This design comes from an exercise in tuning for small area and a short achievable clock period on the open sky130 flow, not from production work. Where RTL was checked, it was by simulation tests only, not by an equivalence proof against the original. The series may have gaps, and a smaller design here may also do less where the tests do not look. Only the layout flow was run in runs 2, 11 and 12; the RTL was not checked for function there.

--- flow/design.v: outline only ---
// module SRGL: 6236 lines
module SRGL(
    input wire clk,
    input wire reset,
    input wire mov,
    input wire signed [31:0] mpu_valor,
    input wire [7:0] letra_base,
    input wire mpu_valid,
    output reg ready,
    output reg [7:0] letra_final
);
  // ...
==> flow/run.sh <==
#!/bin/bash
# synth_recipe.tcl (not shown) runs the flow's synth.tcl, then flattens the netlist and writes it again
# the make line also repeats each setting of config.mk as NAME=value (left out here)
make -C /OpenROAD-flow-scripts/flow DESIGN_CONFIG=/design/flow/config.mk WORK_HOME=/design/flow/orfs CLKGATE_MAP_FILE= SYNTH_SCRIPT=/design/flow/synth_recipe.tcl finish
==> flow/config.mk <==
export PLATFORM = sky130hd
export DESIGN_NAME = SRGL
export DESIGN_NICKNAME = SRGL
export VERILOG_FILES = /design/flow/design.v
export SDC_FILE = /design/flow/constraint.sdc
export NUM_CORES = 4
export LEC_CHECK = 0
export CAP_MARGIN = 20
export CORE_MARGIN = 2
export CORE_UTILIZATION = 40
export SLEW_MARGIN = 20
==> flow/constraint.sdc <==
create_clock -name core_clock -period 90.0 [get_ports {clk}]
set_input_delay 18.0000 -clock core_clock [delete_from_list [all_inputs] [get_ports {clk}]]
set_output_delay 18.0000 -clock core_clock [all_outputs]
set_load 0.01 [all_outputs]
==> run_1/layer_met1.png <==
Supply wires on this layer in gray.
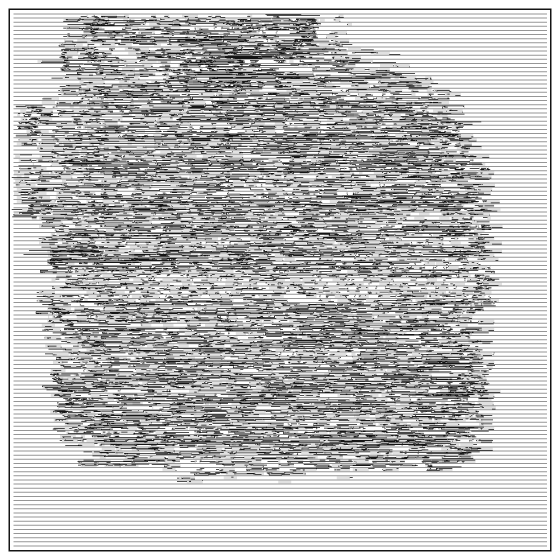
longest straight run: 98.4 µm
main direction: horizontal
nets with wire on the layer: 4821
share of all routed wire: 45%
wire length on this layer: 50.5 mm
met1 global-route usage: 0.271
vias: 25.1k
Total Wirelength: 112000 µm

==> run_1/layer_met2.png <==
Scale bar: 100 µm.
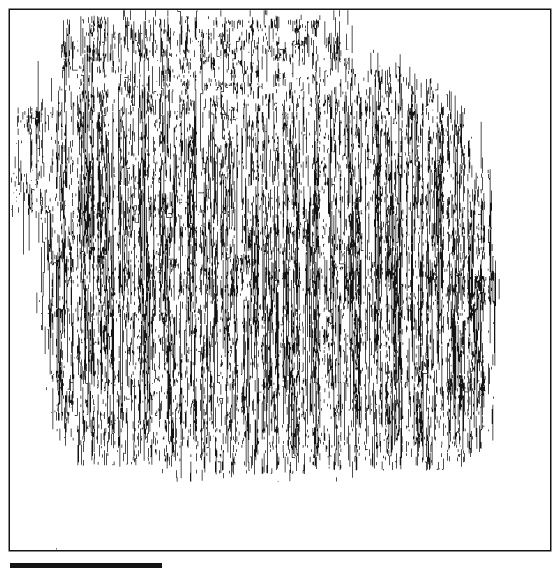
main direction: vertical
nets with wire on the layer: 4115
met2 Use GR: 0.307

==> run_1/layer_met3.png <==
Scale bar: 100 µm.
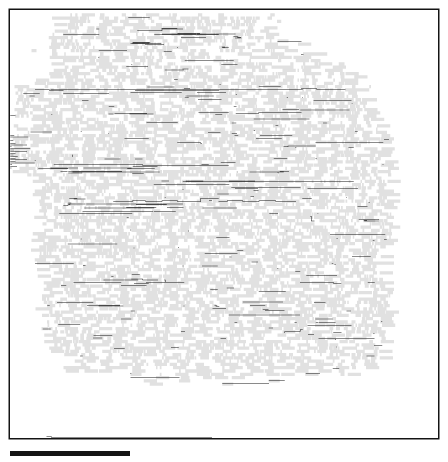
share of all routed wire: 3.9%
nets with wire on the layer: 150
global routing met3 resource utilization: 0.0245

==> run_1/layer_met4.png <==
Supply wires on this layer in gray.
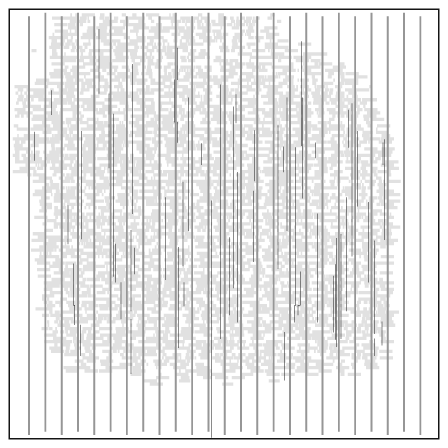
longest straight run: 212 µm
wire length on this layer: 3770 µm

==> run summary, run 1 <==
- The run finished with no timing, DRC or antenna violations.
- The netlist area before placement is roughly 50000 µm².
- The commonest cells after synthesis are sky130_fd_sc_hd__fa_1 (1063), sky130_fd_sc_hd__inv_1 (916), sky130_fd_sc_hd__edfxtp_1 (453).
- Of the available clock period, the critical path in the final layout requires 0.365.
- Yosys attributes the largest share of cell area to sky130_fd_sc_hd__fa_1 (43%), sky130_fd_sc_hd__edfxtp_1 (27%), sky130_fd_sc_hd__inv_1 (6.9%), sky130_fd_sc_hd__ha_1 (5.8%), sky130_fd_sc_hd__xnor2_1 (5.7%).
- The count of antenna-violating nets left after detailed routing is 0.
- The count of routing violations after the opening detailed-route iteration is between 1k and 1.5k.
- For this run, combinational gates with multiple inputs come to around 2.3k.
- The transition time at the pin with the least slew margin is around 1.1 ns.
- The number of clock buffers inserted by TritonCTS is between 60 and 70.
- Summing all flip-flop and latch instances after layout gives between 10000 and 15000 µm².
- For this run, the share of the core covered by cells in the final layout is 0.440.
- The global placer's final weighted congestion is approximately 0.85.
- The most frequent cell on the critical path is sky130_fd_sc_hd__fa_1.
- The I/O pin count is 53.
- Setup repair after global routing left no endpoint under its margin.
- After filler insertion, the fill cell instance count of the layout stands at between 10k and 15k.
- The portion of synthesized cell area occupied by the leading cell type is 0.429.
- Setup violations remaining at the end of the flow were counted as 0.
- The setup slack at placement is ~56 ns.
- The cts-stage hold buffer count is 0.
- The number of global-route vias before repair is ~28k.
- The biggest fanout along the worst timing path is 31.
- The critical path contains buffers and inverters numbering 18 combined.
- The achievable frequency is slightly above 30 MHz.
- The startpoint kind of the worst setup timing path is a primary input.
- The total half-perimeter wirelength after legalization and detailed placement is a little over 90000 µm.
- The relative max-transition margin is 0.238.
- The arrival time at the worst endpoint is 33.49 ns.
- The antenna diode instance count is 0.
- Once the clock tree was built, the setup fixing pass inserted 0 buffers.
- The starting utilization of the core area is 0.402.
- TritonCTS built the clock tree.
- The total number of H-tree levels is 2.
- Post-CTS repair changed the size of 0 cells.
- The count of different cell masters after synthesis is 73.
- The cell type group with the largest total delay on the critical path is adder cells.
- The clock buffer and inverter area fraction after layout is 0.0370.
- The worst-path cell with the longest stage delay is sky130_fd_sc_hd__a211oi_1.
- The number of synthesis warnings is 1.
- The synthesized design contains around 470 register bits.
- In the routed design, unresolved DRC markers number 0.
-- run 1: per-layer routing --
metal | part of all wire | vias to the layer above | wire length (µm) | global-route usage
met5 | 0 | - | 0 | 0
met4 | 0.034 | 0 | 3770 | 0.0599
met3 | 0.039 | 132 | 4430 | 0.0245
met2 | 0.48 | 431 | 53800 | 0.307
met1 | 0.45 | 13100 | 50500 | 0.271
li1 | - | 11458 | - | -
-- run 1: cell families (layout without fill, tap and decap cells) --
family / count (synthesis) / in the layout / synth area share
fa+ha+maj: 1317 / 1317 / 0.492
buf+inv: 981 / 1137 / 0.0757
xor+xnor: 569 / 569 / 0.104
flops: 468 / 468 / 0.282
simple gates: 220 / 220 / 0.0235
compound gates: 138 / 138 / 0.0198
mux: 16 / 16 / 0.00333
other cells: 1 / 1 / 0.0000756
==> run 2: too many edits to list; what changed since run 1 <==
flow/design.v: 6236 -> 4992 lines; modules unchanged: 0
  SRGL: edited, 6236 -> 4981 lines
  srgl_fa: new, 4 lines
  srgl_nor: new, 3 lines
  srgl_ha: new, 4 lines
==> module srgl_fa as of run 2 <==
module srgl_fa(input wire a, input wire b, input wire c, output wire s, output wire co);
assign s = a ^ b ^ c;
assign co = (a & b) | (a & c) | (b & c);
endmodule
==> module srgl_nor as of run 2 <==
module srgl_nor(input wire a, input wire b, output wire y);
assign y = ~(a | b);
endmodule
==> module srgl_ha as of run 2 <==
module srgl_ha(input wire a, input wire b, output wire s, output wire co);
assign s = a ^ b;
assign co = a & b;
endmodule
--- a/flow/config.mk
+++ b/flow/config.mk
@@ -6,6 +6,9 @@
 export NUM_CORES = 4
 export LEC_CHECK = 0
+export ABC_AREA = 1
 export CAP_MARGIN = 20
 export CORE_MARGIN = 2
 export CORE_UTILIZATION = 40
 export SLEW_MARGIN = 20
+export SYNTH_HIERARCHICAL = 1
+export SYNTH_MINIMUM_KEEP_SIZE = 0
==> run_2/layer_met2.png <==
Scale bar: 100 µm.
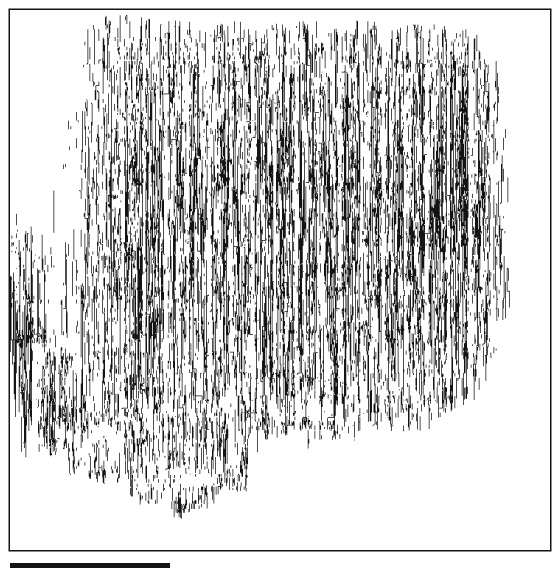
wire length on this layer: 49.6 mm
nets with wire on the layer: 3627
longest straight run: 195 µm
vias: 22.4k
met2 Use GR: 0.316
Total Wirelength: 104000 µm

==> run_2/layer_met4.png <==
Supply wires on this layer in gray.
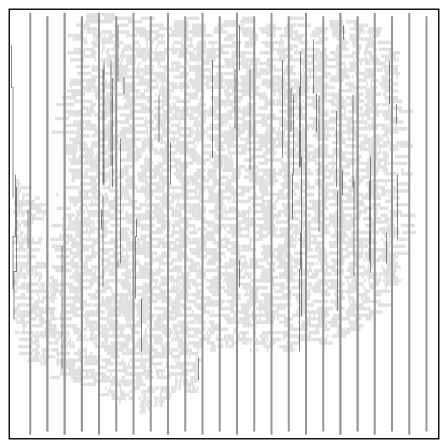
nets with wire on the layer: 30
main direction: vertical

==> run 2 against run 1 <==
Worst hold slack lost 0.0074 ns; critical path depth down 7; fmax decreased by 1.1%; utilization rose by 0.17 points; first-iteration DRC count up 11%; sequential share of layout area up 3.1 points; register-to-register slack lost 0.29 ns; critical path type unchanged; highest routed layer unchanged.
==> run summary, run 2 <==
- The sequential standard cell area is 14000 µm² (about the same).
- The number of setup buffers added after CTS is 0 (unchanged).
- The met1 track utilization from global routing is 0.271 (about the same).
- Leading post-synthesis cells by cell area: sky130_fd_sc_hd__fa_1 (49%), sky130_fd_sc_hd__edfxtp_1 (31%), sky130_fd_sc_hd__ha_1 (6.5%), sky130_fd_sc_hd__nor2_1 (4.1%), sky130_fd_sc_hd__inv_1 (3.2%) (was sky130_fd_sc_hd__fa_1 (43%), sky130_fd_sc_hd__edfxtp_1 (27%), sky130_fd_sc_hd__inv_1 (6.9%), sky130_fd_sc_hd__ha_1 (5.8%), sky130_fd_sc_hd__xnor2_1 (5.7%)).
- The compound-cell area share of the yosys netlist is 0.00784 (was 0.0198).
- The global-route track usage on met3 is 0.0366 (was 0.0245).
- The count of different cell masters after synthesis came to 39 (was 73).
- Run status: no timing/DRC/antenna violations (unchanged).
- The sum of routed wire segments on met1 is 45200 µm (was 50500 µm).
- The leading cell category by total area was multi-input gates (unchanged).
- The highest routed metal layer is met4 (unchanged).
- The synthesized instance count is 3024 (was 3710).
- The utilization of the core after routing was 0.442 (was 0.440).
- The routed length on met3 was 5930 µm (was 4430 µm).
- The flip-flop and latch count after synthesis is 470 (was 468).
- RSZ-0062 raised after global routing: false (unchanged).
- The register fraction of the total cell area is 0.288 (was 0.257).
- The count of antenna-violating nets left after detailed routing is 0 (unchanged).
- The netlist area before placement is 44400 µm² (was 49600 µm²).
- Post-synth top cells: sky130_fd_sc_hd__fa_1 (1091), sky130_fd_sc_hd__nor2_1 (486), sky130_fd_sc_hd__edfxtp_1 (455) (was sky130_fd_sc_hd__fa_1 (1063), sky130_fd_sc_hd__inv_1 (916), sky130_fd_sc_hd__edfxtp_1 (453)).
- The biggest fanout along the worst timing path is 28 (was 31).
- The multiplexer share of the synthesized area is 0 (was 0.00333).
- The number of synthesis warnings is 7 (was 1).
- The I/O pin count came to 53 (unchanged).
- The worst-path cell with the longest stage delay was sky130_fd_sc_hd__clkdlybuf4s50_1 (was sky130_fd_sc_hd__a211oi_1).
- The achievable frequency is 30.1 MHz (was 30.4 MHz).
- The transition time at the pin with the least slew margin is 1.11 ns (was 1.14 ns).
- The number of global-route vias before repair is 25.6k (was 28.3k).
- The clock input transition at the sequential cells of the worst setup and hold paths was 0.06 ns (about the same).
- The post-synthesis adder-cell area fraction is 0.558 (was 0.492).
- The combinational family with the most area after synthesis is adder cells (unchanged).
- The CTS tree is built (unchanged).
- The relative max-transition margin is 0.262 (was 0.238).
- The portion of synthesized cell area occupied by the leading cell type is 0.492 (was 0.429).
- The final-report setup violation count is 0 (unchanged).
- The arrival time at the worst endpoint is 33.85 ns (was 33.49 ns).
- The met2 layer wire length in the routed design came to 49600 µm (was 53800 µm).
- The number of remaining DRC errors is 0 (unchanged).
- The part of the cycle the worst path needs is 0.370 (was 0.365).
- The clock buffer and inverter area fraction after layout came to 0.0370 (about the same).
- The post-synthesis xor/xnor area fraction is 0.0245 (was 0.104).
- The number of search-and-repair iterations in the first detailed-routing pass is 5 (was 7).
- The area inside the core boundary is 110000 µm² (was 123000 µm²).
- The antenna diode instance count is 2 (was 0).
- The global placer's final weighted congestion was 0.823 (was 0.854).
- The number of cells upsized or downsized after cts was 0 (unchanged).
- The most crowded layer after global routing is met2 (unchanged).
- The clock skew is 0.0338 ns (was 0.0265 ns).
- The multi-input combinational cell count was 2158 (was 2261).
- The starting utilization of the core area came to 0.402 (about the same).
- The cts-stage hold buffer count is 0 (unchanged).
- The filler cell count in the final layout is 9856 (was 11.2k).
- The most frequent cell on the critical path is sky130_fd_sc_hd__fa_1 (unchanged).
- The total number of H-tree levels is 2 (unchanged).
- The final-layout clock buffer total came to 75 (was 77).
## run 2: changes by cell type after synthesis, sizes merged, moves of 25 or more
cell    delta
xnor2    -288
clkbuf    -29
inv      -534
nand3     +26
fa        +28
maj3      -25
nor2     +430
xor2     -148
nand2     +31
## run 2: stage by stage
step,setup slack (ns)
finish,56.73
global route,56.14
CTS,56.81
detailed placement,56.12
global placement,56.23
floorplan,50.61
## run 2: worst max-delay path, delay by kind of cell
family | cells | cell delay [ns]
buf+inv | 10 | 3.55
compound gates | 4 | 1.04
simple gates | 7 | 1.37
xor+xnor | 2 | 0.36
fa+ha+maj | 22 | 9.49
## run 2: cells by family (layout without fill, tap and decap cells)
| kind of cell | count (synthesis) | in the layout |
|---|---|---|
| adders and majority gates | 1322 | 1322 |
| DFF | 470 | 470 |
| buffers and inverters | 396 | 577 |
| xor gates and xnor gates | 124 | 124 |
| AOI/OAI and AO/OA | 61 | 61 |
| and+or+nand+nor | 650 | 650 |
| other | 1 | 3 |
--- run 3 (diff from run 2) ---
--- a/flow/design.v
+++ b/flow/design.v
@@ -115,5 +115,5 @@
 wire [7:0] dmax = {hmax[6], hmax} - {mxh[6], mxh};
 wire [7:0] dmin = {mxh[6], mxh} - {hmin[6], hmin};
-wire span_ok = ($signed(dmax) <= 8'sd15) & ($signed(dmin) <= 8'sd15);
+wire span_ok = (dmax[7] | ~|dmax[6:4]) & (dmin[7] | ~|dmin[6:4]);    
 wire [1:0] msel = {letra_base[3], letra_base[3] ? letra_base[2] : letra_base[1]};    
 wire [15:0] mf;
--- a/flow/config.mk
+++ b/flow/config.mk
@@ -9,5 +9,5 @@
 export CAP_MARGIN = 20
 export CORE_MARGIN = 2
-export CORE_UTILIZATION = 40
+export CORE_UTILIZATION = 65
 export SLEW_MARGIN = 20
 export SYNTH_HIERARCHICAL = 1
==> run_3/layer_met3.png <==
Scale bar: 100 µm.
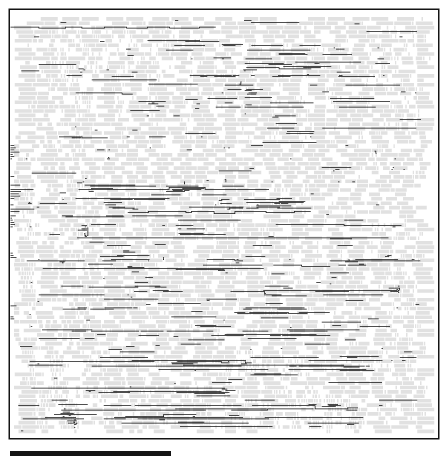
nets with wire on the layer: 303
longest straight run: 193 µm
main direction: horizontal
share of all routed wire: 7.0%
wire length on this layer: 7320 µm
Total Wirelength: 105000 µm
vias: 23.6k
global routing met3 resource utilization: 0.0580

==> run_3/layer_met4.png <==
Supply wires on this layer in gray.
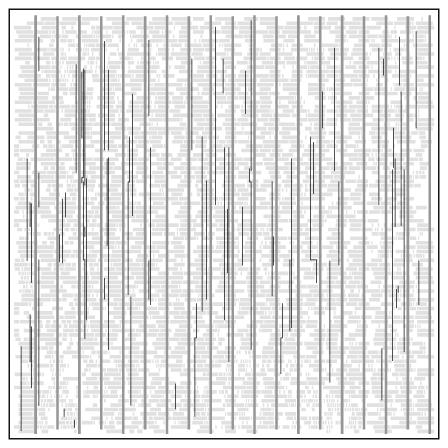
wire length on this layer: 3910 µm
longest straight run: 133 µm

==> run 3 against run 2 <==
Wire length rose by 1.2%; register-to-register slack lost 0.06 ns; utilization rose by 27 points; critical endpoint is now letra_final[3]$_DFF_PP1_; die area fell by 38%; synthesized area barely moved; count of clock-buffer cells in the layout decreased by 1; via count up 5.2%.
==> run summary, run 3 <==
- The flip-flop and latch count after synthesis is 470 (unchanged).
- The count of flip-flops with a built-in enable after synthesis is 455 (unchanged).
- The setup slack at placement is 56.36 ns (was 56.12 ns).
- The startpoint kind of the worst setup timing path was a primary input (unchanged).
- The part of the cycle the worst path needs is 0.367 (was 0.370).
- Run status: no timing/DRC/antenna violations (unchanged).
- The number of global-route vias before repair was 26.9k (was 25.6k).
- The most common cell in the netlist was sky130_fd_sc_hd__fa_1 (unchanged).
- The count of buffer and inverter cells on the critical path came to 8 (was 10).
- The path depth of the worst reg2reg path is 72 (unchanged).
- The delay of the slowest cell on the worst path came to 0.68 ns (was 0.67 ns).
- The total number of clock tree sinks is 470 (unchanged).
- The portion of synthesized cell area occupied by the leading cell type is 0.491 (was 0.492).
- The leading register cell type out of synthesis is sky130_fd_sc_hd__edfxtp_1 (unchanged).
- The met2 layer wire length in the routed design is 50800 µm (was 49600 µm).
- The kind of critical path is in2reg (unchanged).
- The total die area is 70400 µm² (was 114000 µm²).
- The area after detailed placement is 46200 µm² (was 47000 µm²).
- The relative max-transition margin was 0.280 (was 0.262).
- The most crowded layer after global routing is met2 (unchanged).
- The clock input transition at the sequential cells of the worst setup and hold paths is 0.06 ns (about the same).
- The cell type group with the largest total delay on the critical path is adder cells (unchanged).
- The utilization of the core after routing is 0.713 (was 0.442).
- The global routing met2 resource utilization is 0.520 (was 0.316).
- The top cell type by total area after synthesis is sky130_fd_sc_hd__fa_1 (unchanged).
- The proportion of layout cells with a drive suffix above 1 is 0.0641 (was 0.0562).
- The clock skew is 0.0160 ns (was 0.0338 ns).
- The starting utilization of the core area is 0.658 (was 0.402).
- The area of the multi-input gates is 28900 µm² (about the same).
- The horizontal die dimension came to 265 µm (was 337 µm).
- The commonest non-fill, non-tap cell in the layout is sky130_fd_sc_hd__fa_1 (unchanged).
- The final-report setup violation count is 0 (unchanged).
- The total grt overflow came to 0 (unchanged).
- The synthesized instance count came to 3029 (was 3024).
- The critical path capture point type was a flip-flop (unchanged).
- The achievable frequency is 30.3 MHz (was 30.1 MHz).
- Post-synth top cells: sky130_fd_sc_hd__fa_1 (1089), sky130_fd_sc_hd__nor2_1 (476), sky130_fd_sc_hd__edfxtp_1 (455) (was sky130_fd_sc_hd__fa_1 (1091), sky130_fd_sc_hd__nor2_1 (486), sky130_fd_sc_hd__edfxtp_1 (455)).
- The area growth from synthesis to layout is 8.35% (was 10.0%).
- The number of synthesis warnings came to 7 (unchanged).
- The most frequent cell on the critical path is sky130_fd_sc_hd__fa_1 (unchanged).
- The count of antenna-violating nets left after detailed routing is 0 (unchanged).
- The total half-perimeter wirelength after legalization and detailed placement is 86400 µm (was 86000 µm).
- The cts-stage hold buffer count is 0 (unchanged).
- The number of cells upsized or downsized after cts was 0 (unchanged).
- Most frequent cells in the layout: sky130_fd_sc_hd__fa_1 (1089), sky130_fd_sc_hd__nor2_1 (470), sky130_fd_sc_hd__edfxtp_1 (455), sky130_fd_sc_hd__inv_1 (369), sky130_fd_sc_hd__ha_1 (229) (was sky130_fd_sc_hd__fa_1 (1091), sky130_fd_sc_hd__nor2_1 (481), sky130_fd_sc_hd__edfxtp_1 (455), sky130_fd_sc_hd__inv_1 (366), sky130_fd_sc_hd__ha_1 (231)).
- The transition time at the pin with the least slew margin is 1.08 ns (was 1.11 ns).
- The shortest clock period the worst path allows after layout is 33.05 ns (was 33.27 ns).
- The number of instances on the worst hold path is 0 (unchanged).
- The proportion of register bits with asynchronous set or reset after synthesis is 0.0319 (unchanged).
- The met1 track utilization from global routing is 0.466 (was 0.271).
- The count of routing violations after the opening detailed-route iteration is 1858 (was 1534).
- The worst endpoint required time is 90.55 ns (was 90.59 ns).
- The largest net degree at the start of global routing is 83 (was 172).
- The count of different cell masters after synthesis came to 41 (was 39).
- The number of setup buffers added after CTS is 0 (unchanged).
- The setup slack of the critical path after layout was 56.95 ns (was 56.73 ns).
- The number of search-and-repair iterations in the first detailed-routing pass was 5 (unchanged).
- The overall track demand over capacity in global routing is 0.325 (was 0.195).
- The number of remaining DRC errors was 0 (unchanged).
- The arrival time at the worst endpoint is 33.60 ns (was 33.85 ns).
- The total of buffers placed on input and output ports is 36 (unchanged).
- RSZ-0062 raised after global routing: false (unchanged).
- The sequential standard cell area is 14000 µm² (unchanged).
- The mean instance size in the synthesized netlist came to 14.6 µm² (was 14.7 µm²).
- The net count after synthesis is 4391 (was 4390).
- The number of nets in the finished design is 4531 (was 4528).
- The initial antenna violation count came to 0 (was 2).
- The number of flip-flops in the largest register is 21 (unchanged).
- The number of hold-slack violations in the final timing report is 0 (unchanged).
- Leading post-synthesis cells by cell area: sky130_fd_sc_hd__fa_1 (49%), sky130_fd_sc_hd__edfxtp_1 (31%), sky130_fd_sc_hd__ha_1 (6.5%), sky130_fd_sc_hd__nor2_1 (4.0%), sky130_fd_sc_hd__inv_1 (3.3%) (was sky130_fd_sc_hd__fa_1 (49%), sky130_fd_sc_hd__edfxtp_1 (31%), sky130_fd_sc_hd__ha_1 (6.5%), sky130_fd_sc_hd__nor2_1 (4.1%), sky130_fd_sc_hd__inv_1 (3.2%)).
- The average routed wire per standard cell is 25.6 µm (was 22.1 µm).
- The antenna diode instance count is 0 (was 2).
- The filler cell count in the final layout is 4543 (was 9856).
- The global placer's final weighted congestion is 0.895 (was 0.823).
- The netlist area before placement is 44400 µm² (about the same).
- The worst-path cell with the longest stage delay is sky130_fd_sc_hd__buf_4 (was sky130_fd_sc_hd__clkdlybuf4s50_1).
- The CTS tree is built (unchanged).
- The number of clock buffers inserted by TritonCTS was 56 (was 59).
- The highest routed metal layer is met4 (unchanged).
- The sequential fraction of the synthesis area is 0.317 (about the same).
- The total number of H-tree levels is 2 (unchanged).
- The I/O pin count came to 53 (unchanged).
- The worst min-delay path class is reg2reg (unchanged).
- The logic depth of the worst path, buffers included is 43 (was 45).
- The routed length on met3 is 7320 µm (was 5930 µm).
- The area inside the core boundary is 67400 µm² (was 110000 µm²).
- The biggest fanout along the worst timing path was 30 (was 28).
- The setup total negative slack is 0 ns (unchanged).
- The final-report max-slew violation count is 0 (unchanged).
- The number of cell rows came to 95 (was 122).
- The sum of routed wire segments on met1 came to 42700 µm (was 45200 µm).
- The vias per cell is 5.77 (was 4.78).
## run 3: area by class of cell
cell class | count | area share
Inverter | 389 | 0.0304
Multi-Input combinational cell | 2158 | 0.600
Clock buffer | 74 | 0.0325
Sequential cell | 470 | 0.292
Tap cell | 873 | 0.0227
Timing Repair Buffer | 94 | 0.0165
Clock inverter | 30 | 0.00547
## run 3: kinds of logic (layout without fill, tap and decap cells)
group / count (synthesis) / in the layout / share of synthesized area
xor+xnor: 126 / 126 / 0.0250
fa+ha+maj: 1318 / 1318 / 0.556
compound gates: 61 / 61 / 0.00804
simple gates: 652 / 652 / 0.0601
other cells: 1 / 1 / 0.0000845
buf+inv: 401 / 587 / 0.0341
flops: 470 / 470 / 0.317
## run 3: worst reg2reg max path, delay by kind of cell (launching register included)
kind / cells / cell delay [ns]
adders and majority gates: 37 / 15.91
and+or+nand+nor: 16 / 2.03
buffers and inverters: 11 / 1.87
AOI/OAI and AO/OA: 3 / 0.94
xor gates and xnor gates: 5 / 0.92
DFF: 1 / 0.53
--- run 4 (diff from run 3) ---
--- a/flow/config.mk
+++ b/flow/config.mk
@@ -10,4 +10,5 @@
 export CORE_MARGIN = 2
 export CORE_UTILIZATION = 65
+export CTS_BUF_LIST = sky130_fd_sc_hd__clkbuf_4
 export SLEW_MARGIN = 20
 export SYNTH_HIERARCHICAL = 1
==> run_4/layer_met2.png <==
Scale bar: 100 µm.
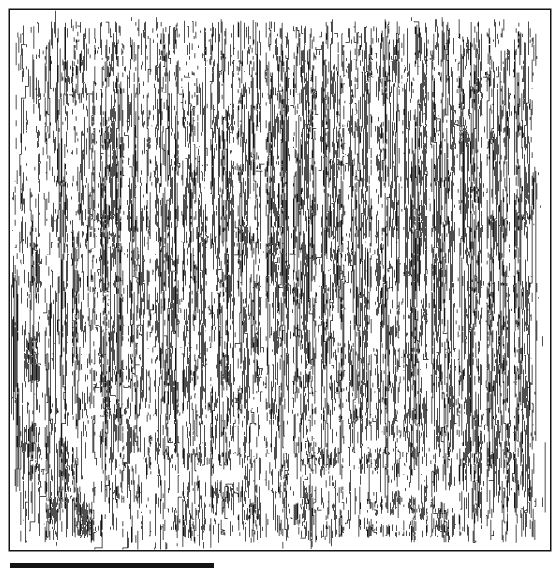
wire length on this layer: 51.1 mm
longest straight run: 192 µm
nets with wire on the layer: 3907
share of all routed wire: 48%
main direction: vertical
met2 Use GR: 0.518
vias: 24.1k

==> run 4 against run 3 <==
Cell area up 0.23%; critical path type unchanged; utilization increased by 0.17 points; still clean; flip-flop and latch count did not move.
==> run summary, run 4 <==
- Run status: no timing/DRC/antenna violations (unchanged).
- The simple-gate portion of the synthesized area is 0.0601 (unchanged).
- The portion of synthesized cell area occupied by the leading cell type was 0.491 (unchanged).
- The worst-path cell with the longest stage delay is sky130_fd_sc_hd__buf_4 (unchanged).
- The largest net degree at the start of global routing is 83 (unchanged).
- The commonest non-fill, non-tap cell in the layout is sky130_fd_sc_hd__fa_1 (unchanged).
- The total number of H-tree levels was 4 (was 2).
- The worst endpoint required time is 90.89 ns (was 90.55 ns).
- The shortest clock period the worst path allows after layout is 32.62 ns (was 33.05 ns).
- The logic depth of the worst path, buffers included came to 43 (unchanged).
- The netlist area before placement is 44400 µm² (unchanged).
- The number of hold-slack violations in the final timing report was 0 (unchanged).
- The number of instances on the worst hold path was 0 (unchanged).
- The final-report setup violation count was 0 (unchanged).
- The arrival time at the worst endpoint is 33.50 ns (was 33.60 ns).
- The area inside the core boundary is 67400 µm² (unchanged).
- The most frequent cell on the critical path is sky130_fd_sc_hd__fa_1 (unchanged).
- The total number of clock tree sinks is 470 (unchanged).
- The number of flip-flops in the largest register came to 21 (unchanged).
- The initial antenna violation count is 2 (was 0).
- Post-synth top cells: sky130_fd_sc_hd__fa_1 (1089), sky130_fd_sc_hd__nor2_1 (476), sky130_fd_sc_hd__edfxtp_1 (455) (unchanged).
- The root buffer cell is sky130_fd_sc_hd__clkbuf_4 (was sky130_fd_sc_hd__clkbuf_16).
- The horizontal die dimension is 265 µm (unchanged).
- The flip-flop and latch count after synthesis is 470 (unchanged).
- The net count after synthesis is 4391 (unchanged).
- The count of flip-flops with a built-in enable after synthesis is 455 (unchanged).
- The combinational family with the most area after synthesis was adder cells (unchanged).
- The setup slack of the critical path after layout is 57.38 ns (was 56.95 ns).
- The part of the cycle the worst path needs is 0.362 (was 0.367).
- The number of search-and-repair iterations in the first detailed-routing pass was 5 (unchanged).
- The post-synthesis xor/xnor area fraction is 0.0250 (unchanged).
- The count of buffer and inverter cells on the critical path is 8 (unchanged).
- The biggest fanout along the worst timing path was 30 (unchanged).
- The total of buffers placed on input and output ports is 36 (unchanged).
- The worst reg-to-reg setup slack was 67.79 ns (was 67.75 ns).
- The transition time at the pin with the least slew margin is 1.09 ns (was 1.08 ns).
- The count of different cell masters after synthesis is 41 (unchanged).
- The compound-cell area share of the yosys netlist is 0.00804 (unchanged).
- The number of cells upsized or downsized after cts is 0 (unchanged).
- The setup slack at placement is 56.36 ns (unchanged).
- The multiplexer share of the synthesized area is 0 (unchanged).
- The post-synthesis adder-cell area fraction is 0.556 (unchanged).
- The proportion of register bits with asynchronous set or reset after synthesis is 0.0319 (unchanged).
- The number of global-route vias before repair is 27.7k (was 26.9k).
- The cell type group with the largest total delay on the critical path is adder cells (unchanged).
- The startpoint kind of the worst setup timing path is a primary input (unchanged).
- The leading register cell type out of synthesis was sky130_fd_sc_hd__edfxtp_1 (unchanged).
- The worst min-delay path class is reg2reg (unchanged).
- The CTS tree is built (unchanged).
- The global placer's final weighted congestion is 0.895 (unchanged).
- The mean instance size in the synthesized netlist is 14.6 µm² (unchanged).
- The total grt overflow came to 0 (unchanged).
- The I/O pin count is 53 (unchanged).
- The average routed wire per standard cell is 24.9 µm (was 25.6 µm).
- The count of routing violations after the opening detailed-route iteration was 1941 (was 1858).
- The total die area was 70400 µm² (unchanged).
- The achievable frequency was 30.7 MHz (was 30.3 MHz).
- The cts-stage hold buffer count is 0 (unchanged).
- The number of remaining DRC errors is 0 (unchanged).
- The proportion of layout cells with a drive suffix above 1 came to 0.102 (was 0.0641).
- The most common cell in the netlist is sky130_fd_sc_hd__fa_1 (unchanged).
- The sequential fraction of the synthesis area is 0.317 (unchanged).
- The setup total negative slack is 0 ns (unchanged).
- The overall track demand over capacity in global routing is 0.330 (was 0.325).
- The area growth from synthesis to layout is 8.60% (was 8.35%).
- The path depth of the worst reg2reg path is 72 (unchanged).
- The area after detailed placement came to 46200 µm² (unchanged).
- The number of clock buffers inserted by TritonCTS was 142 (was 56).
- The number of setup buffers added after CTS is 0 (unchanged).
- The number of cell rows was 95 (unchanged).
- The vias per cell is 5.67 (was 5.77).
- The delay of the slowest cell on the worst path is 0.67 ns (was 0.68 ns).
- RSZ-0062 raised after global routing: false (unchanged).
- The top cell type by total area after synthesis is sky130_fd_sc_hd__fa_1 (unchanged).
- The synthesized instance count is 3029 (unchanged).
- The starting utilization of the core area is 0.658 (unchanged).
- Leading post-synthesis cells by cell area: sky130_fd_sc_hd__fa_1 (49%), sky130_fd_sc_hd__edfxtp_1 (31%), sky130_fd_sc_hd__ha_1 (6.5%), sky130_fd_sc_hd__nor2_1 (4.0%), sky130_fd_sc_hd__inv_1 (3.3%) (unchanged).
- The kind of critical path is in2reg (unchanged).
- The critical path capture point type is a flip-flop (unchanged).
- The number of nets in the finished design is 4617 (was 4531).
- The count of antenna-violating nets left after detailed routing is 0 (unchanged).
- The clock skew came to 0.0677 ns (was 0.0160 ns).
- The final-report max-slew violation count is 0 (unchanged).
- The clock input transition at the sequential cells of the worst setup and hold paths is 0.06 ns (about the same).
- The total half-perimeter wirelength after legalization and detailed placement is 86400 µm (unchanged).
- The number of synthesis warnings came to 7 (unchanged).
==> run_4/layer_met3.png <==
Scale bar: 100 µm.
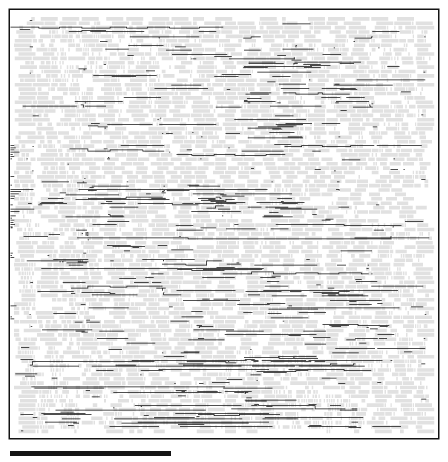
wire length on this layer: 7930 µm
longest straight run: 138 µm
share of all routed wire: 7.5%
nets with wire on the layer: 289
Total Wirelength: 106000 µm
global routing met3 resource utilization: 0.0778

-- run 4: cell counts after synthesis --
Identical to the previous run, type by type.
-- run 4: per-layer routing --
metal / global-route usage / vias to the layer above / part of all wire
met3: 0.0778 / 190 / 0.075
met2: 0.518 / 911 / 0.48
li1: - / 10178 / -
met4: 0.118 / 0 / 0.036
met5: 0 / - / 0
met1: 0.465 / 12797 / 0.41
-- run 4: kinds of logic after synthesis --
logic type                 count (synthesis)
AOI/OAI and AO/OA                         61
and+or+nand+nor                          652
adders and majority gates               1318
xor gates and xnor gates                 126
DFF                                      470
buffers and inverters                    401
other                                      1
-- run 4: area by class of cell --
cell class              count  area, µm²
multi-input cells        2158      28900
fillers                  4626      19200
clock buffers             208       1560
clock inverters            50        358
repair buffers             94        791
well taps                 873       1090
diodes                      6       15.0
flip-flops and latches    470      14000
inverters                 389       1460
-- run 4: stage by stage --
stage,util,hold WS [ns]
finish,0.715,0.427
global route,0.715,0.455
CTS,0.715,0.439
detailed placement,0.686,0.436
global placement,0.686,0.434
floorplan,-,0.375
--- run 5 (diff from run 4) ---
--- a/flow/config.mk
+++ b/flow/config.mk
@@ -10,5 +10,6 @@
 export CORE_MARGIN = 2
 export CORE_UTILIZATION = 65
-export CTS_BUF_LIST = sky130_fd_sc_hd__clkbuf_4
+export CTS_BUF_LIST = sky130_fd_sc_hd__clkbuf_8
+export CTS_CLUSTER_SIZE = 30
 export SLEW_MARGIN = 20
 export SYNTH_HIERARCHICAL = 1
==> run_5/layer_met4.png <==
Supply wires on this layer in gray.
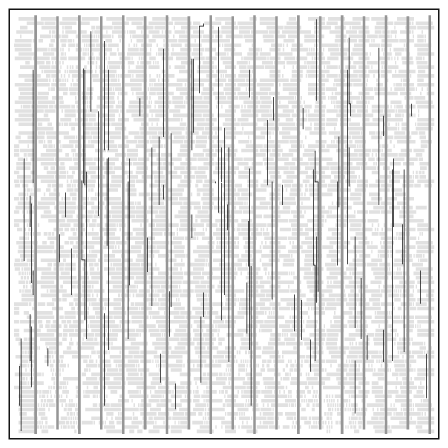
nets with wire on the layer: 52
share of all routed wire: 4.0%
longest straight run: 133 µm
wire length on this layer: 4210 µm
main direction: vertical
vias: 23.6k
Total Wirelength: 105000 µm

==> run 5 against run 4 <==
Sequential share of layout area is 0.16 points higher; wire length is 0.70% lower; largest cell class unchanged; global-route usage is 0.37 points lower.
==> run summary, run 5 <==
- The horizontal die dimension was 265 µm (unchanged).
- The starting utilization of the core area came to 0.658 (unchanged).
- The final-report max-slew violation count is 0 (unchanged).
- The total half-perimeter wirelength after legalization and detailed placement is 86400 µm (unchanged).
- The initial antenna violation count is 1 (was 2).
- The number of global-route vias before repair came to 27.1k (was 27.7k).
- The commonest non-fill, non-tap cell in the layout is sky130_fd_sc_hd__fa_1 (unchanged).
- The netlist area before placement is 44400 µm² (unchanged).
- The total die area is 70400 µm² (unchanged).
- The total of buffers placed on input and output ports was 36 (unchanged).
- The count of placed standard cells including taps was 3984 (unchanged).
- The sequential standard cell area is 14000 µm² (unchanged).
- The area of the multi-input gates is 28900 µm² (unchanged).
- The clock skew is 0.0201 ns (was 0.0677 ns).
- The largest net degree at the start of global routing is 83 (unchanged).
- Most frequent cells in the layout: sky130_fd_sc_hd__fa_1 (1089), sky130_fd_sc_hd__nor2_1 (470), sky130_fd_sc_hd__edfxtp_1 (455), sky130_fd_sc_hd__inv_1 (390), sky130_fd_sc_hd__ha_1 (229) (was sky130_fd_sc_hd__fa_1 (1089), sky130_fd_sc_hd__nor2_1 (470), sky130_fd_sc_hd__edfxtp_1 (455), sky130_fd_sc_hd__inv_1 (369), sky130_fd_sc_hd__ha_1 (229)).
- The number of setup buffers added after CTS is 0 (unchanged).
- The number of hold-slack violations in the final timing report came to 0 (unchanged).
- The total grt overflow is 0 (unchanged).
- The setup slack of the critical path after layout is 57.03 ns (was 57.38 ns).
- The average routed wire per standard cell is 25.4 µm (was 24.9 µm).
- The mean instance size in the synthesized netlist came to 14.6 µm² (unchanged).
- RSZ-0062 raised after global routing: false (unchanged).
- Run status: no timing/DRC/antenna violations (unchanged).
- The number of instances on the worst hold path was 0 (unchanged).
- The root buffer cell is sky130_fd_sc_hd__clkbuf_8 (was sky130_fd_sc_hd__clkbuf_4).
- The count of antenna-violating nets left after detailed routing is 0 (unchanged).
- The number of cells upsized or downsized after cts was 0 (unchanged).
- The utilization of the core after routing came to 0.711 (was 0.715).
- The number of remaining DRC errors was 0 (unchanged).
- The most common cell in the netlist was sky130_fd_sc_hd__fa_1 (unchanged).
- The part of the cycle the worst path needs is 0.366 (was 0.362).
- The number of clock buffers inserted by TritonCTS is 91 (was 142).
- The biggest fanout along the worst timing path is 30 (unchanged).
- The flip-flop and latch count after synthesis is 470 (unchanged).
- The path depth of the worst reg2reg path is 72 (unchanged).
- The count of buffer and inverter cells on the critical path is 8 (unchanged).
- The count of different cell masters after synthesis is 41 (unchanged).
- The overall track demand over capacity in global routing is 0.327 (was 0.330).
- The worst hold slack across all endpoints is 0.445 ns (was 0.427 ns).
- The top cell type by total area after synthesis is sky130_fd_sc_hd__fa_1 (unchanged).
- The critical path capture point type was a flip-flop (unchanged).
- The filler cell count in the final layout is 4618 (was 4626).
- The number of nets in the finished design is 4566 (was 4617).
- The number of cell rows is 95 (unchanged).
- Leading post-synthesis cells by cell area: sky130_fd_sc_hd__fa_1 (49%), sky130_fd_sc_hd__edfxtp_1 (31%), sky130_fd_sc_hd__ha_1 (6.5%), sky130_fd_sc_hd__nor2_1 (4.0%), sky130_fd_sc_hd__inv_1 (3.3%) (unchanged).
- The total number of clock tree sinks came to 470 (unchanged).
- The global placer's final weighted congestion is 0.895 (unchanged).
- The transition time at the pin with the least slew margin is 1.06 ns (was 1.09 ns).
- The worst reg-to-reg setup slack was 67.70 ns (was 67.79 ns).
- The setup slack at placement is 56.36 ns (unchanged).
- The net count after synthesis is 4391 (unchanged).
- The I/O pin count is 53 (unchanged).
- The arrival time at the worst endpoint is 33.59 ns (was 33.50 ns).
- The worst-path cell with the longest stage delay is sky130_fd_sc_hd__buf_4 (unchanged).
- The number of search-and-repair iterations in the first detailed-routing pass came to 5 (unchanged).
- The worst endpoint required time is 90.62 ns (was 90.89 ns).
- The count of flip-flops with a built-in enable after synthesis is 455 (unchanged).
- The synthesized instance count is 3029 (unchanged).
- The achievable frequency is 30.3 MHz (was 30.7 MHz).
- Post-synth top cells: sky130_fd_sc_hd__fa_1 (1089), sky130_fd_sc_hd__nor2_1 (476), sky130_fd_sc_hd__edfxtp_1 (455) (unchanged).
- The vias per cell is 5.69 (was 5.67).
- The number of flip-flops in the largest register is 21 (unchanged).
- The proportion of layout cells with a drive suffix above 1 came to 0.0697 (was 0.102).
- The clock input transition at the sequential cells of the worst setup and hold paths is 0.05 ns (was 0.06 ns).
- The cell type group with the largest total delay on the critical path is adder cells (unchanged).
- The delay of the slowest cell on the worst path is 0.68 ns (was 0.67 ns).
- The count of routing violations after the opening detailed-route iteration was 1868 (was 1941).
- The cts-stage hold buffer count is 0 (unchanged).
- The latest clock arrival within the worst-skew pair is 0.70 ns (was 1.02 ns).
- The CTS tree was built (unchanged).
- The setup total negative slack is 0 ns (unchanged).
- The kind of critical path is in2reg (unchanged).
- The most frequent cell on the critical path is sky130_fd_sc_hd__fa_1 (unchanged).
- The logic depth of the worst path, buffers included is 43 (unchanged).
- The area growth from synthesis to layout is 8.02% (was 8.60%).
- The area after detailed placement is 46200 µm² (unchanged).
- The relative max-transition margin came to 0.294 (was 0.275).
- The worst min-delay path class is reg2reg (unchanged).
- The sequential fraction of the synthesis area is 0.317 (unchanged).
- The shortest clock period the worst path allows after layout came to 32.97 ns (was 32.62 ns).
- The portion of synthesized cell area occupied by the leading cell type came to 0.491 (unchanged).
- The final-report setup violation count was 0 (unchanged).
==> run_5/layer_met1.png <==
Supply wires on this layer in gray.
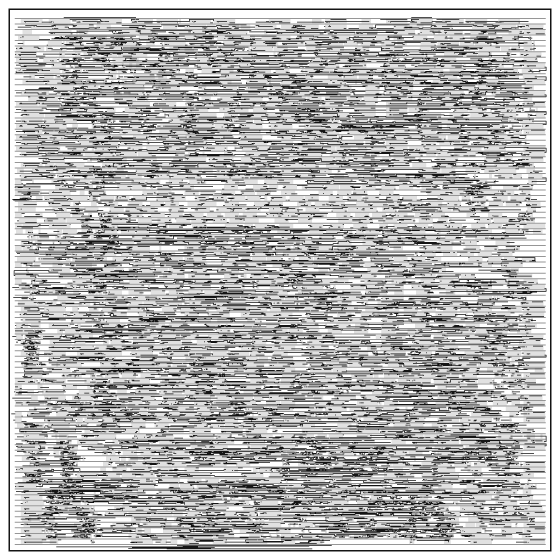
nets with wire on the layer: 4221
share of all routed wire: 41%
longest straight run: 78.2 µm
wire length on this layer: 43.0 mm
met1 global-route usage: 0.465

==> run 5: cell counts after synthesis <==
No cell type changed its count.
==> run 5: cell type report <==
class	count	share of cell area
flip-flops and latches	470	0.293
diodes	1	0.0000522
well taps	873	0.0228
repair buffers	94	0.0165
clock buffers	93	0.0267
multi-input cells	2158	0.602
clock inverters	65	0.00828
inverters	389	0.0305
==> run 5: routing by layer <==
metal	vias to the layer above	global-route usage	wire, µm	share of wire
met5	-	0	0	0
met4	0	0.112	4210	0.040
met3	195	0.0695	7620	0.073
met2	866	0.515	50300	0.48
met1	12526	0.465	43000	0.41
li1	9992	-	-	-
==> run 5: cell families after synthesis <==
logic type,Yosys count,share of synthesized area
simple gates,652,0.0601
xor+xnor,126,0.0250
buf+inv,401,0.0341
other cells,1,0.0000845
fa+ha+maj,1318,0.556
flops,470,0.317
compound gates,61,0.00804
--- run 6 (diff from run 5) ---
--- a/flow/config.mk
+++ b/flow/config.mk
@@ -10,6 +10,6 @@
 export CORE_MARGIN = 2
 export CORE_UTILIZATION = 65
-export CTS_BUF_LIST = sky130_fd_sc_hd__clkbuf_8
-export CTS_CLUSTER_SIZE = 30
+export CTS_CLUSTER_DIAMETER = 100
+export CTS_CLUSTER_SIZE = 40
 export SLEW_MARGIN = 20
 export SYNTH_HIERARCHICAL = 1
==> run_6/layer_met1.png <==
Supply wires on this layer in gray.
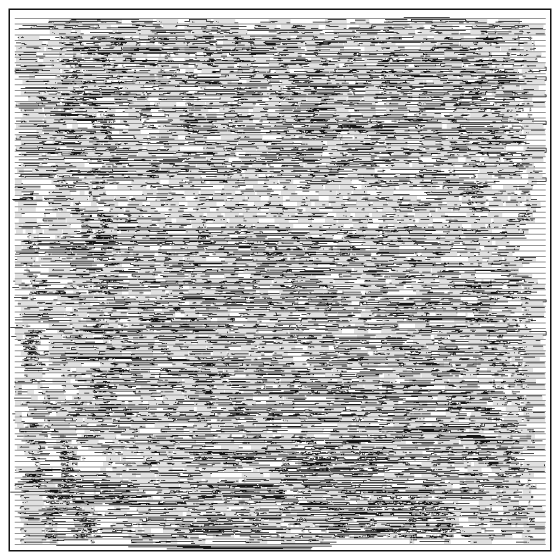
wire length on this layer: 43.0 mm
share of all routed wire: 42%
met1 global-route usage: 0.469
vias: 23.2k
Total Wirelength: 104000 µm

==> run_6/layer_met2.png <==
Scale bar: 100 µm.
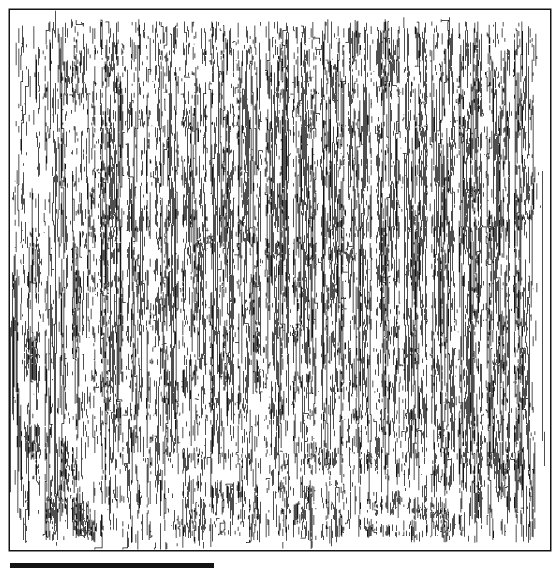
main direction: vertical
share of all routed wire: 48%
nets with wire on the layer: 3785
longest straight run: 133 µm
wire length on this layer: 50.2 mm
met2 Use GR: 0.514

==> run 6 against run 5 <==
Setup slack got worse by 0.0065 ns; clock skew rose by 0.0032 ns; worst hold slack improved by 0.010 ns; still clean; die area did not move; synthesized cell count did not move; wire length fell by 1.4%.
==> run summary, run 6 <==
- The part of the cycle the worst path needs is 0.366 (about the same).
- The top cell type by total area after synthesis is sky130_fd_sc_hd__fa_1 (unchanged).
- The worst min-delay path class is reg2reg (unchanged).
- The number of search-and-repair iterations in the first detailed-routing pass came to 7 (was 5).
- The delay of the slowest cell on the worst path came to 0.67 ns (was 0.68 ns).
- The sequential fraction of the synthesis area was 0.317 (unchanged).
- The relative max-transition margin is 0.284 (was 0.294).
- Post-synth top cells: sky130_fd_sc_hd__fa_1 (1089), sky130_fd_sc_hd__nor2_1 (476), sky130_fd_sc_hd__edfxtp_1 (455) (unchanged).
- The starting utilization of the core area is 0.658 (unchanged).
- The mean instance size in the synthesized netlist is 14.6 µm² (unchanged).
- The commonest non-fill, non-tap cell in the layout is sky130_fd_sc_hd__fa_1 (unchanged).
- The path depth of the worst reg2reg path came to 72 (unchanged).
- The count of placed standard cells including taps is 3984 (unchanged).
- The final-report max-slew violation count is 0 (unchanged).
- The setup total negative slack was 0 ns (unchanged).
- Run status: no timing/DRC/antenna violations (unchanged).
- The count of different cell masters after synthesis was 41 (unchanged).
- The overall track demand over capacity in global routing came to 0.320 (was 0.327).
- The number of cell rows is 95 (unchanged).
- The transition time at the pin with the least slew margin is 1.07 ns (was 1.06 ns).
- The initial antenna violation count is 0 (was 1).
- The area inside the core boundary is 67400 µm² (unchanged).
- The proportion of register bits with asynchronous set or reset after synthesis was 0.0319 (unchanged).
- The number of remaining DRC errors is 0 (unchanged).
- The number of hold-slack violations in the final timing report is 0 (unchanged).
- The flip-flop and latch count after synthesis is 470 (unchanged).
- The most crowded layer after global routing was met2 (unchanged).
- The number of nets in the finished design is 4506 (was 4566).
- The proportion of layout cells with a drive suffix above 1 is 0.0546 (was 0.0697).
- The global-route track usage on met3 is 0.0520 (was 0.0695).
- The I/O pin count came to 53 (unchanged).
- The most frequent cell on the critical path is sky130_fd_sc_hd__fa_1 (unchanged).
- The synthesized instance count is 3029 (unchanged).
- The number of synthesis warnings was 7 (unchanged).
- Leading post-synthesis cells by cell area: sky130_fd_sc_hd__fa_1 (49%), sky130_fd_sc_hd__edfxtp_1 (31%), sky130_fd_sc_hd__ha_1 (6.5%), sky130_fd_sc_hd__nor2_1 (4.0%), sky130_fd_sc_hd__inv_1 (3.3%) (unchanged).
- The critical path capture point type was a flip-flop (unchanged).
- The shortest clock period the worst path allows after layout came to 32.98 ns (was 32.97 ns).
- The kind of critical path is in2reg (unchanged).
- The clock skew is 0.0233 ns (was 0.0201 ns).
- The cts-stage hold buffer count was 0 (unchanged).
- The net count after synthesis is 4391 (unchanged).
- The number of cells upsized or downsized after cts is 0 (unchanged).
- The count of flip-flops with a built-in enable after synthesis is 455 (unchanged).
- The area growth from synthesis to layout is 6.89% (was 8.02%).
- The largest net degree at the start of global routing is 83 (unchanged).
- The total of buffers placed on input and output ports was 36 (unchanged).
- The worst reg-to-reg setup slack is 67.70 ns (about the same).
- The latest clock arrival within the worst-skew pair is 0.65 ns (was 0.70 ns).
- The CTS tree is built (unchanged).
- The final-report setup violation count is 0 (unchanged).
- The average routed wire per standard cell is 25.6 µm (was 25.4 µm).
- The global placer's final weighted congestion is 0.895 (unchanged).
- The startpoint kind of the worst setup timing path is a primary input (unchanged).
- The sum of routed wire segments on met1 was 43000 µm (about the same).
- The vias per cell is 5.75 (was 5.69).
- The total number of clock tree sinks came to 470 (unchanged).
- The most common cell in the netlist is sky130_fd_sc_hd__fa_1 (unchanged).
- The arrival time at the worst endpoint is 33.55 ns (was 33.59 ns).
- The area after detailed placement is 46200 µm² (unchanged).
- The achievable frequency is 30.3 MHz (about the same).
- The horizontal die dimension is 265 µm (unchanged).
- The biggest fanout along the worst timing path is 30 (unchanged).
- The number of global-route vias before repair is 26.5k (was 27.1k).
- The leading register cell type out of synthesis is sky130_fd_sc_hd__edfxtp_1 (unchanged).
- The root buffer cell is sky130_fd_sc_hd__clkbuf_16 (was sky130_fd_sc_hd__clkbuf_8).
- The portion of synthesized cell area occupied by the leading cell type is 0.491 (unchanged).
- The number of flip-flops in the largest register was 21 (unchanged).
- RSZ-0062 raised after global routing: false (unchanged).
- The met2 layer wire length in the routed design is 50200 µm (was 50300 µm).
- The number of setup buffers added after CTS is 0 (unchanged).
- The number of clock buffers inserted by TritonCTS is 31 (was 91).
- The highest routed metal layer was met4 (unchanged).
- The total number of H-tree levels was 1 (was 3).
- The routed length on met3 is 6800 µm (was 7620 µm).
- The antenna diode instance count is 0 (was 1).
- The clock input transition at the sequential cells of the worst setup and hold paths is 0.09 ns (was 0.05 ns).
- The worst-path cell with the longest stage delay is sky130_fd_sc_hd__buf_4 (unchanged).
- The worst endpoint required time is 90.57 ns (was 90.62 ns).
- The number of instances on the worst hold path is 0 (unchanged).
- The worst hold slack across all endpoints is 0.455 ns (was 0.445 ns).
- The count of antenna-violating nets left after detailed routing is 0 (unchanged).
- The total die area is 70400 µm² (unchanged).
run 6: metrics by stage:
step                utilization  setup slack, ns
global route              0.704            56.40
floorplan                     -            50.61
global placement          0.686            56.52
finish                    0.704            57.02
CTS                       0.704            57.05
detailed placement        0.686            56.36
run 6: logic make-up after synthesis:
kind of cell,Yosys count,synth area share
adder cells (fa/ha/maj),1318,0.556
AND/OR/NAND/NOR,652,0.0601
flip-flops,470,0.317
buffers and inverters,401,0.0341
XOR/XNOR,126,0.0250
AO/OA/AOI/OAI,61,0.00804
other,1,0.0000845
run 6: critical path: cells and delay by family:
family / cells / cell delay (ns)
fa+ha+maj: 22 / 9.41
buf+inv: 8 / 3.21
simple gates: 8 / 1.54
compound gates: 3 / 0.95
xor+xnor: 2 / 0.35
run 6: area by class of cell:
type	count	area (µm²)
fillers	4597	20000
flip-flops and latches	470	14000
inverters	389	1460
multi-input cells	2158	28900
repair buffers	94	791
clock inverters	25	387
well taps	873	1090
clock buffers	32	790
--- run 7 (diff from run 6) ---
--- a/flow/config.mk
+++ b/flow/config.mk
@@ -9,7 +9,5 @@
 export CAP_MARGIN = 20
 export CORE_MARGIN = 2
-export CORE_UTILIZATION = 65
-export CTS_CLUSTER_DIAMETER = 100
-export CTS_CLUSTER_SIZE = 40
+export CORE_UTILIZATION = 40
 export SLEW_MARGIN = 20
 export SYNTH_HIERARCHICAL = 1
==> run_7/clocks.png <==
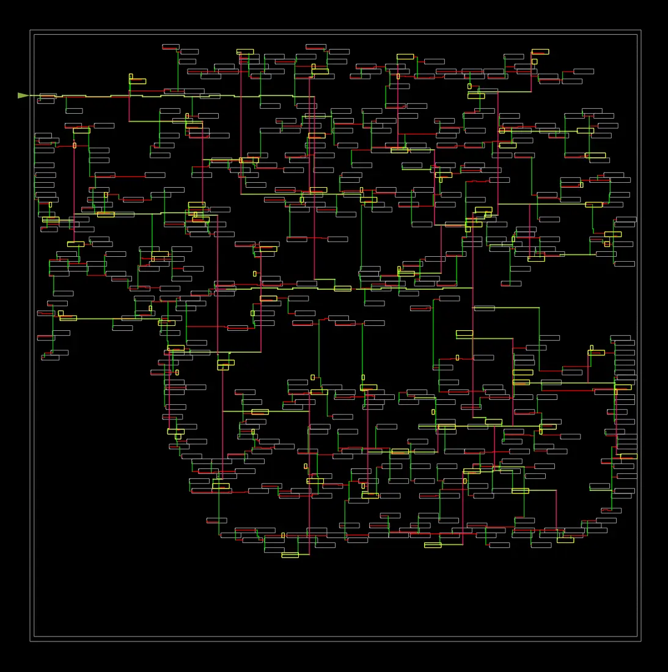
number of CTS-inserted buffers: 56
Worst Skew: 0.0226 ns
number of clock sinks seen by CTS: 470

==> run 7 against run 6 <==
Critical path depth fell by 1; synthesized area is the same; cell area rose by 2.7%; register-to-register slack better by 0.21 ns; global-route usage decreased by 12 points; count of clock-buffer cells in the layout up 35; wire length increased by 1.9%; via count down 3.2%; non-clock buffer count shrank 3; critical path type unchanged; critical endpoint unchanged; highest routed layer unchanged.
==> run summary, run 7 <==
- Post-synth top cells: sky130_fd_sc_hd__fa_1 (1089), sky130_fd_sc_hd__nor2_1 (476), sky130_fd_sc_hd__edfxtp_1 (455) (unchanged).
- The number of instances on the worst hold path is 0 (unchanged).
- The routed length on met3 came to 5530 µm (was 6800 µm).
- The number of setup buffers added after CTS is 0 (unchanged).
- The biggest fanout along the worst timing path is 33 (was 30).
- The clock input transition at the sequential cells of the worst setup and hold paths is 0.06 ns (was 0.09 ns).
- The critical path capture point type is a flip-flop (unchanged).
- The commonest non-fill, non-tap cell in the layout is sky130_fd_sc_hd__fa_1 (unchanged).
- The top cell type by total area after synthesis is sky130_fd_sc_hd__fa_1 (unchanged).
- The number of remaining DRC errors is 0 (unchanged).
- The total half-perimeter wirelength after legalization and detailed placement is 86700 µm (was 86400 µm).
- The number of cell rows is 122 (was 95).
- The total die area is 114000 µm² (was 70400 µm²).
- The count of flip-flops with a built-in enable after synthesis is 455 (unchanged).
- The synthesized instance count is 3029 (unchanged).
- The number of hold-slack violations in the final timing report was 0 (unchanged).
- The global routing met2 resource utilization is 0.331 (was 0.514).
- Leading post-synthesis cells by cell area: sky130_fd_sc_hd__fa_1 (49%), sky130_fd_sc_hd__edfxtp_1 (31%), sky130_fd_sc_hd__ha_1 (6.5%), sky130_fd_sc_hd__nor2_1 (4.0%), sky130_fd_sc_hd__inv_1 (3.3%) (unchanged).
- The number of synthesis warnings is 7 (unchanged).
- The count of placed standard cells including taps came to 4596 (was 3984).
- The count of antenna-violating nets left after detailed routing is 0 (unchanged).
- The proportion of register bits with asynchronous set or reset after synthesis is 0.0319 (unchanged).
- The number of search-and-repair iterations in the first detailed-routing pass is 5 (was 7).
- The final-report setup violation count is 0 (unchanged).
- The overall track demand over capacity in global routing is 0.199 (was 0.320).
- The final-report max-slew violation count is 0 (unchanged).
- The worst hold slack across all endpoints is 0.452 ns (was 0.455 ns).
- The kind of critical path was in2reg (unchanged).
- The horizontal die dimension is 337 µm (was 265 µm).
- The worst-path cell with the longest stage delay is sky130_fd_sc_hd__buf_4 (unchanged).
- Run status: no timing/DRC/antenna violations (unchanged).
- The part of the cycle the worst path needs came to 0.363 (was 0.366).
- The flip-flop and latch count after synthesis was 470 (unchanged).
- The area inside the core boundary is 110000 µm² (was 67400 µm²).
- The CTS tree is built (unchanged).
- The leading register cell type out of synthesis is sky130_fd_sc_hd__edfxtp_1 (unchanged).
- The number of nets in the finished design came to 4528 (was 4506).
- The vias per cell came to 4.79 (was 5.75).
- The proportion of layout cells with a drive suffix above 1 came to 0.0589 (was 0.0546).
- The number of cells upsized or downsized after cts is 0 (unchanged).
- The count of different cell masters after synthesis is 41 (unchanged).
- The net count after synthesis is 4391 (unchanged).
- The portion of synthesized cell area occupied by the leading cell type is 0.491 (unchanged).
- The starting utilization of the core area is 0.402 (was 0.658).
- The latest clock arrival within the worst-skew pair is 0.65 ns (about the same).
==> run_7/layer_met3.png <==
Scale bar: 100 µm.
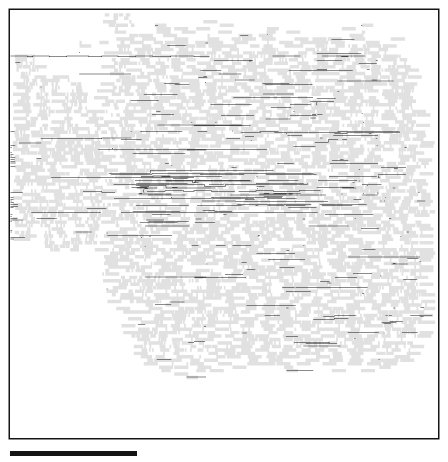
main direction: horizontal
wire length on this layer: 5530 µm
longest straight run: 155 µm
Total Wirelength: 106000 µm
vias: 22.5k
global routing met3 resource utilization: 0.0301

-- run 7: cell counts after synthesis --
No cell type changed its count.
-- run 7: area by class of cell --
type,instances,area [µm²],area share
clock buffer,67,1440,0.0296
clock inverter,32,223,0.00457
inverter,389,1460,0.0300
multi-input combinational,2158,28900,0.593
sequential,470,14000,0.288
tap,1488,1860,0.0382
timing repair buffer,91,793,0.0163
-- run 7: stage by stage --
step            util  worst slack [ns]
5_1_grt        0.441             56.85
3_5_place_dp   0.426             56.77
2_1_floorplan      -             50.61
3_3_place_gp   0.426             56.88
6_report       0.441             57.31
4_1_cts        0.441             57.44
-- run 7: cells by family (layout without fill, tap and decap cells) --
logic type,Yosys count,after routing,synth area share
AOI/OAI and AO/OA,61,61,0.00804
xor gates and xnor gates,126,126,0.0250
adders and majority gates,1318,1318,0.556
buffers and inverters,401,579,0.0341
DFF,470,470,0.317
other,1,1,0.0000845
and+or+nand+nor,652,652,0.0601
-- run 7: worst max-delay path, delay by kind of cell --
kind	cells	cell delay, ns
adder cells (fa/ha/maj)	21	9.33
AND/OR/NAND/NOR	8	1.33
buffers and inverters	8	3.16
XOR/XNOR	2	0.32
AO/OA/AOI/OAI	3	1.00
==> run_7/layer_met2.png <==
Scale bar: 100 µm.
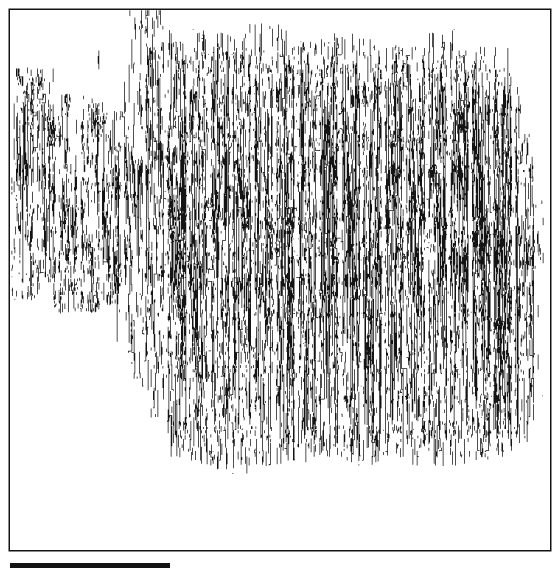

## Run 8: large edit since run 7, in outline
flow/design.v: 4992 -> 4962 lines; modules unchanged: 3
  SRGL: edited, 4981 -> 4951 lines
--- a/flow/config.mk
+++ b/flow/config.mk
@@ -9,5 +9,7 @@
 export CAP_MARGIN = 20
 export CORE_MARGIN = 2
-export CORE_UTILIZATION = 40
+export CORE_UTILIZATION = 65
+export CTS_CLUSTER_DIAMETER = 80
+export CTS_CLUSTER_SIZE = 30
 export SLEW_MARGIN = 20
 export SYNTH_HIERARCHICAL = 1
==> run_8/layer_met2.png <==
Scale bar: 100 µm.
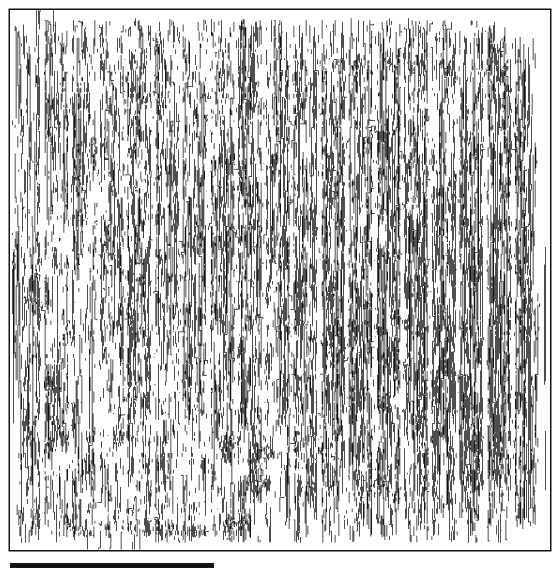
wire length on this layer: 52.3 mm
main direction: vertical
longest straight run: 134 µm
vias: 23.4k
Total Wirelength: 106000 µm
met2 Use GR: 0.542

==> run 8 against run 7 <==
Register-to-register slack got worse by 0.57 ns; critical path type unchanged; final cell count shrank 16%; highest routed layer unchanged; synthesized area decreased by 0.41%; critical endpoint is now letra_final[1]$_DFF_PP1_; clock skew is 0.017 ns higher; first-iteration DRC count up 11%; wire length hardly changed; worst hold slack lost 0.0044 ns; count of clock-buffer cells in the layout is 27 lower; flip-flop and latch count unchanged; utilization increased by 26 points.
==> run summary, run 8 <==
- The setup slack at placement was 56.83 ns (was 56.77 ns).
- The cell type group with the largest total delay on the critical path is adder cells (unchanged).
- The number of nets in the finished design was 4428 (was 4528).
- The filler cell count in the final layout came to 4482 (was 9882).
- The setup slack of the critical path after layout is 57.42 ns (was 57.31 ns).
- The number of setup buffers added after CTS is 0 (unchanged).
- The total number of H-tree levels is 2 (unchanged).
- The setup total negative slack is 0 ns (unchanged).
- The multiplexer share of the synthesized area is 0 (unchanged).
- The transition time at the pin with the least slew margin is 1.07 ns (was 1.17 ns).
- The total grt overflow is 0 (unchanged).
- The post-synthesis adder-cell area fraction is 0.559 (was 0.556).
- The net count after synthesis was 4314 (was 4391).
- The CTS tree is built (unchanged).
- The count of different cell masters after synthesis is 46 (was 41).
- The starting utilization of the core area came to 0.657 (was 0.402).
- The number of cells in the finished layout apart from fillers is 3964 (was 4695).
- The logic depth of the worst path, buffers included is 46 (was 42).
- The number of cells upsized or downsized after cts is 0 (unchanged).
- The startpoint kind of the worst setup timing path is a primary input (unchanged).
- The number of synthesis warnings is 7 (unchanged).
- The simple-gate portion of the synthesized area is 0.0624 (was 0.0601).
- Leading post-synthesis cells by cell area: sky130_fd_sc_hd__fa_1 (49%), sky130_fd_sc_hd__edfxtp_1 (31%), sky130_fd_sc_hd__ha_1 (6.5%), sky130_fd_sc_hd__nor2_1 (4.0%), sky130_fd_sc_hd__inv_1 (2.4%) (was sky130_fd_sc_hd__fa_1 (49%), sky130_fd_sc_hd__edfxtp_1 (31%), sky130_fd_sc_hd__ha_1 (6.5%), sky130_fd_sc_hd__nor2_1 (4.0%), sky130_fd_sc_hd__inv_1 (3.3%)).
- RSZ-0062 raised after global routing: false (unchanged).
- Post-synth top cells: sky130_fd_sc_hd__fa_1 (1089), sky130_fd_sc_hd__nor2_1 (474), sky130_fd_sc_hd__edfxtp_1 (455) (was sky130_fd_sc_hd__fa_1 (1089), sky130_fd_sc_hd__nor2_1 (476), sky130_fd_sc_hd__edfxtp_1 (455)).
- The delay of the slowest cell on the worst path came to 0.59 ns (was 0.68 ns).
- The part of the cycle the worst path needs is 0.362 (was 0.363).
- The utilization of the core after routing is 0.705 (was 0.441).
- The compound-cell area share of the yosys netlist is 0.00765 (was 0.00804).
- The count of buffer and inverter cells on the critical path is 10 (was 8).
- The achievable frequency is 30.7 MHz (was 30.6 MHz).
- The number of global-route vias before repair is 27.6k (was 25.7k).
- The number of clock buffers inserted by TritonCTS is 36 (was 56).
- The area after detailed placement is 46200 µm² (was 47000 µm²).
- The commonest non-fill, non-tap cell in the layout is sky130_fd_sc_hd__fa_1 (unchanged).
- The relative max-transition margin came to 0.285 (was 0.222).
- The synthesized instance count is 2951 (was 3029).
- The biggest fanout along the worst timing path is 15 (was 33).
- The proportion of layout cells with a drive suffix above 1 was 0.0589 (about the same).
- The antenna diode instance count is 0 (unchanged).
- The worst-path cell with the longest stage delay is sky130_fd_sc_hd__inv_1 (was sky130_fd_sc_hd__buf_4).
- The clock skew was 0.0391 ns (was 0.0226 ns).
- The count of flip-flops with a built-in enable after synthesis is 455 (unchanged).
- The count of routing violations after the opening detailed-route iteration was 1709 (was 1545).
- Most frequent cells in the layout: sky130_fd_sc_hd__fa_1 (1089), sky130_fd_sc_hd__nor2_1 (469), sky130_fd_sc_hd__edfxtp_1 (455), sky130_fd_sc_hd__inv_1 (284), sky130_fd_sc_hd__ha_1 (228) (was sky130_fd_sc_hd__fa_1 (1088), sky130_fd_sc_hd__nor2_1 (470), sky130_fd_sc_hd__edfxtp_1 (455), sky130_fd_sc_hd__inv_1 (370), sky130_fd_sc_hd__ha_1 (229)).
- The proportion of register bits with asynchronous set or reset after synthesis came to 0.0319 (unchanged).
- The I/O pin count was 53 (unchanged).
- The total die area was 70100 µm² (was 114000 µm²).
- The total half-perimeter wirelength after legalization and detailed placement was 88600 µm (was 86700 µm).
- The path depth of the worst reg2reg path is 74 (was 72).
- The worst hold slack across all endpoints is 0.448 ns (was 0.452 ns).
- The sequential fraction of the synthesis area is 0.318 (was 0.317).
- The portion of synthesized cell area occupied by the leading cell type is 0.493 (was 0.491).
- The vias per cell is 5.91 (was 4.79).
- The root buffer cell was sky130_fd_sc_hd__clkbuf_16 (unchanged).
- The global placer's final weighted congestion is 0.912 (was 0.858).
- The flip-flop and latch count after synthesis is 470 (unchanged).
- The count of placed standard cells including taps was 3900 (was 4596).
- The netlist area before placement is 44200 µm² (was 44400 µm²).
- The arrival time at the worst endpoint is 33.11 ns (was 33.25 ns).
- The total of buffers placed on input and output ports was 36 (unchanged).
- The met1 track utilization from global routing is 0.449 (was 0.274).
- The count of antenna-violating nets left after detailed routing is 0 (unchanged).
- The leading register cell type out of synthesis is sky130_fd_sc_hd__edfxtp_1 (unchanged).
- The number of hold-slack violations in the final timing report is 0 (unchanged).
- The most crowded layer after global routing is met2 (unchanged).
- The worst endpoint required time is 90.52 ns (was 90.56 ns).
- The critical path capture point type is a flip-flop (unchanged).
- The number of instances on the worst hold path is 0 (unchanged).
- The area growth from synthesis to layout came to 7.37% (was 9.76%).
- The worst min-delay path class is reg2reg (unchanged).
- The latest clock arrival within the worst-skew pair was 0.60 ns (was 0.65 ns).
- The final-report max-slew violation count is 0 (unchanged).
- The area inside the core boundary is 67300 µm² (was 110000 µm²).
- The horizontal die dimension is 265 µm (was 337 µm).
- The initial antenna violation count is 0 (was 1).
- The number of flip-flops in the largest register is 21 (unchanged).
- The most common cell in the netlist was sky130_fd_sc_hd__fa_1 (unchanged).
- The number of cell rows came to 95 (was 122).
- The combinational family with the most area after synthesis is adder cells (unchanged).
- The final-report setup violation count is 0 (unchanged).
- The mean instance size in the synthesized netlist was 15.0 µm² (was 14.6 µm²).
- The largest net degree at the start of global routing is 183 (was 173).
- The post-synthesis xor/xnor area fraction is 0.0271 (was 0.0250).
- The overall track demand over capacity in global routing is 0.331 (was 0.199).
- The top cell type by total area after synthesis is sky130_fd_sc_hd__fa_1 (unchanged).
- Run status: no timing/DRC/antenna violations (unchanged).
- The shortest clock period the worst path allows after layout is 32.58 ns (was 32.69 ns).
- The worst reg-to-reg setup slack came to 67.34 ns (was 67.91 ns).
==> run_8/layer_met3.png <==
Scale bar: 100 µm.
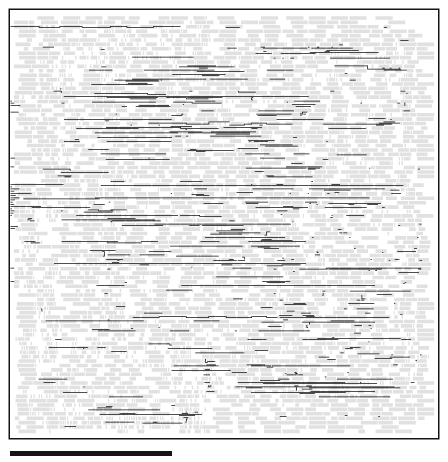
wire length on this layer: 6790 µm
longest straight run: 187 µm
main direction: horizontal
nets with wire on the layer: 277
global routing met3 resource utilization: 0.0595

[run 8: cell count changes in the layout (fill, tap and decap cells not counted), sizes merged, moves of 5 or more]
cell	delta
clkinv	-17
xnor2	+7
nor3	+5
o211ai	-5
nand2	+12
inv	-83
clkbuf	-27
nand4	-8
[run 8: layer usage]
layer | wire length (µm) | vias up | share of wire
met5 | 0 | - | 0
met1 | 41000 | 12752 | 0.39
li1 | - | 9694 | -
met3 | 6790 | 192 | 0.064
met4 | 5460 | 0 | 0.052
met2 | 52300 | 773 | 0.50
[run 8: final cells by class]
cell class	instances	area (µm²)	share of cell area
Timing Repair Buffer	87	751	0.0158
Multi-Input combinational cell	2177	29300	0.617
Sequential cell	470	14000	0.296
Clock inverter	24	253	0.00533
Inverter	293	1100	0.0232
Tap cell	873	1090	0.0230
Clock buffer	40	937	0.0198
--- run 9 (diff from run 8) ---
--- a/flow/config.mk
+++ b/flow/config.mk
@@ -6,5 +6,5 @@
 export NUM_CORES = 4
 export LEC_CHECK = 0
-export ABC_AREA = 1
+export ABC_AREA = 0
 export CAP_MARGIN = 20
 export CORE_MARGIN = 2
==> run_9/layer_met1.png <==
Supply wires on this layer in gray.
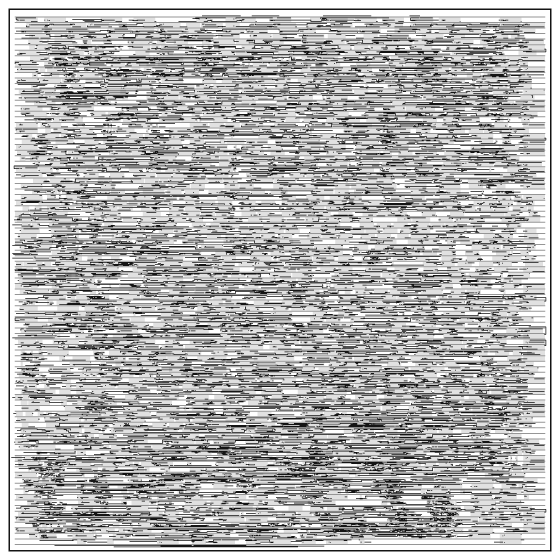
longest straight run: 90.2 µm
share of all routed wire: 41%
wire length on this layer: 42.9 mm
Total Wirelength: 105000 µm
met1 global-route usage: 0.468
vias: 22.9k

==> run_9/clocks.png <==
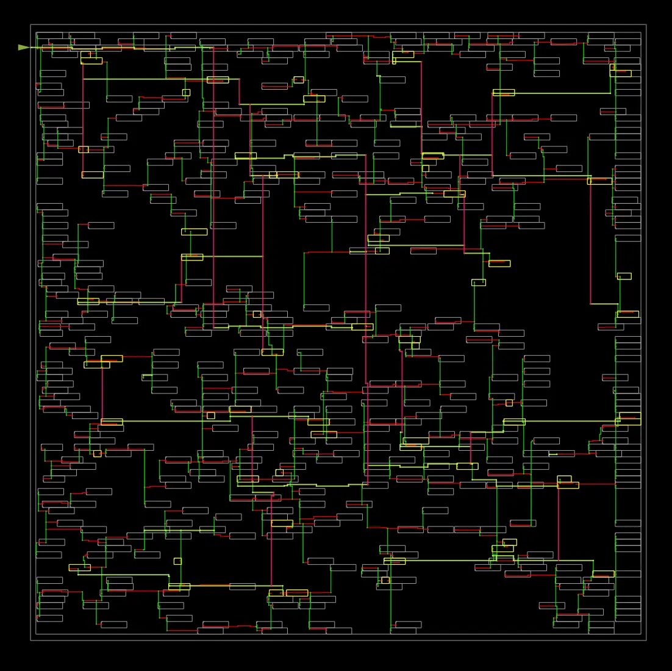
clock latency on the worst-skew pair: 0.61 ns

==> run 9 against run 8 <==
Still clean; synthesized area decreased by 0.17%; critical path type unchanged; clock skew fell by 0.0068 ns; via count shrank 2.3%; largest cell class unchanged; utilization grew 0.17 points.
==> run summary, run 9 <==
- The critical path capture point type is a flip-flop (unchanged).
- The flip-flop and latch count after synthesis came to 470 (unchanged).
- The I/O pin count came to 53 (unchanged).
- The shortest clock period the worst path allows after layout is 32.54 ns (was 32.58 ns).
- The area inside the core boundary was 67200 µm² (was 67300 µm²).
- The largest net degree at the start of global routing is 117 (was 183).
- The clock skew was 0.0324 ns (was 0.0391 ns).
- The overall track demand over capacity in global routing is 0.329 (was 0.331).
- The kind of critical path is in2reg (unchanged).
- The count of antenna-violating nets left after detailed routing is 0 (unchanged).
- The vias per cell is 5.90 (was 5.91).
- The transition time at the pin with the least slew margin is 1.06 ns (was 1.07 ns).
- The number of cell rows is 95 (unchanged).
- The worst-path cell with the longest stage delay is sky130_fd_sc_hd__xnor2_2 (was sky130_fd_sc_hd__inv_1).
- The path depth of the worst reg2reg path came to 67 (was 74).
- The setup slack of the critical path after layout is 57.46 ns (was 57.42 ns).
- The arrival time at the worst endpoint came to 33.08 ns (was 33.11 ns).
- The total die area is 70000 µm² (was 70100 µm²).
- The initial antenna violation count came to 1 (was 0).
- Run status: no timing/DRC/antenna violations (unchanged).
- The count of different cell masters after synthesis came to 65 (was 46).
- The most common cell in the netlist is sky130_fd_sc_hd__fa_1 (unchanged).
- The worst reg-to-reg setup slack is 66.05 ns (was 67.34 ns).
- The commonest non-fill, non-tap cell in the layout is sky130_fd_sc_hd__fa_1 (unchanged).
- The delay of the slowest cell on the worst path is 0.79 ns (was 0.59 ns).
- The net count after synthesis is 4217 (was 4314).
- The number of cells upsized or downsized after cts came to 0 (unchanged).
- The total half-perimeter wirelength after legalization and detailed placement was 87600 µm (was 88600 µm).
- The worst hold slack across all endpoints is 0.455 ns (was 0.448 ns).
- The mean instance size in the synthesized netlist is 15.5 µm² (was 15.0 µm²).
- The relative max-transition margin came to 0.291 (was 0.285).
- The portion of synthesized cell area occupied by the leading cell type came to 0.494 (was 0.493).
- The average routed wire per standard cell came to 27.2 µm (was 26.6 µm).
- The proportion of layout cells with a drive suffix above 1 is 0.0594 (was 0.0589).
- The worst min-delay path class was reg2reg (unchanged).
- The CTS tree is built (unchanged).
- The sequential standard cell area was 14000 µm² (unchanged).
- The biggest fanout along the worst timing path is 15 (unchanged).
- The count of routing violations after the opening detailed-route iteration was 1872 (was 1709).
- The final-report max-slew violation count is 0 (unchanged).
- The netlist area before placement is 44100 µm² (was 44200 µm²).
- The leading register cell type out of synthesis is sky130_fd_sc_hd__edfxtp_1 (unchanged).
- The number of remaining DRC errors was 0 (unchanged).
- The global placer's final weighted congestion was 0.907 (was 0.912).
- The total of buffers placed on input and output ports is 36 (unchanged).
- The proportion of register bits with asynchronous set or reset after synthesis is 0.0319 (unchanged).
- The count of buffer and inverter cells on the critical path is 5 (was 10).
- The part of the cycle the worst path needs is 0.362 (about the same).
- The number of synthesis warnings is 7 (unchanged).
- The achievable frequency is 30.7 MHz (about the same).
==> run 9: logic make-up after synthesis <==
kind of cell,Yosys count,share of synthesized area
and+or+nand+nor,590,0.0565
buffers and inverters,236,0.0203
muxes,7,0.00167
other,1,0.0000850
adders and majority gates,1319,0.559
DFF,470,0.318
AOI/OAI and AO/OA,83,0.0136
xor gates and xnor gates,148,0.0299
==> run 9: per-layer routing <==
layer	share of wire	wire, µm	track usage	up-vias
met3	0.068	7180	0.0646	144
met4	0.035	3740	0.101	0
met5	0	0	0	-
li1	-	-	-	9543
met1	0.41	42900	0.468	12399
met2	0.49	51600	0.529	775
==> run 9: final cells by class <==
class,count,area share
tap,873,0.0230
clock inverter,27,0.00809
multi-input combinational,2148,0.619
antenna,1,0.0000527
timing repair buffer,93,0.0168
inverter,223,0.0179
sequential,470,0.296
clock buffer,38,0.0196
--- run 10 (diff from run 9) ---
--- a/flow/config.mk
+++ b/flow/config.mk
@@ -9,5 +9,5 @@
 export CAP_MARGIN = 20
 export CORE_MARGIN = 2
-export CORE_UTILIZATION = 65
+export CORE_UTILIZATION = 80
 export CTS_CLUSTER_DIAMETER = 80
 export CTS_CLUSTER_SIZE = 30
==> run_10/clocks.png <==
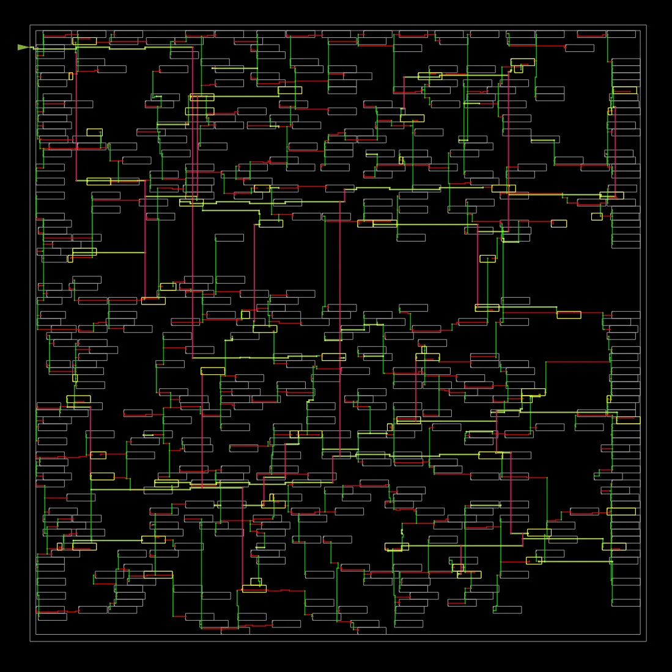
total number of sequential cells: 470
Worst Skew: 0.0294 ns

==> run 10 against run 9 <==
Die area decreased by 18%; final cell count decreased by 4.6%; sequential share of layout area increased by 0.19 points; utilization increased by 15 points; setup slack got worse by 0.085 ns; synthesized cell count unchanged; highest routed layer unchanged.
==> run summary, run 10 <==
- The flip-flop and latch count after synthesis was 470 (unchanged).
- The post-synthesis xor/xnor area fraction is 0.0299 (unchanged).
- The netlist area before placement came to 44100 µm² (unchanged).
- The initial antenna violation count was 0 (was 1).
- The global-route track usage on met3 is 0.0943 (was 0.0646).
- The final-layout clock buffer total is 39 (was 38).
- The clock buffer and inverter area fraction after layout was 0.0267 (was 0.0277).
- The proportion of register bits with asynchronous set or reset after synthesis is 0.0319 (unchanged).
- The simple-gate portion of the synthesized area is 0.0565 (unchanged).
- The count of antenna-violating nets left after detailed routing was 0 (unchanged).
- The most crowded layer after global routing is met2 (unchanged).
- The total half-perimeter wirelength after legalization and detailed placement is 86800 µm (was 87600 µm).
- The inverter count of the layout excluding clock inverters was 223 (unchanged).
- The sum of routed wire segments on met1 was 38100 µm (was 42900 µm).
- The total grt overflow is 0 (unchanged).
- The proportion of layout cells with a drive suffix above 1 is 0.0572 (was 0.0594).
- The number of nets in the finished design is 4328 (was 4336).
- The relative max-transition margin was 0.274 (was 0.291).
- The root buffer cell is sky130_fd_sc_hd__clkbuf_16 (unchanged).
- The path depth of the worst reg2reg path was 66 (was 67).
- The number of remaining DRC errors came to 0 (unchanged).
- The number of setup buffers added after CTS is 0 (unchanged).
- Post-synth top cells: sky130_fd_sc_hd__fa_1 (1089), sky130_fd_sc_hd__nor2_1 (462), sky130_fd_sc_hd__edfxtp_1 (455) (unchanged).
- The achievable frequency was 30.7 MHz (about the same).
- The met2 layer wire length in the routed design is 51900 µm (was 51600 µm).
- The total of buffers placed on input and output ports is 36 (unchanged).
- The sequential fraction of the synthesis area was 0.318 (unchanged).
- The number of search-and-repair iterations in the first detailed-routing pass came to 6 (was 5).
- The largest net degree at the start of global routing came to 163 (was 117).
- The final-report max-slew violation count was 0 (unchanged).
- The area growth from synthesis to layout came to 6.94% (was 7.61%).
- The latest clock arrival within the worst-skew pair came to 0.61 ns (about the same).
- The total die area came to 57000 µm² (was 70000 µm²).
- The mean instance size in the synthesized netlist is 15.5 µm² (unchanged).
- The cts-stage hold buffer count is 0 (unchanged).
- The setup total negative slack is 0 ns (unchanged).
- The number of synthesis warnings is 7 (unchanged).
- The routed length on met3 is 10700 µm (was 7180 µm).
- The multi-input logic portion of the cell area is 0.623 (was 0.619).
- RSZ-0062 raised after global routing: false (unchanged).
- The number of instances on the worst hold path is 0 (unchanged).
- The average routed wire per standard cell is 29.5 µm (was 27.2 µm).
- The count of flip-flops with a built-in enable after synthesis is 455 (unchanged).
- The global placer's final weighted congestion is 0.915 (was 0.907).
- The critical path capture point type is a flip-flop (unchanged).
- The compound-cell area share of the yosys netlist was 0.0136 (unchanged).
- The multiplexer share of the synthesized area came to 0.00167 (unchanged).
- The setup slack of the critical path after layout is 57.38 ns (was 57.46 ns).
- The biggest fanout along the worst timing path came to 29 (was 15).
- The portion of synthesized cell area occupied by the leading cell type was 0.494 (unchanged).
- The filler cell count in the final layout came to 2413 (was 4476).
- The setup slack at placement came to 56.94 ns (was 56.85 ns).
- The total number of clock tree sinks is 470 (unchanged).
- Run status: no timing/DRC/antenna violations (unchanged).
- The buffer share of cell area is 0.0156 (was 0.0168).
- The number of cell rows is 86 (was 95).
- Leading post-synthesis cells by cell area: sky130_fd_sc_hd__fa_1 (49%), sky130_fd_sc_hd__edfxtp_1 (31%), sky130_fd_sc_hd__ha_1 (6.5%), sky130_fd_sc_hd__nor2_1 (3.9%), sky130_fd_sc_hd__xnor2_1 (2.3%) (unchanged).
- Most frequent cells in the layout: sky130_fd_sc_hd__fa_1 (1089), sky130_fd_sc_hd__nor2_1 (460), sky130_fd_sc_hd__edfxtp_1 (455), sky130_fd_sc_hd__ha_1 (228), sky130_fd_sc_hd__inv_1 (218) (unchanged).
- The starting utilization of the core area was 0.805 (was 0.657).
- The utilization of the core after routing is 0.861 (was 0.707).
- The I/O pin count is 53 (unchanged).
==> run_10/layer_met1.png <==
Supply wires on this layer in gray.
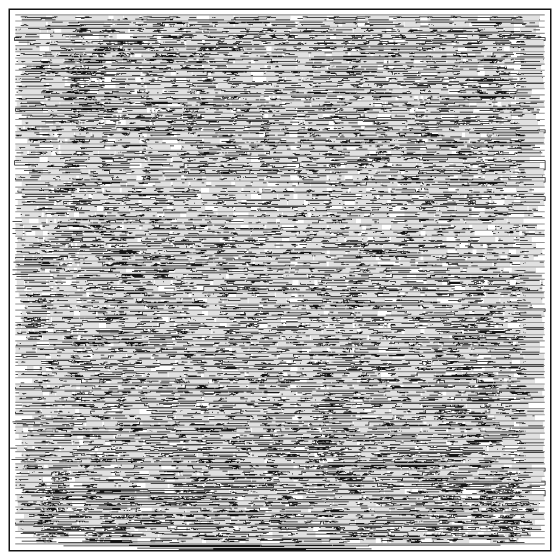
main direction: horizontal
longest straight run: 96.6 µm
share of all routed wire: 35%
wire length on this layer: 38.1 mm
nets with wire on the layer: 3970
met1 global-route usage: 0.565
Total Wirelength: 109000 µm

run 10: cell types whose count changed in the layout (fill, tap and decap cells not counted), moves of 4 or more:
| cell | before | now |
|---|---|---|
| sky130_fd_sc_hd__inv_6 | 8 | 2 |
| sky130_fd_sc_hd__xnor2_1 | 105 | 101 |
| sky130_fd_sc_hd__clkinv_2 | 1 | 5 |
| sky130_fd_sc_hd__xnor2_2 | 12 | 16 |
| sky130_fd_sc_hd__buf_4 | 56 | 48 |
run 10: per-stage QoR:
step	hold WS [ns]	cells
after detailed placement	0.443	3630
after global placement	0.453	3630
after CTS	0.466	3695
after floorplan	0.386	2854
after global routing	0.482	3695
final	0.470	3695
run 10: critical path: cells and delay by family:
family	cells	cell delay [ns]
compound gates	2	0.63
xor+xnor	2	0.99
mux	1	0.36
buf+inv	6	1.75
fa+ha+maj	22	9.49
simple gates	8	1.87
## Run 11: files that changed since run 10, shown whole
==> flow/design.v <==
module SRGL(
    input wire clk,
    input wire reset,
    input wire mov,  
    input wire signed [31:0] mpu_valor,  
    input wire [7:0] letra_base,  
    input wire mpu_valid,            
    output reg ready,
    output reg [7:0] letra_final
);
localparam signed [31:0] TOLERANCIA_Z = 150;  
localparam signed [31:0] TOLERANCIA_J = 425;  
localparam signed [31:0] TOLERANCIA_H = 150;  
localparam signed [31:0] TOLERANCIA_V = 500;  
localparam signed [31:0] TOLERANCIA_T = 450;  
localparam signed [31:0] TOLERANCIA_K = 150;  
localparam signed [31:0] TOLERANCIA_G = 450;  
reg signed [31:0] mem_rom [29:0];
reg signed [31:0] mem_ram [29:0];
integer i;
reg [4:0] write_ptr;  
reg buffer_full;      
always @(posedge clk or posedge reset) begin
    if (reset) begin
        write_ptr <= 0;
        buffer_full <= 0;
    end else begin
        if (mpu_valid && !buffer_full) begin
            mem_ram[write_ptr] <= mpu_valor;
            if (write_ptr == 29) begin
                buffer_full <= 1;  
            end else begin
                write_ptr <= write_ptr + 1;
            end
        end
        if (!mov) begin 
            write_ptr <= 0;
            buffer_full <= 0;
        end
    end
end
reg signed [31:0] tolerancia_atual;
reg [7:0] letra_alvo_movimento;  
reg verificar_movimento;
always @(*) begin
        verificar_movimento = 0;
        tolerancia_atual = 0;
        letra_alvo_movimento = letra_base;
        for(i=0; i<30; i=i+1) mem_rom[i] = 0;
        case (letra_base)
            "D": begin  
                verificar_movimento = 1;
                letra_alvo_movimento = "Z";
                tolerancia_atual = TOLERANCIA_Z;
                mem_rom[0] = -865; mem_rom[1] = -854; mem_rom[2] = -685;
                mem_rom[3] = -813; mem_rom[4] = -809; mem_rom[5] = -784;
                mem_rom[6] = -836; mem_rom[7] = -781; mem_rom[8] = -598;
                mem_rom[9] = -341; mem_rom[10] = -313; mem_rom[11] = -347;
                mem_rom[12] = -270; mem_rom[13] = -225; mem_rom[14] = -209;
                mem_rom[15] = -283; mem_rom[16] = -472; mem_rom[17] = -886;
                mem_rom[18] = -1141; mem_rom[19] = -873; mem_rom[20] = -757;
                mem_rom[21] = -656; mem_rom[22] = -509; mem_rom[23] = -349;
                mem_rom[24] = -352; mem_rom[25] = -358; mem_rom[26] = -522;
                mem_rom[27] = -556; mem_rom[28] = -612; mem_rom[29] = -550;
            end
            "H": begin
                verificar_movimento = 1;
                letra_alvo_movimento = "K";
                tolerancia_atual = TOLERANCIA_K;
                mem_rom[0] = -674; mem_rom[1] = -601; mem_rom[2] = -628;
                mem_rom[3] = -549; mem_rom[4] = -586; mem_rom[5] = -576;
                mem_rom[6] = -615; mem_rom[7] = -594; mem_rom[8] = -637;
                mem_rom[9] = -592; mem_rom[10] = -685; mem_rom[11] = -577;
                mem_rom[12] = -470; mem_rom[13] = -329; mem_rom[14] = -176;
                mem_rom[15] = -332; mem_rom[16] = -116; mem_rom[17] = -313;
                mem_rom[18] = -470; mem_rom[19] = -513; mem_rom[20] = -469;
                mem_rom[21] = -567; mem_rom[22] = -563; mem_rom[23] = -540;
                mem_rom[24] = -502; mem_rom[25] = -448; mem_rom[26] = -470;
                mem_rom[27] = -381; mem_rom[28] = -353; mem_rom[29] = -380;
            end
            "F": begin
                verificar_movimento = 1;
                letra_alvo_movimento = "T";
                tolerancia_atual = TOLERANCIA_T;
                mem_rom[0] = -642; mem_rom[1] = -535; mem_rom[2] = -446;
                mem_rom[3] = -482; mem_rom[4] = -432; mem_rom[5] = -520;
                mem_rom[6] = -491; mem_rom[7] = -398; mem_rom[8] = -397;
                mem_rom[9] = -216; mem_rom[10] = -185; mem_rom[11] = -165;
                mem_rom[12] = -1; mem_rom[13] = 164; mem_rom[14] = 248;
                mem_rom[15] = 340; mem_rom[16] = 441; mem_rom[17] = 690;
                mem_rom[18] = 600; mem_rom[19] = 540; mem_rom[20] = 476;
                mem_rom[21] = 450; mem_rom[22] = 448; mem_rom[23] = 419;
                mem_rom[24] = 330; mem_rom[25] = 439; mem_rom[26] = 20;
                mem_rom[27] = -165; mem_rom[28] = -433; mem_rom[29] = -420;
            end
            "L": begin
                verificar_movimento = 1;
                letra_alvo_movimento = "G";
                tolerancia_atual = TOLERANCIA_G;
                mem_rom[0] = -503; mem_rom[1] = -376; mem_rom[2] = -276;
                mem_rom[3] = -275; mem_rom[4] = -311; mem_rom[5] = -617;
                mem_rom[6] = -2; mem_rom[7] = -482; mem_rom[8] = -28;
                mem_rom[9] = 199; mem_rom[10] = 489; mem_rom[11] = 540;
                mem_rom[12] = 682; mem_rom[13] = 743; mem_rom[14] = 846;
                mem_rom[15] = 787; mem_rom[16] = 808; mem_rom[17] = 627;
                mem_rom[18] = 491; mem_rom[19] = 397; mem_rom[20] = 253;
                mem_rom[21] = 206; mem_rom[22] = 32; mem_rom[23] = -64;
                mem_rom[24] = -234; mem_rom[25] = -178; mem_rom[26] = -192;
                mem_rom[27] = -361; mem_rom[28] = -354; mem_rom[29] = -381;
            end
        endcase
end
wire signed [31:0] sub, soma_indice, media;
reg signed [31:0] soma_buffer;
reg signed [31:0] soma_modelo;
reg signed [31:0] media_buffer;
reg signed [31:0] media_modelo;
reg signed [31:0] diff_norm;
reg signed [31:0] soma_erro_abs;
reg signed [31:0] erro_final;
always @(*) begin
    soma_buffer = 0;
    soma_modelo = 0;
    soma_erro_abs = 0;
    for (i = 0; i < 30; i = i + 1) begin
        soma_buffer = soma_buffer + mem_ram[i];
        soma_modelo = soma_modelo + mem_rom[i];
    end
    media_buffer = soma_buffer / 30;
    media_modelo = soma_modelo / 30;
    for (i = 0; i < 30; i = i + 1) begin
        diff_norm = (mem_ram[i] - media_buffer) - (mem_rom[i] - media_modelo);
        if (diff_norm < 0) 
            soma_erro_abs = soma_erro_abs - diff_norm;
        else
            soma_erro_abs = soma_erro_abs + diff_norm;
    end
    erro_final = soma_erro_abs / 30;
end
always @(posedge clk or posedge reset) begin
    if (reset) begin
        letra_final <= "?";
        ready <= 0;
    end else begin
        if (buffer_full) begin
            ready <= 1;  
            if (mov && verificar_movimento && (erro_final < tolerancia_atual)) begin
                letra_final <= letra_alvo_movimento;  
            end else begin
                letra_final <= letra_base;  
            end
        end else begin
            ready <= 0;  
            letra_final <= letra_base; 
        end
    end
end
endmodule
==> flow/config.mk <==
export PLATFORM = sky130hd
export DESIGN_NAME = SRGL
export DESIGN_NICKNAME = SRGL
export VERILOG_FILES = /design/flow/design.v
export SDC_FILE = /design/flow/constraint.sdc
export NUM_CORES = 4
export LEC_CHECK = 0
export CAP_MARGIN = 20
export CORE_MARGIN = 2
export CORE_UTILIZATION = 40
export SLEW_MARGIN = 20
==> run 11 against run 10 <==
Critical path depth grew 209; die area grew to 8.3 times the previous value; first-iteration DRC count grew to 5.2 times the previous value; utilization shrank 42 points; register-to-register slack lost 51 ns; non-clock buffer count grew 418; final cell count grew to 7.3 times the previous value; via count grew to 5.9 times the previous value; clock skew grew 0.026 ns; largest cell class unchanged.
==> run summary, run 11 <==
- Run status: no timing/DRC/antenna violations (unchanged).
- The delay of the slowest cell on the worst path was 0.77 ns (was 0.81 ns).
- The path depth of the worst reg2reg path is 257 (was 66).
- The vias per cell is 5.37 (was 6.63).
- The mean instance size in the synthesized netlist is 9.30 µm² (was 15.5 µm²).
- The worst endpoint required time is 90.77 ns (was 90.53 ns).
- The area inside the core boundary is 467000 µm² (was 54800 µm²).
- The worst-path cell with the longest stage delay is sky130_fd_sc_hd__or4b_2 (was sky130_fd_sc_hd__xnor2_2).
- The CTS tree was built (unchanged).
- The arrival time at the worst endpoint is 86.62 ns (was 33.15 ns).
- The net count after synthesis is 24.5k (was 4217).
- The count of buffer and inverter cells on the critical path came to 31 (was 6).
- The multi-input combinational cell count is 15.3k (was 2148).
- The multiplexer share of the synthesized area was 0.00490 (was 0.00167).
- The logic depth of the worst path, buffers included is 250 (was 41).
- The count of placed standard cells including taps is 26.7k (was 3630).
- The total half-perimeter wirelength after legalization and detailed placement is 619000 µm (was 86800 µm).
- The total number of H-tree levels is 4 (was 2).
- The netlist area before placement is 188000 µm² (was 44100 µm²).
- The sum of routed wire segments on met1 is 287000 µm (was 38100 µm).
- The post-synthesis adder-cell area fraction is 0.374 (was 0.559).
- The flip-flop and latch count after synthesis is 975 (was 470).
- The register fraction of the total cell area is 0.143 (was 0.298).
- The post-synthesis xor/xnor area fraction is 0.147 (was 0.0299).
- The commonest non-fill, non-tap cell in the layout is sky130_fd_sc_hd__inv_1 (was sky130_fd_sc_hd__fa_1).
- Leading post-synthesis cells by cell area: sky130_fd_sc_hd__fa_1 (24%), sky130_fd_sc_hd__edfxtp_1 (15%), sky130_fd_sc_hd__ha_1 (14%), sky130_fd_sc_hd__xnor2_1 (9.7%), sky130_fd_sc_hd__inv_1 (7.4%) (was sky130_fd_sc_hd__fa_1 (49%), sky130_fd_sc_hd__edfxtp_1 (31%), sky130_fd_sc_hd__ha_1 (6.5%), sky130_fd_sc_hd__nor2_1 (3.9%), sky130_fd_sc_hd__xnor2_1 (2.3%)).
- The synthesized instance count is 20.2k (was 2854).
- The filler cell count in the final layout is 45.6k (was 2413).
- The largest net degree at the start of global routing came to 39 (was 163).
- The kind of critical path is in2reg (unchanged).
- The combinational family with the most area after synthesis is adder cells (unchanged).
- The count of antenna-violating nets left after detailed routing came to 0 (unchanged).
- The leading register cell type out of synthesis is sky130_fd_sc_hd__edfxtp_1 (unchanged).
- The number of cell rows was 251 (was 86).
- The number of global-route vias before repair is 144k (was 28.7k).
- The most frequent cell on the critical path is sky130_fd_sc_hd__a21oi_1 (was sky130_fd_sc_hd__fa_1).
- The met1 track utilization from global routing is 0.378 (was 0.565).
- The met2 layer wire length in the routed design is 314000 µm (was 51900 µm).
- The tap cell count is 6198 (was 704).
- The initial antenna violation count is 21 (was 0).
- The top cell type by total area after synthesis is sky130_fd_sc_hd__fa_1 (unchanged).
- The number of nets in the finished design is 25.0k (was 4328).
- The multi-input logic portion of the cell area came to 0.710 (was 0.623).
- The area of the multi-input gates is 145000 µm² (was 29400 µm²).
- The number of search-and-repair iterations in the first detailed-routing pass was 6 (unchanged).
- The total die area is 475000 µm² (was 57000 µm²).
- Post-synth top cells: sky130_fd_sc_hd__inv_1 (3693), sky130_fd_sc_hd__fa_1 (2230), sky130_fd_sc_hd__xnor2_1 (2087) (was sky130_fd_sc_hd__fa_1 (1089), sky130_fd_sc_hd__nor2_1 (462), sky130_fd_sc_hd__edfxtp_1 (455)).
- The area growth from synthesis to layout is 8.86% (was 6.94%).
- The number of flip-flops in the largest register is 960 (was 21).
- The area after detailed placement is 200000 µm² (was 45900 µm²).
- The antenna diode instance count was 16 (was 0).
- The relative max-transition margin is 0.106 (was 0.274).
- The part of the cycle the worst path needs is 0.954 (was 0.362).
- The average routed wire per standard cell was 26.1 µm (was 29.5 µm).
- The worst hold slack across all endpoints is 0.546 ns (was 0.470 ns).
- The worst min-delay path class was reg2reg (unchanged).
- The horizontal die dimension is 689 µm (was 239 µm).
- The routed length on met3 was 48400 µm (was 10700 µm).
- The starting utilization of the core area is 0.402 (was 0.805).
- The total number of sequential cells is 975 (was 470).
- Most frequent cells in the layout: sky130_fd_sc_hd__inv_1 (3689), sky130_fd_sc_hd__fa_1 (2229), sky130_fd_sc_hd__ha_1 (2041), sky130_fd_sc_hd__xnor2_1 (2020), sky130_fd_sc_hd__a21oi_1 (2004) (was sky130_fd_sc_hd__fa_1 (1089), sky130_fd_sc_hd__nor2_1 (460), sky130_fd_sc_hd__edfxtp_1 (455), sky130_fd_sc_hd__ha_1 (228), sky130_fd_sc_hd__inv_1 (218)).
- The sequential standard cell area is 29200 µm² (was 14000 µm²).
- The worst reg-to-reg setup slack is 14.97 ns (was 66.04 ns).
- The proportion of layout cells with a drive suffix above 1 is 0.0541 (was 0.0572).
- The setup slack of the critical path after layout came to 4.15 ns (was 57.38 ns).
- The portion of synthesized cell area occupied by the leading cell type is 0.238 (was 0.494).
- The number of hold-slack violations in the final timing report is 0 (unchanged).
- The number of clock buffers inserted by TritonCTS is 141 (was 37).
- The count of plain and timing-repair buffers came to 503 (was 85).
- The final-report max-slew violation count is 0 (unchanged).
- The startpoint kind of the worst setup timing path is a primary input (unchanged).
- The clock input transition at the sequential cells of the worst setup and hold paths was 0.08 ns (was 0.09 ns).
- The leading cell category by total area is multi-input gates (unchanged).
- The sequential fraction of the synthesis area came to 0.156 (was 0.318).
- The transition time at the pin with the least slew margin is 1.33 ns (was 1.08 ns).
run 11: changes by cell type in the layout (fill, tap and decap cells not counted), moves of 304 or more:
cell | before | now
sky130_fd_sc_hd__nor3_1 | 7 | 311
sky130_fd_sc_hd__fa_1 | 1089 | 2229
sky130_fd_sc_hd__buf_4 | 48 | 445
sky130_fd_sc_hd__nor2_1 | 460 | 770
sky130_fd_sc_hd__xnor2_1 | 101 | 2020
sky130_fd_sc_hd__o21ai_0 | 10 | 755
sky130_fd_sc_hd__inv_1 | 218 | 3689
sky130_fd_sc_hd__edfxtp_1 | 455 | 960
sky130_fd_sc_hd__nand2_1 | 25 | 717
sky130_fd_sc_hd__a21oi_1 | 20 | 2004
sky130_fd_sc_hd__ha_1 | 228 | 2041
sky130_fd_sc_hd__xor2_1 | 26 | 1010
sky130_fd_sc_hd__o21bai_1 | 1 | 972
run 11: repair_timing:
action	CTS	global route
endpoints found under the setup margin	0	8
resized for setup	0	46
buffers inserted	0	3
==> run_11/layer_met4.png <==
Supply wires on this layer in gray.
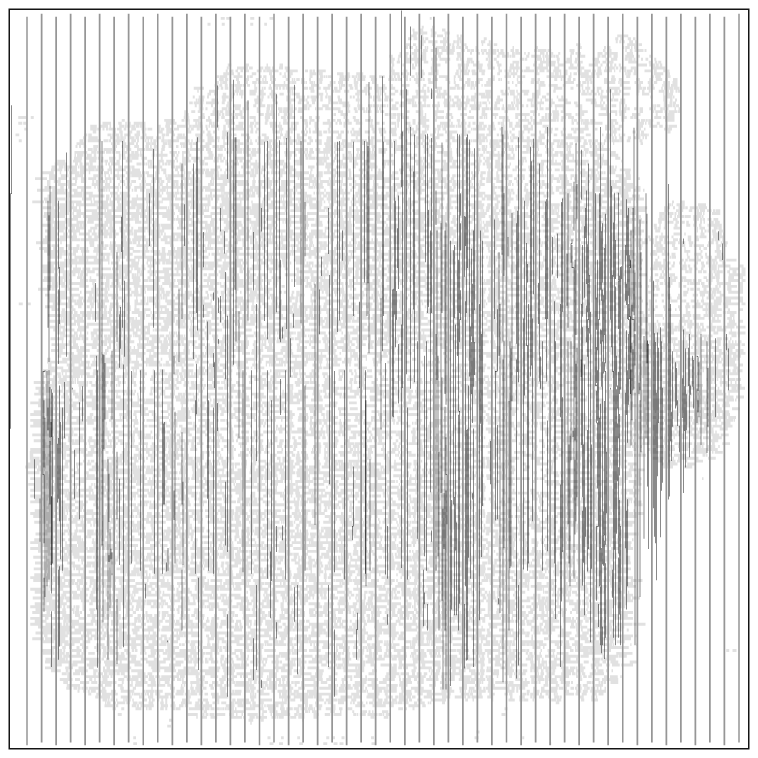
nets with wire on the layer: 366
longest straight run: 399 µm
vias: 145k
Total Wirelength: 703000 µm

==> run_11/layer_met2.png <==
Scale bar: 200 µm.
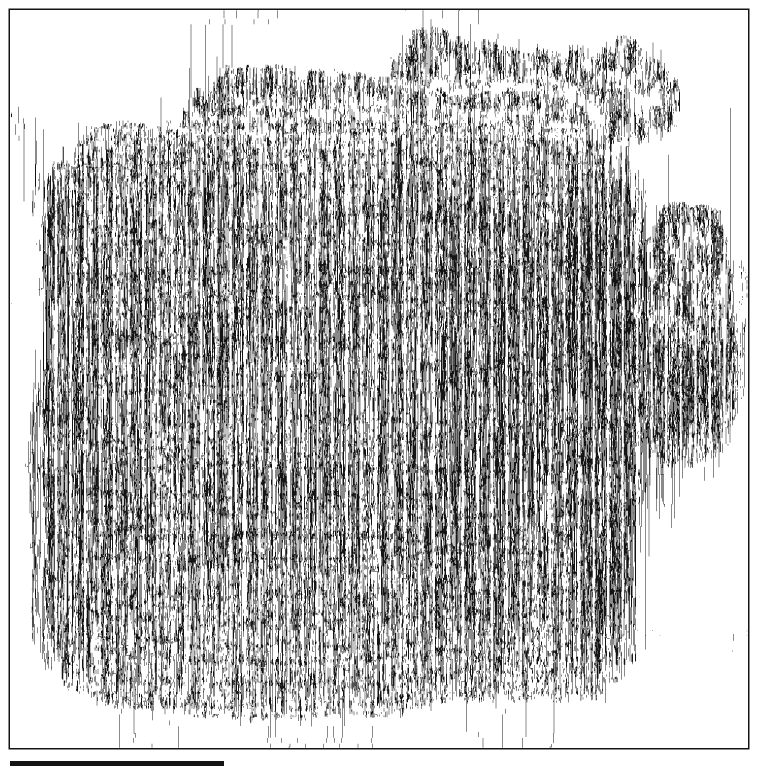
longest straight run: 305 µm
wire length on this layer: 314 mm
nets with wire on the layer: 20759
share of all routed wire: 45%
met2 Use GR: 0.469

==> run 12: too many edits to list; what changed since run 11 <==
flow/design.v: 158 -> 6884 lines; modules unchanged: 0
  SRGL: edited, 158 -> 6834 lines
  srgl_fa: new, 4 lines
  srgl_nor: new, 3 lines
  srgl_dec: new, 18 lines
  srgl_inv: new, 3 lines
  srgl_nand: new, 3 lines
  srgl_nor2: new, 3 lines
  srgl_andn: new, 3 lines
  srgl_orn: new, 3 lines
  srgl_aoi: new, 3 lines
  srgl_oai: new, 3 lines
  srgl_ha: new, 4 lines
==> module srgl_ha as of run 12 <==
module srgl_ha(input wire a, input wire b, output wire s, output wire co);
assign s = a ^ b;
assign co = a & b;
endmodule
==> module srgl_andn as of run 12 <==
module srgl_andn(input wire a, input wire b, output wire y);
assign y = a & ~b;
endmodule
==> module srgl_dec as of run 12 <==
module srgl_dec(input wire [3:1] b, output wire [15:0] mf);
assign mf[0] = b[3] ? 1'b0 : 1'b0;
assign mf[1] = b[3] ? 1'b0 : ~b[1];
assign mf[2] = b[3] ? 1'b0 : b[1];
assign mf[3] = b[3] ? 1'b0 : 1'b1;
assign mf[4] = b[3] ? ~b[2] : 1'b0;
assign mf[5] = b[3] ? ~b[2] : ~b[1];
assign mf[6] = b[3] ? ~b[2] : b[1];
assign mf[7] = b[3] ? ~b[2] : 1'b1;
assign mf[8] = b[3] ? b[2] : 1'b0;
assign mf[9] = b[3] ? b[2] : ~b[1];
assign mf[10] = b[3] ? b[2] : b[1];
assign mf[11] = b[3] ? b[2] : 1'b1;
assign mf[12] = b[3] ? 1'b1 : 1'b0;
assign mf[13] = b[3] ? 1'b1 : ~b[1];
assign mf[14] = b[3] ? 1'b1 : b[1];
assign mf[15] = b[3] ? 1'b1 : 1'b1;
endmodule
==> module srgl_fa as of run 12 <==
module srgl_fa(input wire a, input wire b, input wire c, output wire s, output wire co);
assign s = a ^ b ^ c;
assign co = (a & b) | (a & c) | (b & c);
endmodule
==> module srgl_nor2 as of run 12 <==
module srgl_nor2(input wire a, input wire b, output wire y);
assign y = ~(a | b);
endmodule
==> module srgl_oai as of run 12 <==
module srgl_oai(input wire pn, input wire cn, input wire gn, output wire y);
assign y = ~((pn | cn) & gn);
endmodule
==> module srgl_orn as of run 12 <==
module srgl_orn(input wire a, input wire b, output wire y);
assign y = a | ~b;
endmodule
==> module srgl_aoi as of run 12 <==
module srgl_aoi(input wire g, input wire x, input wire c, output wire y);
assign y = ~(g | (x & c));
endmodule
==> module srgl_nand as of run 12 <==
module srgl_nand(input wire a, input wire b, output wire y);
assign y = ~(a & b);
endmodule
==> module srgl_nor as of run 12 <==
module srgl_nor(input wire a, input wire b, output wire y);
assign y = ~(a | b);
endmodule
==> module srgl_inv as of run 12 <==
module srgl_inv(input wire a, output wire y);
assign y = ~a;
endmodule
--- a/flow/config.mk
+++ b/flow/config.mk
@@ -6,6 +6,11 @@
 export NUM_CORES = 4
 export LEC_CHECK = 0
+export ABC_AREA = 1
 export CAP_MARGIN = 20
 export CORE_MARGIN = 2
-export CORE_UTILIZATION = 40
+export CORE_UTILIZATION = 65
+export CTS_CLUSTER_DIAMETER = 80
+export CTS_CLUSTER_SIZE = 30
 export SLEW_MARGIN = 20
+export SYNTH_HIERARCHICAL = 1
+export SYNTH_MINIMUM_KEEP_SIZE = 0
==> run_12/clocks.png <==
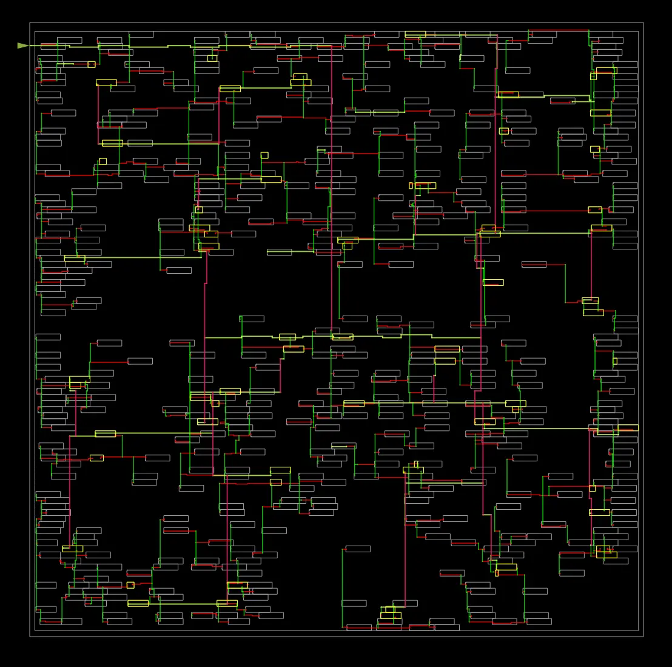
clock buf count: 44

==> run 12 against run 11 <==
Worst hold slack got worse by 0.085 ns; sequential share of layout area rose by 13 points; still clean; highest routed layer is now met4; register-to-register slack improved by 52 ns; via count fell by 80%; synthesized cell count fell by 81%; utilization rose by 26 points; wire length fell by 83%; global-route usage rose by 3.4 points.
==> run summary, run 12 <==
- The cts-stage hold buffer count is 0 (unchanged).
- The worst-path cell with the longest stage delay is sky130_fd_sc_hd__buf_2 (was sky130_fd_sc_hd__or4b_2).
- The final-report max-slew violation count came to 0 (unchanged).
- The total number of H-tree levels was 2 (was 4).
- The filler cell count in the final layout was 5064 (was 45.6k).
- The number of flip-flops in the largest register was 21 (was 960).
- The initial antenna violation count is 0 (was 21).
- Most frequent cells in the layout: sky130_fd_sc_hd__fa_1 (789), sky130_fd_sc_hd__nor2_1 (643), sky130_fd_sc_hd__edfxtp_1 (455), sky130_fd_sc_hd__ha_1 (441), sky130_fd_sc_hd__inv_1 (387) (was sky130_fd_sc_hd__inv_1 (3689), sky130_fd_sc_hd__fa_1 (2229), sky130_fd_sc_hd__ha_1 (2041), sky130_fd_sc_hd__xnor2_1 (2020), sky130_fd_sc_hd__a21oi_1 (2004)).
- The setup slack of the critical path after layout was 59.89 ns (was 4.15 ns).
- The total die area is 76100 µm² (was 475000 µm²).
- Run status: no timing/DRC/antenna violations (unchanged).
- The synthesized instance count is 3892 (was 20.2k).
- The number of global-route vias before repair is 31.8k (was 144k).
- The clock input transition at the sequential cells of the worst setup and hold paths is 0.09 ns (was 0.08 ns).
- The number of cells upsized or downsized after cts came to 0 (unchanged).
- The average routed wire per standard cell is 23.7 µm (was 26.1 µm).
- The clock skew came to 0.0275 ns (was 0.0552 ns).
- The number of instances on the worst hold path is 0 (unchanged).
- The overall track demand over capacity in global routing was 0.328 (was 0.294).
- The worst min-delay path class is reg2reg (unchanged).
- The biggest fanout along the worst timing path is 28 (unchanged).
- The arrival time at the worst endpoint was 30.62 ns (was 86.62 ns).
- The vias per cell is 5.83 (was 5.37).
- The largest net degree at the start of global routing came to 88 (was 39).
- The mean instance size in the synthesized netlist is 12.4 µm² (was 9.30 µm²).
- The delay of the slowest cell on the worst path came to 0.58 ns (was 0.77 ns).
- The total grt overflow is 0 (unchanged).
- The part of the cycle the worst path needs came to 0.335 (was 0.954).
- The antenna diode instance count is 0 (was 16).
- The most frequent cell on the critical path was sky130_fd_sc_hd__fa_1 (was sky130_fd_sc_hd__a21oi_1).
- The number of remaining DRC errors is 0 (unchanged).
- The netlist area before placement is 48100 µm² (was 188000 µm²).
- The horizontal die dimension is 276 µm (was 689 µm).
- The starting utilization of the core area is 0.658 (was 0.402).
- The count of antenna-violating nets left after detailed routing is 0 (unchanged).
- The number of cells in the finished layout apart from fillers came to 4980 (was 27.0k).
- The number of search-and-repair iterations in the first detailed-routing pass is 5 (was 6).
- The latest clock arrival within the worst-skew pair came to 0.61 ns (was 0.84 ns).
- The achievable frequency is 33.2 MHz (was 11.6 MHz).
- The sequential standard cell area came to 14000 µm² (was 29200 µm²).
- RSZ-0062 raised after global routing: false (unchanged).
- The critical path capture point type is a flip-flop (unchanged).
- The number of clock buffers inserted by TritonCTS is 38 (was 141).
- The total number of clock tree sinks came to 470 (was 975).
==> run_12/layer_met1.png <==
Supply wires on this layer in gray.
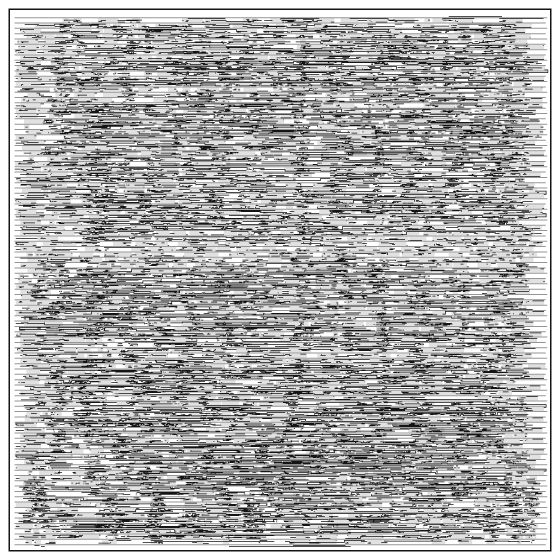
nets with wire on the layer: 4941
main direction: horizontal
wire length on this layer: 51.2 mm
Total Wirelength: 118000 µm
met1 global-route usage: 0.481
vias: 29.0k

==> run 12: critical path, delay by kind of cell <==
family | cells | cell delay [ns]
AOI/OAI and AO/OA | 15 | 2.98
xor gates and xnor gates | 2 | 0.39
adders and majority gates | 10 | 4.82
buffers and inverters | 6 | 1.88
and+or+nand+nor | 8 | 2.42
==> run 12: metal layers <==
metal,part of all wire,global-route usage,vias up
li1,-,-,12960
met1,0.43,0.481,14928
met2,0.46,0.512,957
met3,0.066,0.0403,197
met4,0.041,0.120,0
met5,0,0.000627,-
==> run 12: cell type report <==
class                           instances  share of cell area
Multi-Input combinational cell       3020               0.636
Sequential cell                       470               0.274
Inverter                              391              0.0286
Tap cell                              959              0.0234
Clock buffer                           44              0.0202
Timing Repair Buffer                   71              0.0121
Clock inverter                         25             0.00600
==> run_12/layer_met2.png <==
Scale bar: 100 µm.
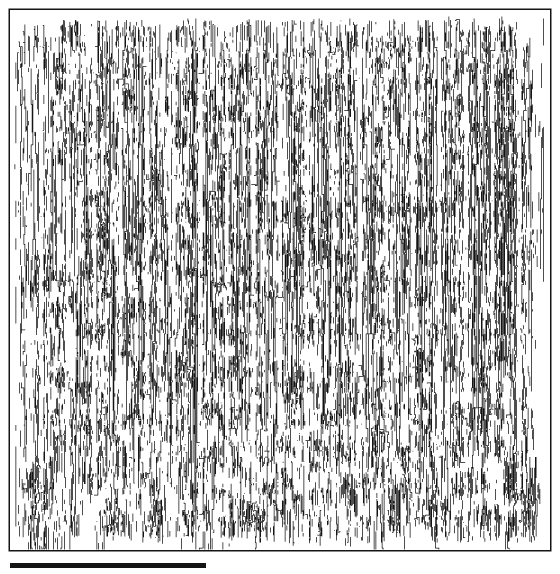

==> run 13: too many edits to list; what changed since run 12 <==
flow/design.v: 6884 -> 6666 lines; modules unchanged: 9
  SRGL: edited, 6834 -> 6637 lines
  removed: srgl_dec, srgl_inv
--- a/flow/config.mk
+++ b/flow/config.mk
@@ -6,5 +6,5 @@
 export NUM_CORES = 4
 export LEC_CHECK = 0
-export ABC_AREA = 1
+export ABC_AREA = 0
 export CAP_MARGIN = 20
 export CORE_MARGIN = 2
==> run_13/layer_met2.png <==
Scale bar: 100 µm.
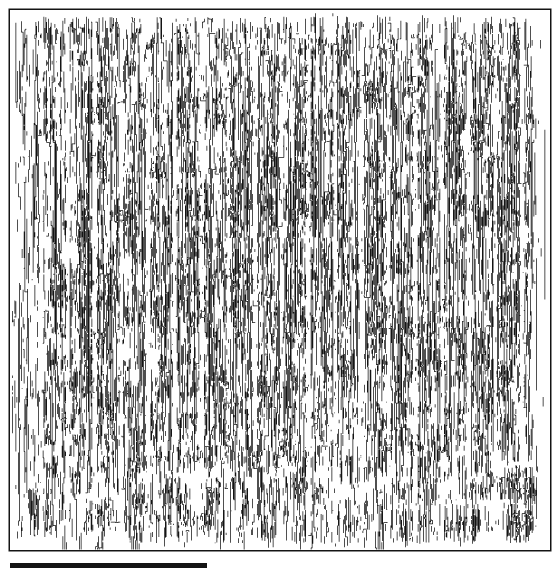
share of all routed wire: 48%
nets with wire on the layer: 4315
wire length on this layer: 56.9 mm
main direction: vertical
longest straight run: 100 µm
Total Wirelength: 118000 µm
vias: 28.6k
met2 Use GR: 0.543

==> run 13 against run 12 <==
Still clean; synthesized area down 1.2%; register-to-register slack worse by 0.69 ns; via count down 1.5%; cell area down 0.76%; count of clock-buffer cells in the layout down 3; critical path type unchanged; worst hold slack better by 0.0048 ns; synthesized cell count down 3.8%.
==> run summary, run 13 <==
- The biggest fanout along the worst timing path is 46 (was 28).
- The multiplexer share of the synthesized area is 0.00203.
- The total of buffers placed on input and output ports is 36 (unchanged).
- sky130_fd_sc_hd__fa_1 takes more of the synthesized area than any other cell.
- The post-synthesis adder-cell area fraction is 0.413.
- The total grt overflow is 0 (unchanged).
- Run status: no timing/DRC/antenna violations (unchanged).
- The count of buffer and inverter cells on the critical path is 4 (was 6).
- The clock input transition at the sequential cells of the worst setup and hold paths is 0.10 ns (was 0.09 ns).
- The number of cell rows is 99 (unchanged).
- The largest net degree at the start of global routing is 122 (was 88).
- The starting utilization of the core area is 0.654 (was 0.658).
- The total die area is 75200 µm² (was 76100 µm²).
- The number of synthesis warnings is 7 (unchanged).
- The worst reg-to-reg setup slack is 66.65 ns (was 67.34 ns).
- The count of flip-flops with a built-in enable after synthesis is 455.
- The number of instances on the worst hold path was 0 (unchanged).
- The number of global-route vias before repair is 31.3k (was 31.8k).
- The critical path capture point type was a flip-flop (unchanged).
- The simple-gate portion of the synthesized area is 0.0877.
- The highest routed metal layer is met4 (unchanged).
- The delay of the slowest cell on the worst path came to 0.87 ns (was 0.58 ns).
- sky130_fd_sc_hd__fa_1 is the most common cell in the netlist.
- The count of antenna-violating nets left after detailed routing is 0 (unchanged).
- The number of hold-slack violations in the final timing report is 0 (unchanged).
- The count of routing violations after the opening detailed-route iteration is 2283 (was 2259).
- The achievable frequency is 33.0 MHz (was 33.2 MHz).
- The overall track demand over capacity in global routing is 0.332 (was 0.328).
- In this run, synthesis produced a sequential element count of 470.
- The startpoint kind of the worst setup timing path is a primary input (unchanged).
- The clock skew is 0.0418 ns (was 0.0275 ns).
- The final-report setup violation count came to 0 (unchanged).
- The number of flip-flops in the largest register is 21 (unchanged).
- The cts-stage hold buffer count is 0 (unchanged).
- The area growth from synthesis to layout is 7.30% (was 6.80%).
- Among all flip-flop cells after synthesis, the most frequent one is sky130_fd_sc_hd__edfxtp_1.
- The root buffer cell is sky130_fd_sc_hd__clkbuf_16 (unchanged).
- Most frequent cells in the layout: sky130_fd_sc_hd__fa_1 (789), sky130_fd_sc_hd__nor2_1 (623), sky130_fd_sc_hd__edfxtp_1 (455), sky130_fd_sc_hd__xnor2_1 (362), sky130_fd_sc_hd__ha_1 (301) (was sky130_fd_sc_hd__fa_1 (789), sky130_fd_sc_hd__nor2_1 (643), sky130_fd_sc_hd__edfxtp_1 (455), sky130_fd_sc_hd__ha_1 (441), sky130_fd_sc_hd__inv_1 (387)).
- The relative max-transition margin was 0.244 (was 0.282).
- The I/O pin count is 53 (unchanged).
- The number of cells in the finished layout apart from fillers is 4840 (was 4980).
- The synthesized instance count came to 3744 (was 3892).
- The kind of critical path is in2reg (unchanged).
- The total number of H-tree levels is 2 (unchanged).
- The horizontal die dimension is 274 µm (was 276 µm).
- The met1 track utilization from global routing was 0.474 (was 0.481).
- The routed length on met3 is 7700 µm (was 7830 µm).
- The number of clock buffers inserted by TritonCTS is 38 (unchanged).
- The vias per cell is 5.91 (was 5.83).
- The worst min-delay path class is reg2reg (unchanged).
- The number of remaining DRC errors is 0 (unchanged).
- The most frequent cell on the critical path is sky130_fd_sc_hd__fa_1 (unchanged).
- The global placer's final weighted congestion was 0.870 (was 0.921).
- The post-synthesis xor/xnor area fraction is 0.133.
- By area, the combinational part of the netlist is dominated by adder cells.
- The transition time at the pin with the least slew margin is 1.13 ns (was 1.08 ns).
- The number of search-and-repair iterations in the first detailed-routing pass is 5 (unchanged).
==> run_13/layer_met3.png <==
Scale bar: 100 µm.
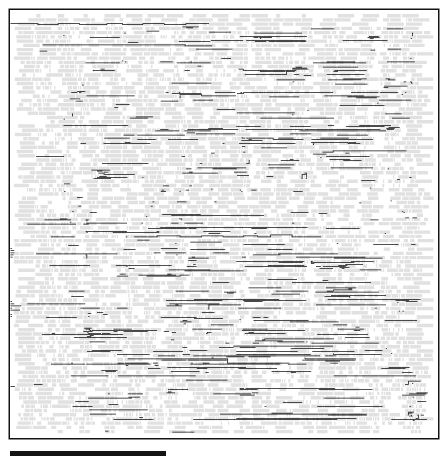
wire length on this layer: 7700 µm
longest straight run: 94.3 µm
share of all routed wire: 6.5%
main direction: horizontal
global routing met3 resource utilization: 0.0393

## run 13: through the flow
step                worst slack, ns   util  area [µm²]  hold slack, ns
CTS                           59.52  0.702       50900           0.466
global placement              59.12  0.683       49600           0.446
detailed placement            58.92  0.683       49600           0.448
finish                        59.71  0.702       50900           0.466
global route                  59.27  0.702       50900           0.482
floorplan                     60.93      -       47500           0.379
## run 13: worst reg2reg max path: cells and delay by family, from the launching register on
family / cells / cell delay (ns)
AOI/OAI and AO/OA: 7 / 1.47
and+or+nand+nor: 9 / 2.07
muxes: 1 / 0.44
adders and majority gates: 35 / 15.12
DFF: 1 / 0.57
xor gates and xnor gates: 5 / 2.14
buffers and inverters: 7 / 1.47
## run 13: area by class of cell
cell class	instances	area, µm²	area share
multi-input combinational	3132	33100	0.649
sequential	470	14000	0.276
tap	959	1200	0.0236
clock buffer	41	1010	0.0199
timing repair buffer	101	847	0.0166
inverter	109	417	0.00818
clock inverter	28	368	0.00722

static timing again, ports no longer ideal:
The flow's constraints put no driver on any port. The routed layouts listed below were extracted and timed again, unchanged, in two steps. Step 1 (the two cells are an assumption about what drives the block):
set clk [get_ports {clk}]
set_driving_cell -lib_cell sky130_fd_sc_hd__clkbuf_16 $clk
set_driving_cell -lib_cell sky130_fd_sc_hd__buf_2 [delete_from_list [all_inputs] $clk]
Step 2 times the ports against the registers' clock, not the clock port: input delays grow and output delays shrink by t, the midpoint of the rising clock arrivals with the driver on. Slacks: ideal ports / drivers / drivers and shift; pairs: ideal ports / drivers.
run	shift t [ns]	slack for setup (ns)	hold WS [ns]	worst setup path after step 2	pins driven straight from the clock port
run 1	0.748	57.111 / 57.158 / 56.410	0.452 / 0.452 / 0.452	input to register	1
run 2	0.705	56.734 / 56.776 / 56.071	0.445 / 0.445 / 0.445	input to register	1
run 3	0.684	56.949 / 56.995 / 56.311	0.448 / 0.448 / 0.448	input to register	1
run 4	1.044	57.384 / 57.430 / 56.385	0.427 / 0.427 / 0.427	input to register	1
run 5	0.752	57.031 / 57.076 / 56.323	0.445 / 0.445 / 0.445	input to register	1
run 6	0.702	57.024 / 57.070 / 56.368	0.455 / 0.455 / 0.455	input to register	1
run 7	0.702	57.307 / 57.351 / 56.649	0.452 / 0.452 / 0.452	input to register	1
run 8	0.642	57.415 / 57.457 / 56.815	0.448 / 0.448 / 0.448	input to register	1
run 9	0.659	57.461 / 57.505 / 56.846	0.455 / 0.455 / 0.455	input to register	1
run 10	0.655	57.376 / 57.411 / 56.756	0.470 / 0.470 / 0.470	input to register	1
run 11	0.949	4.154 / 4.242 / 3.293	0.546 / 0.546 / 0.546	input to register	1
run 12	0.660	59.894 / 59.936 / 59.276	0.461 / 0.461 / 0.461	input to register	1
run 13	0.662	59.712 / 59.761 / 59.099	0.466 / 0.466 / 0.466	input to register	1
After both steps every run listed still meets setup and hold. The setup slack of run 4, which loses most, moves by +0.046 ns with the drivers and by -0.999 ns with both steps.
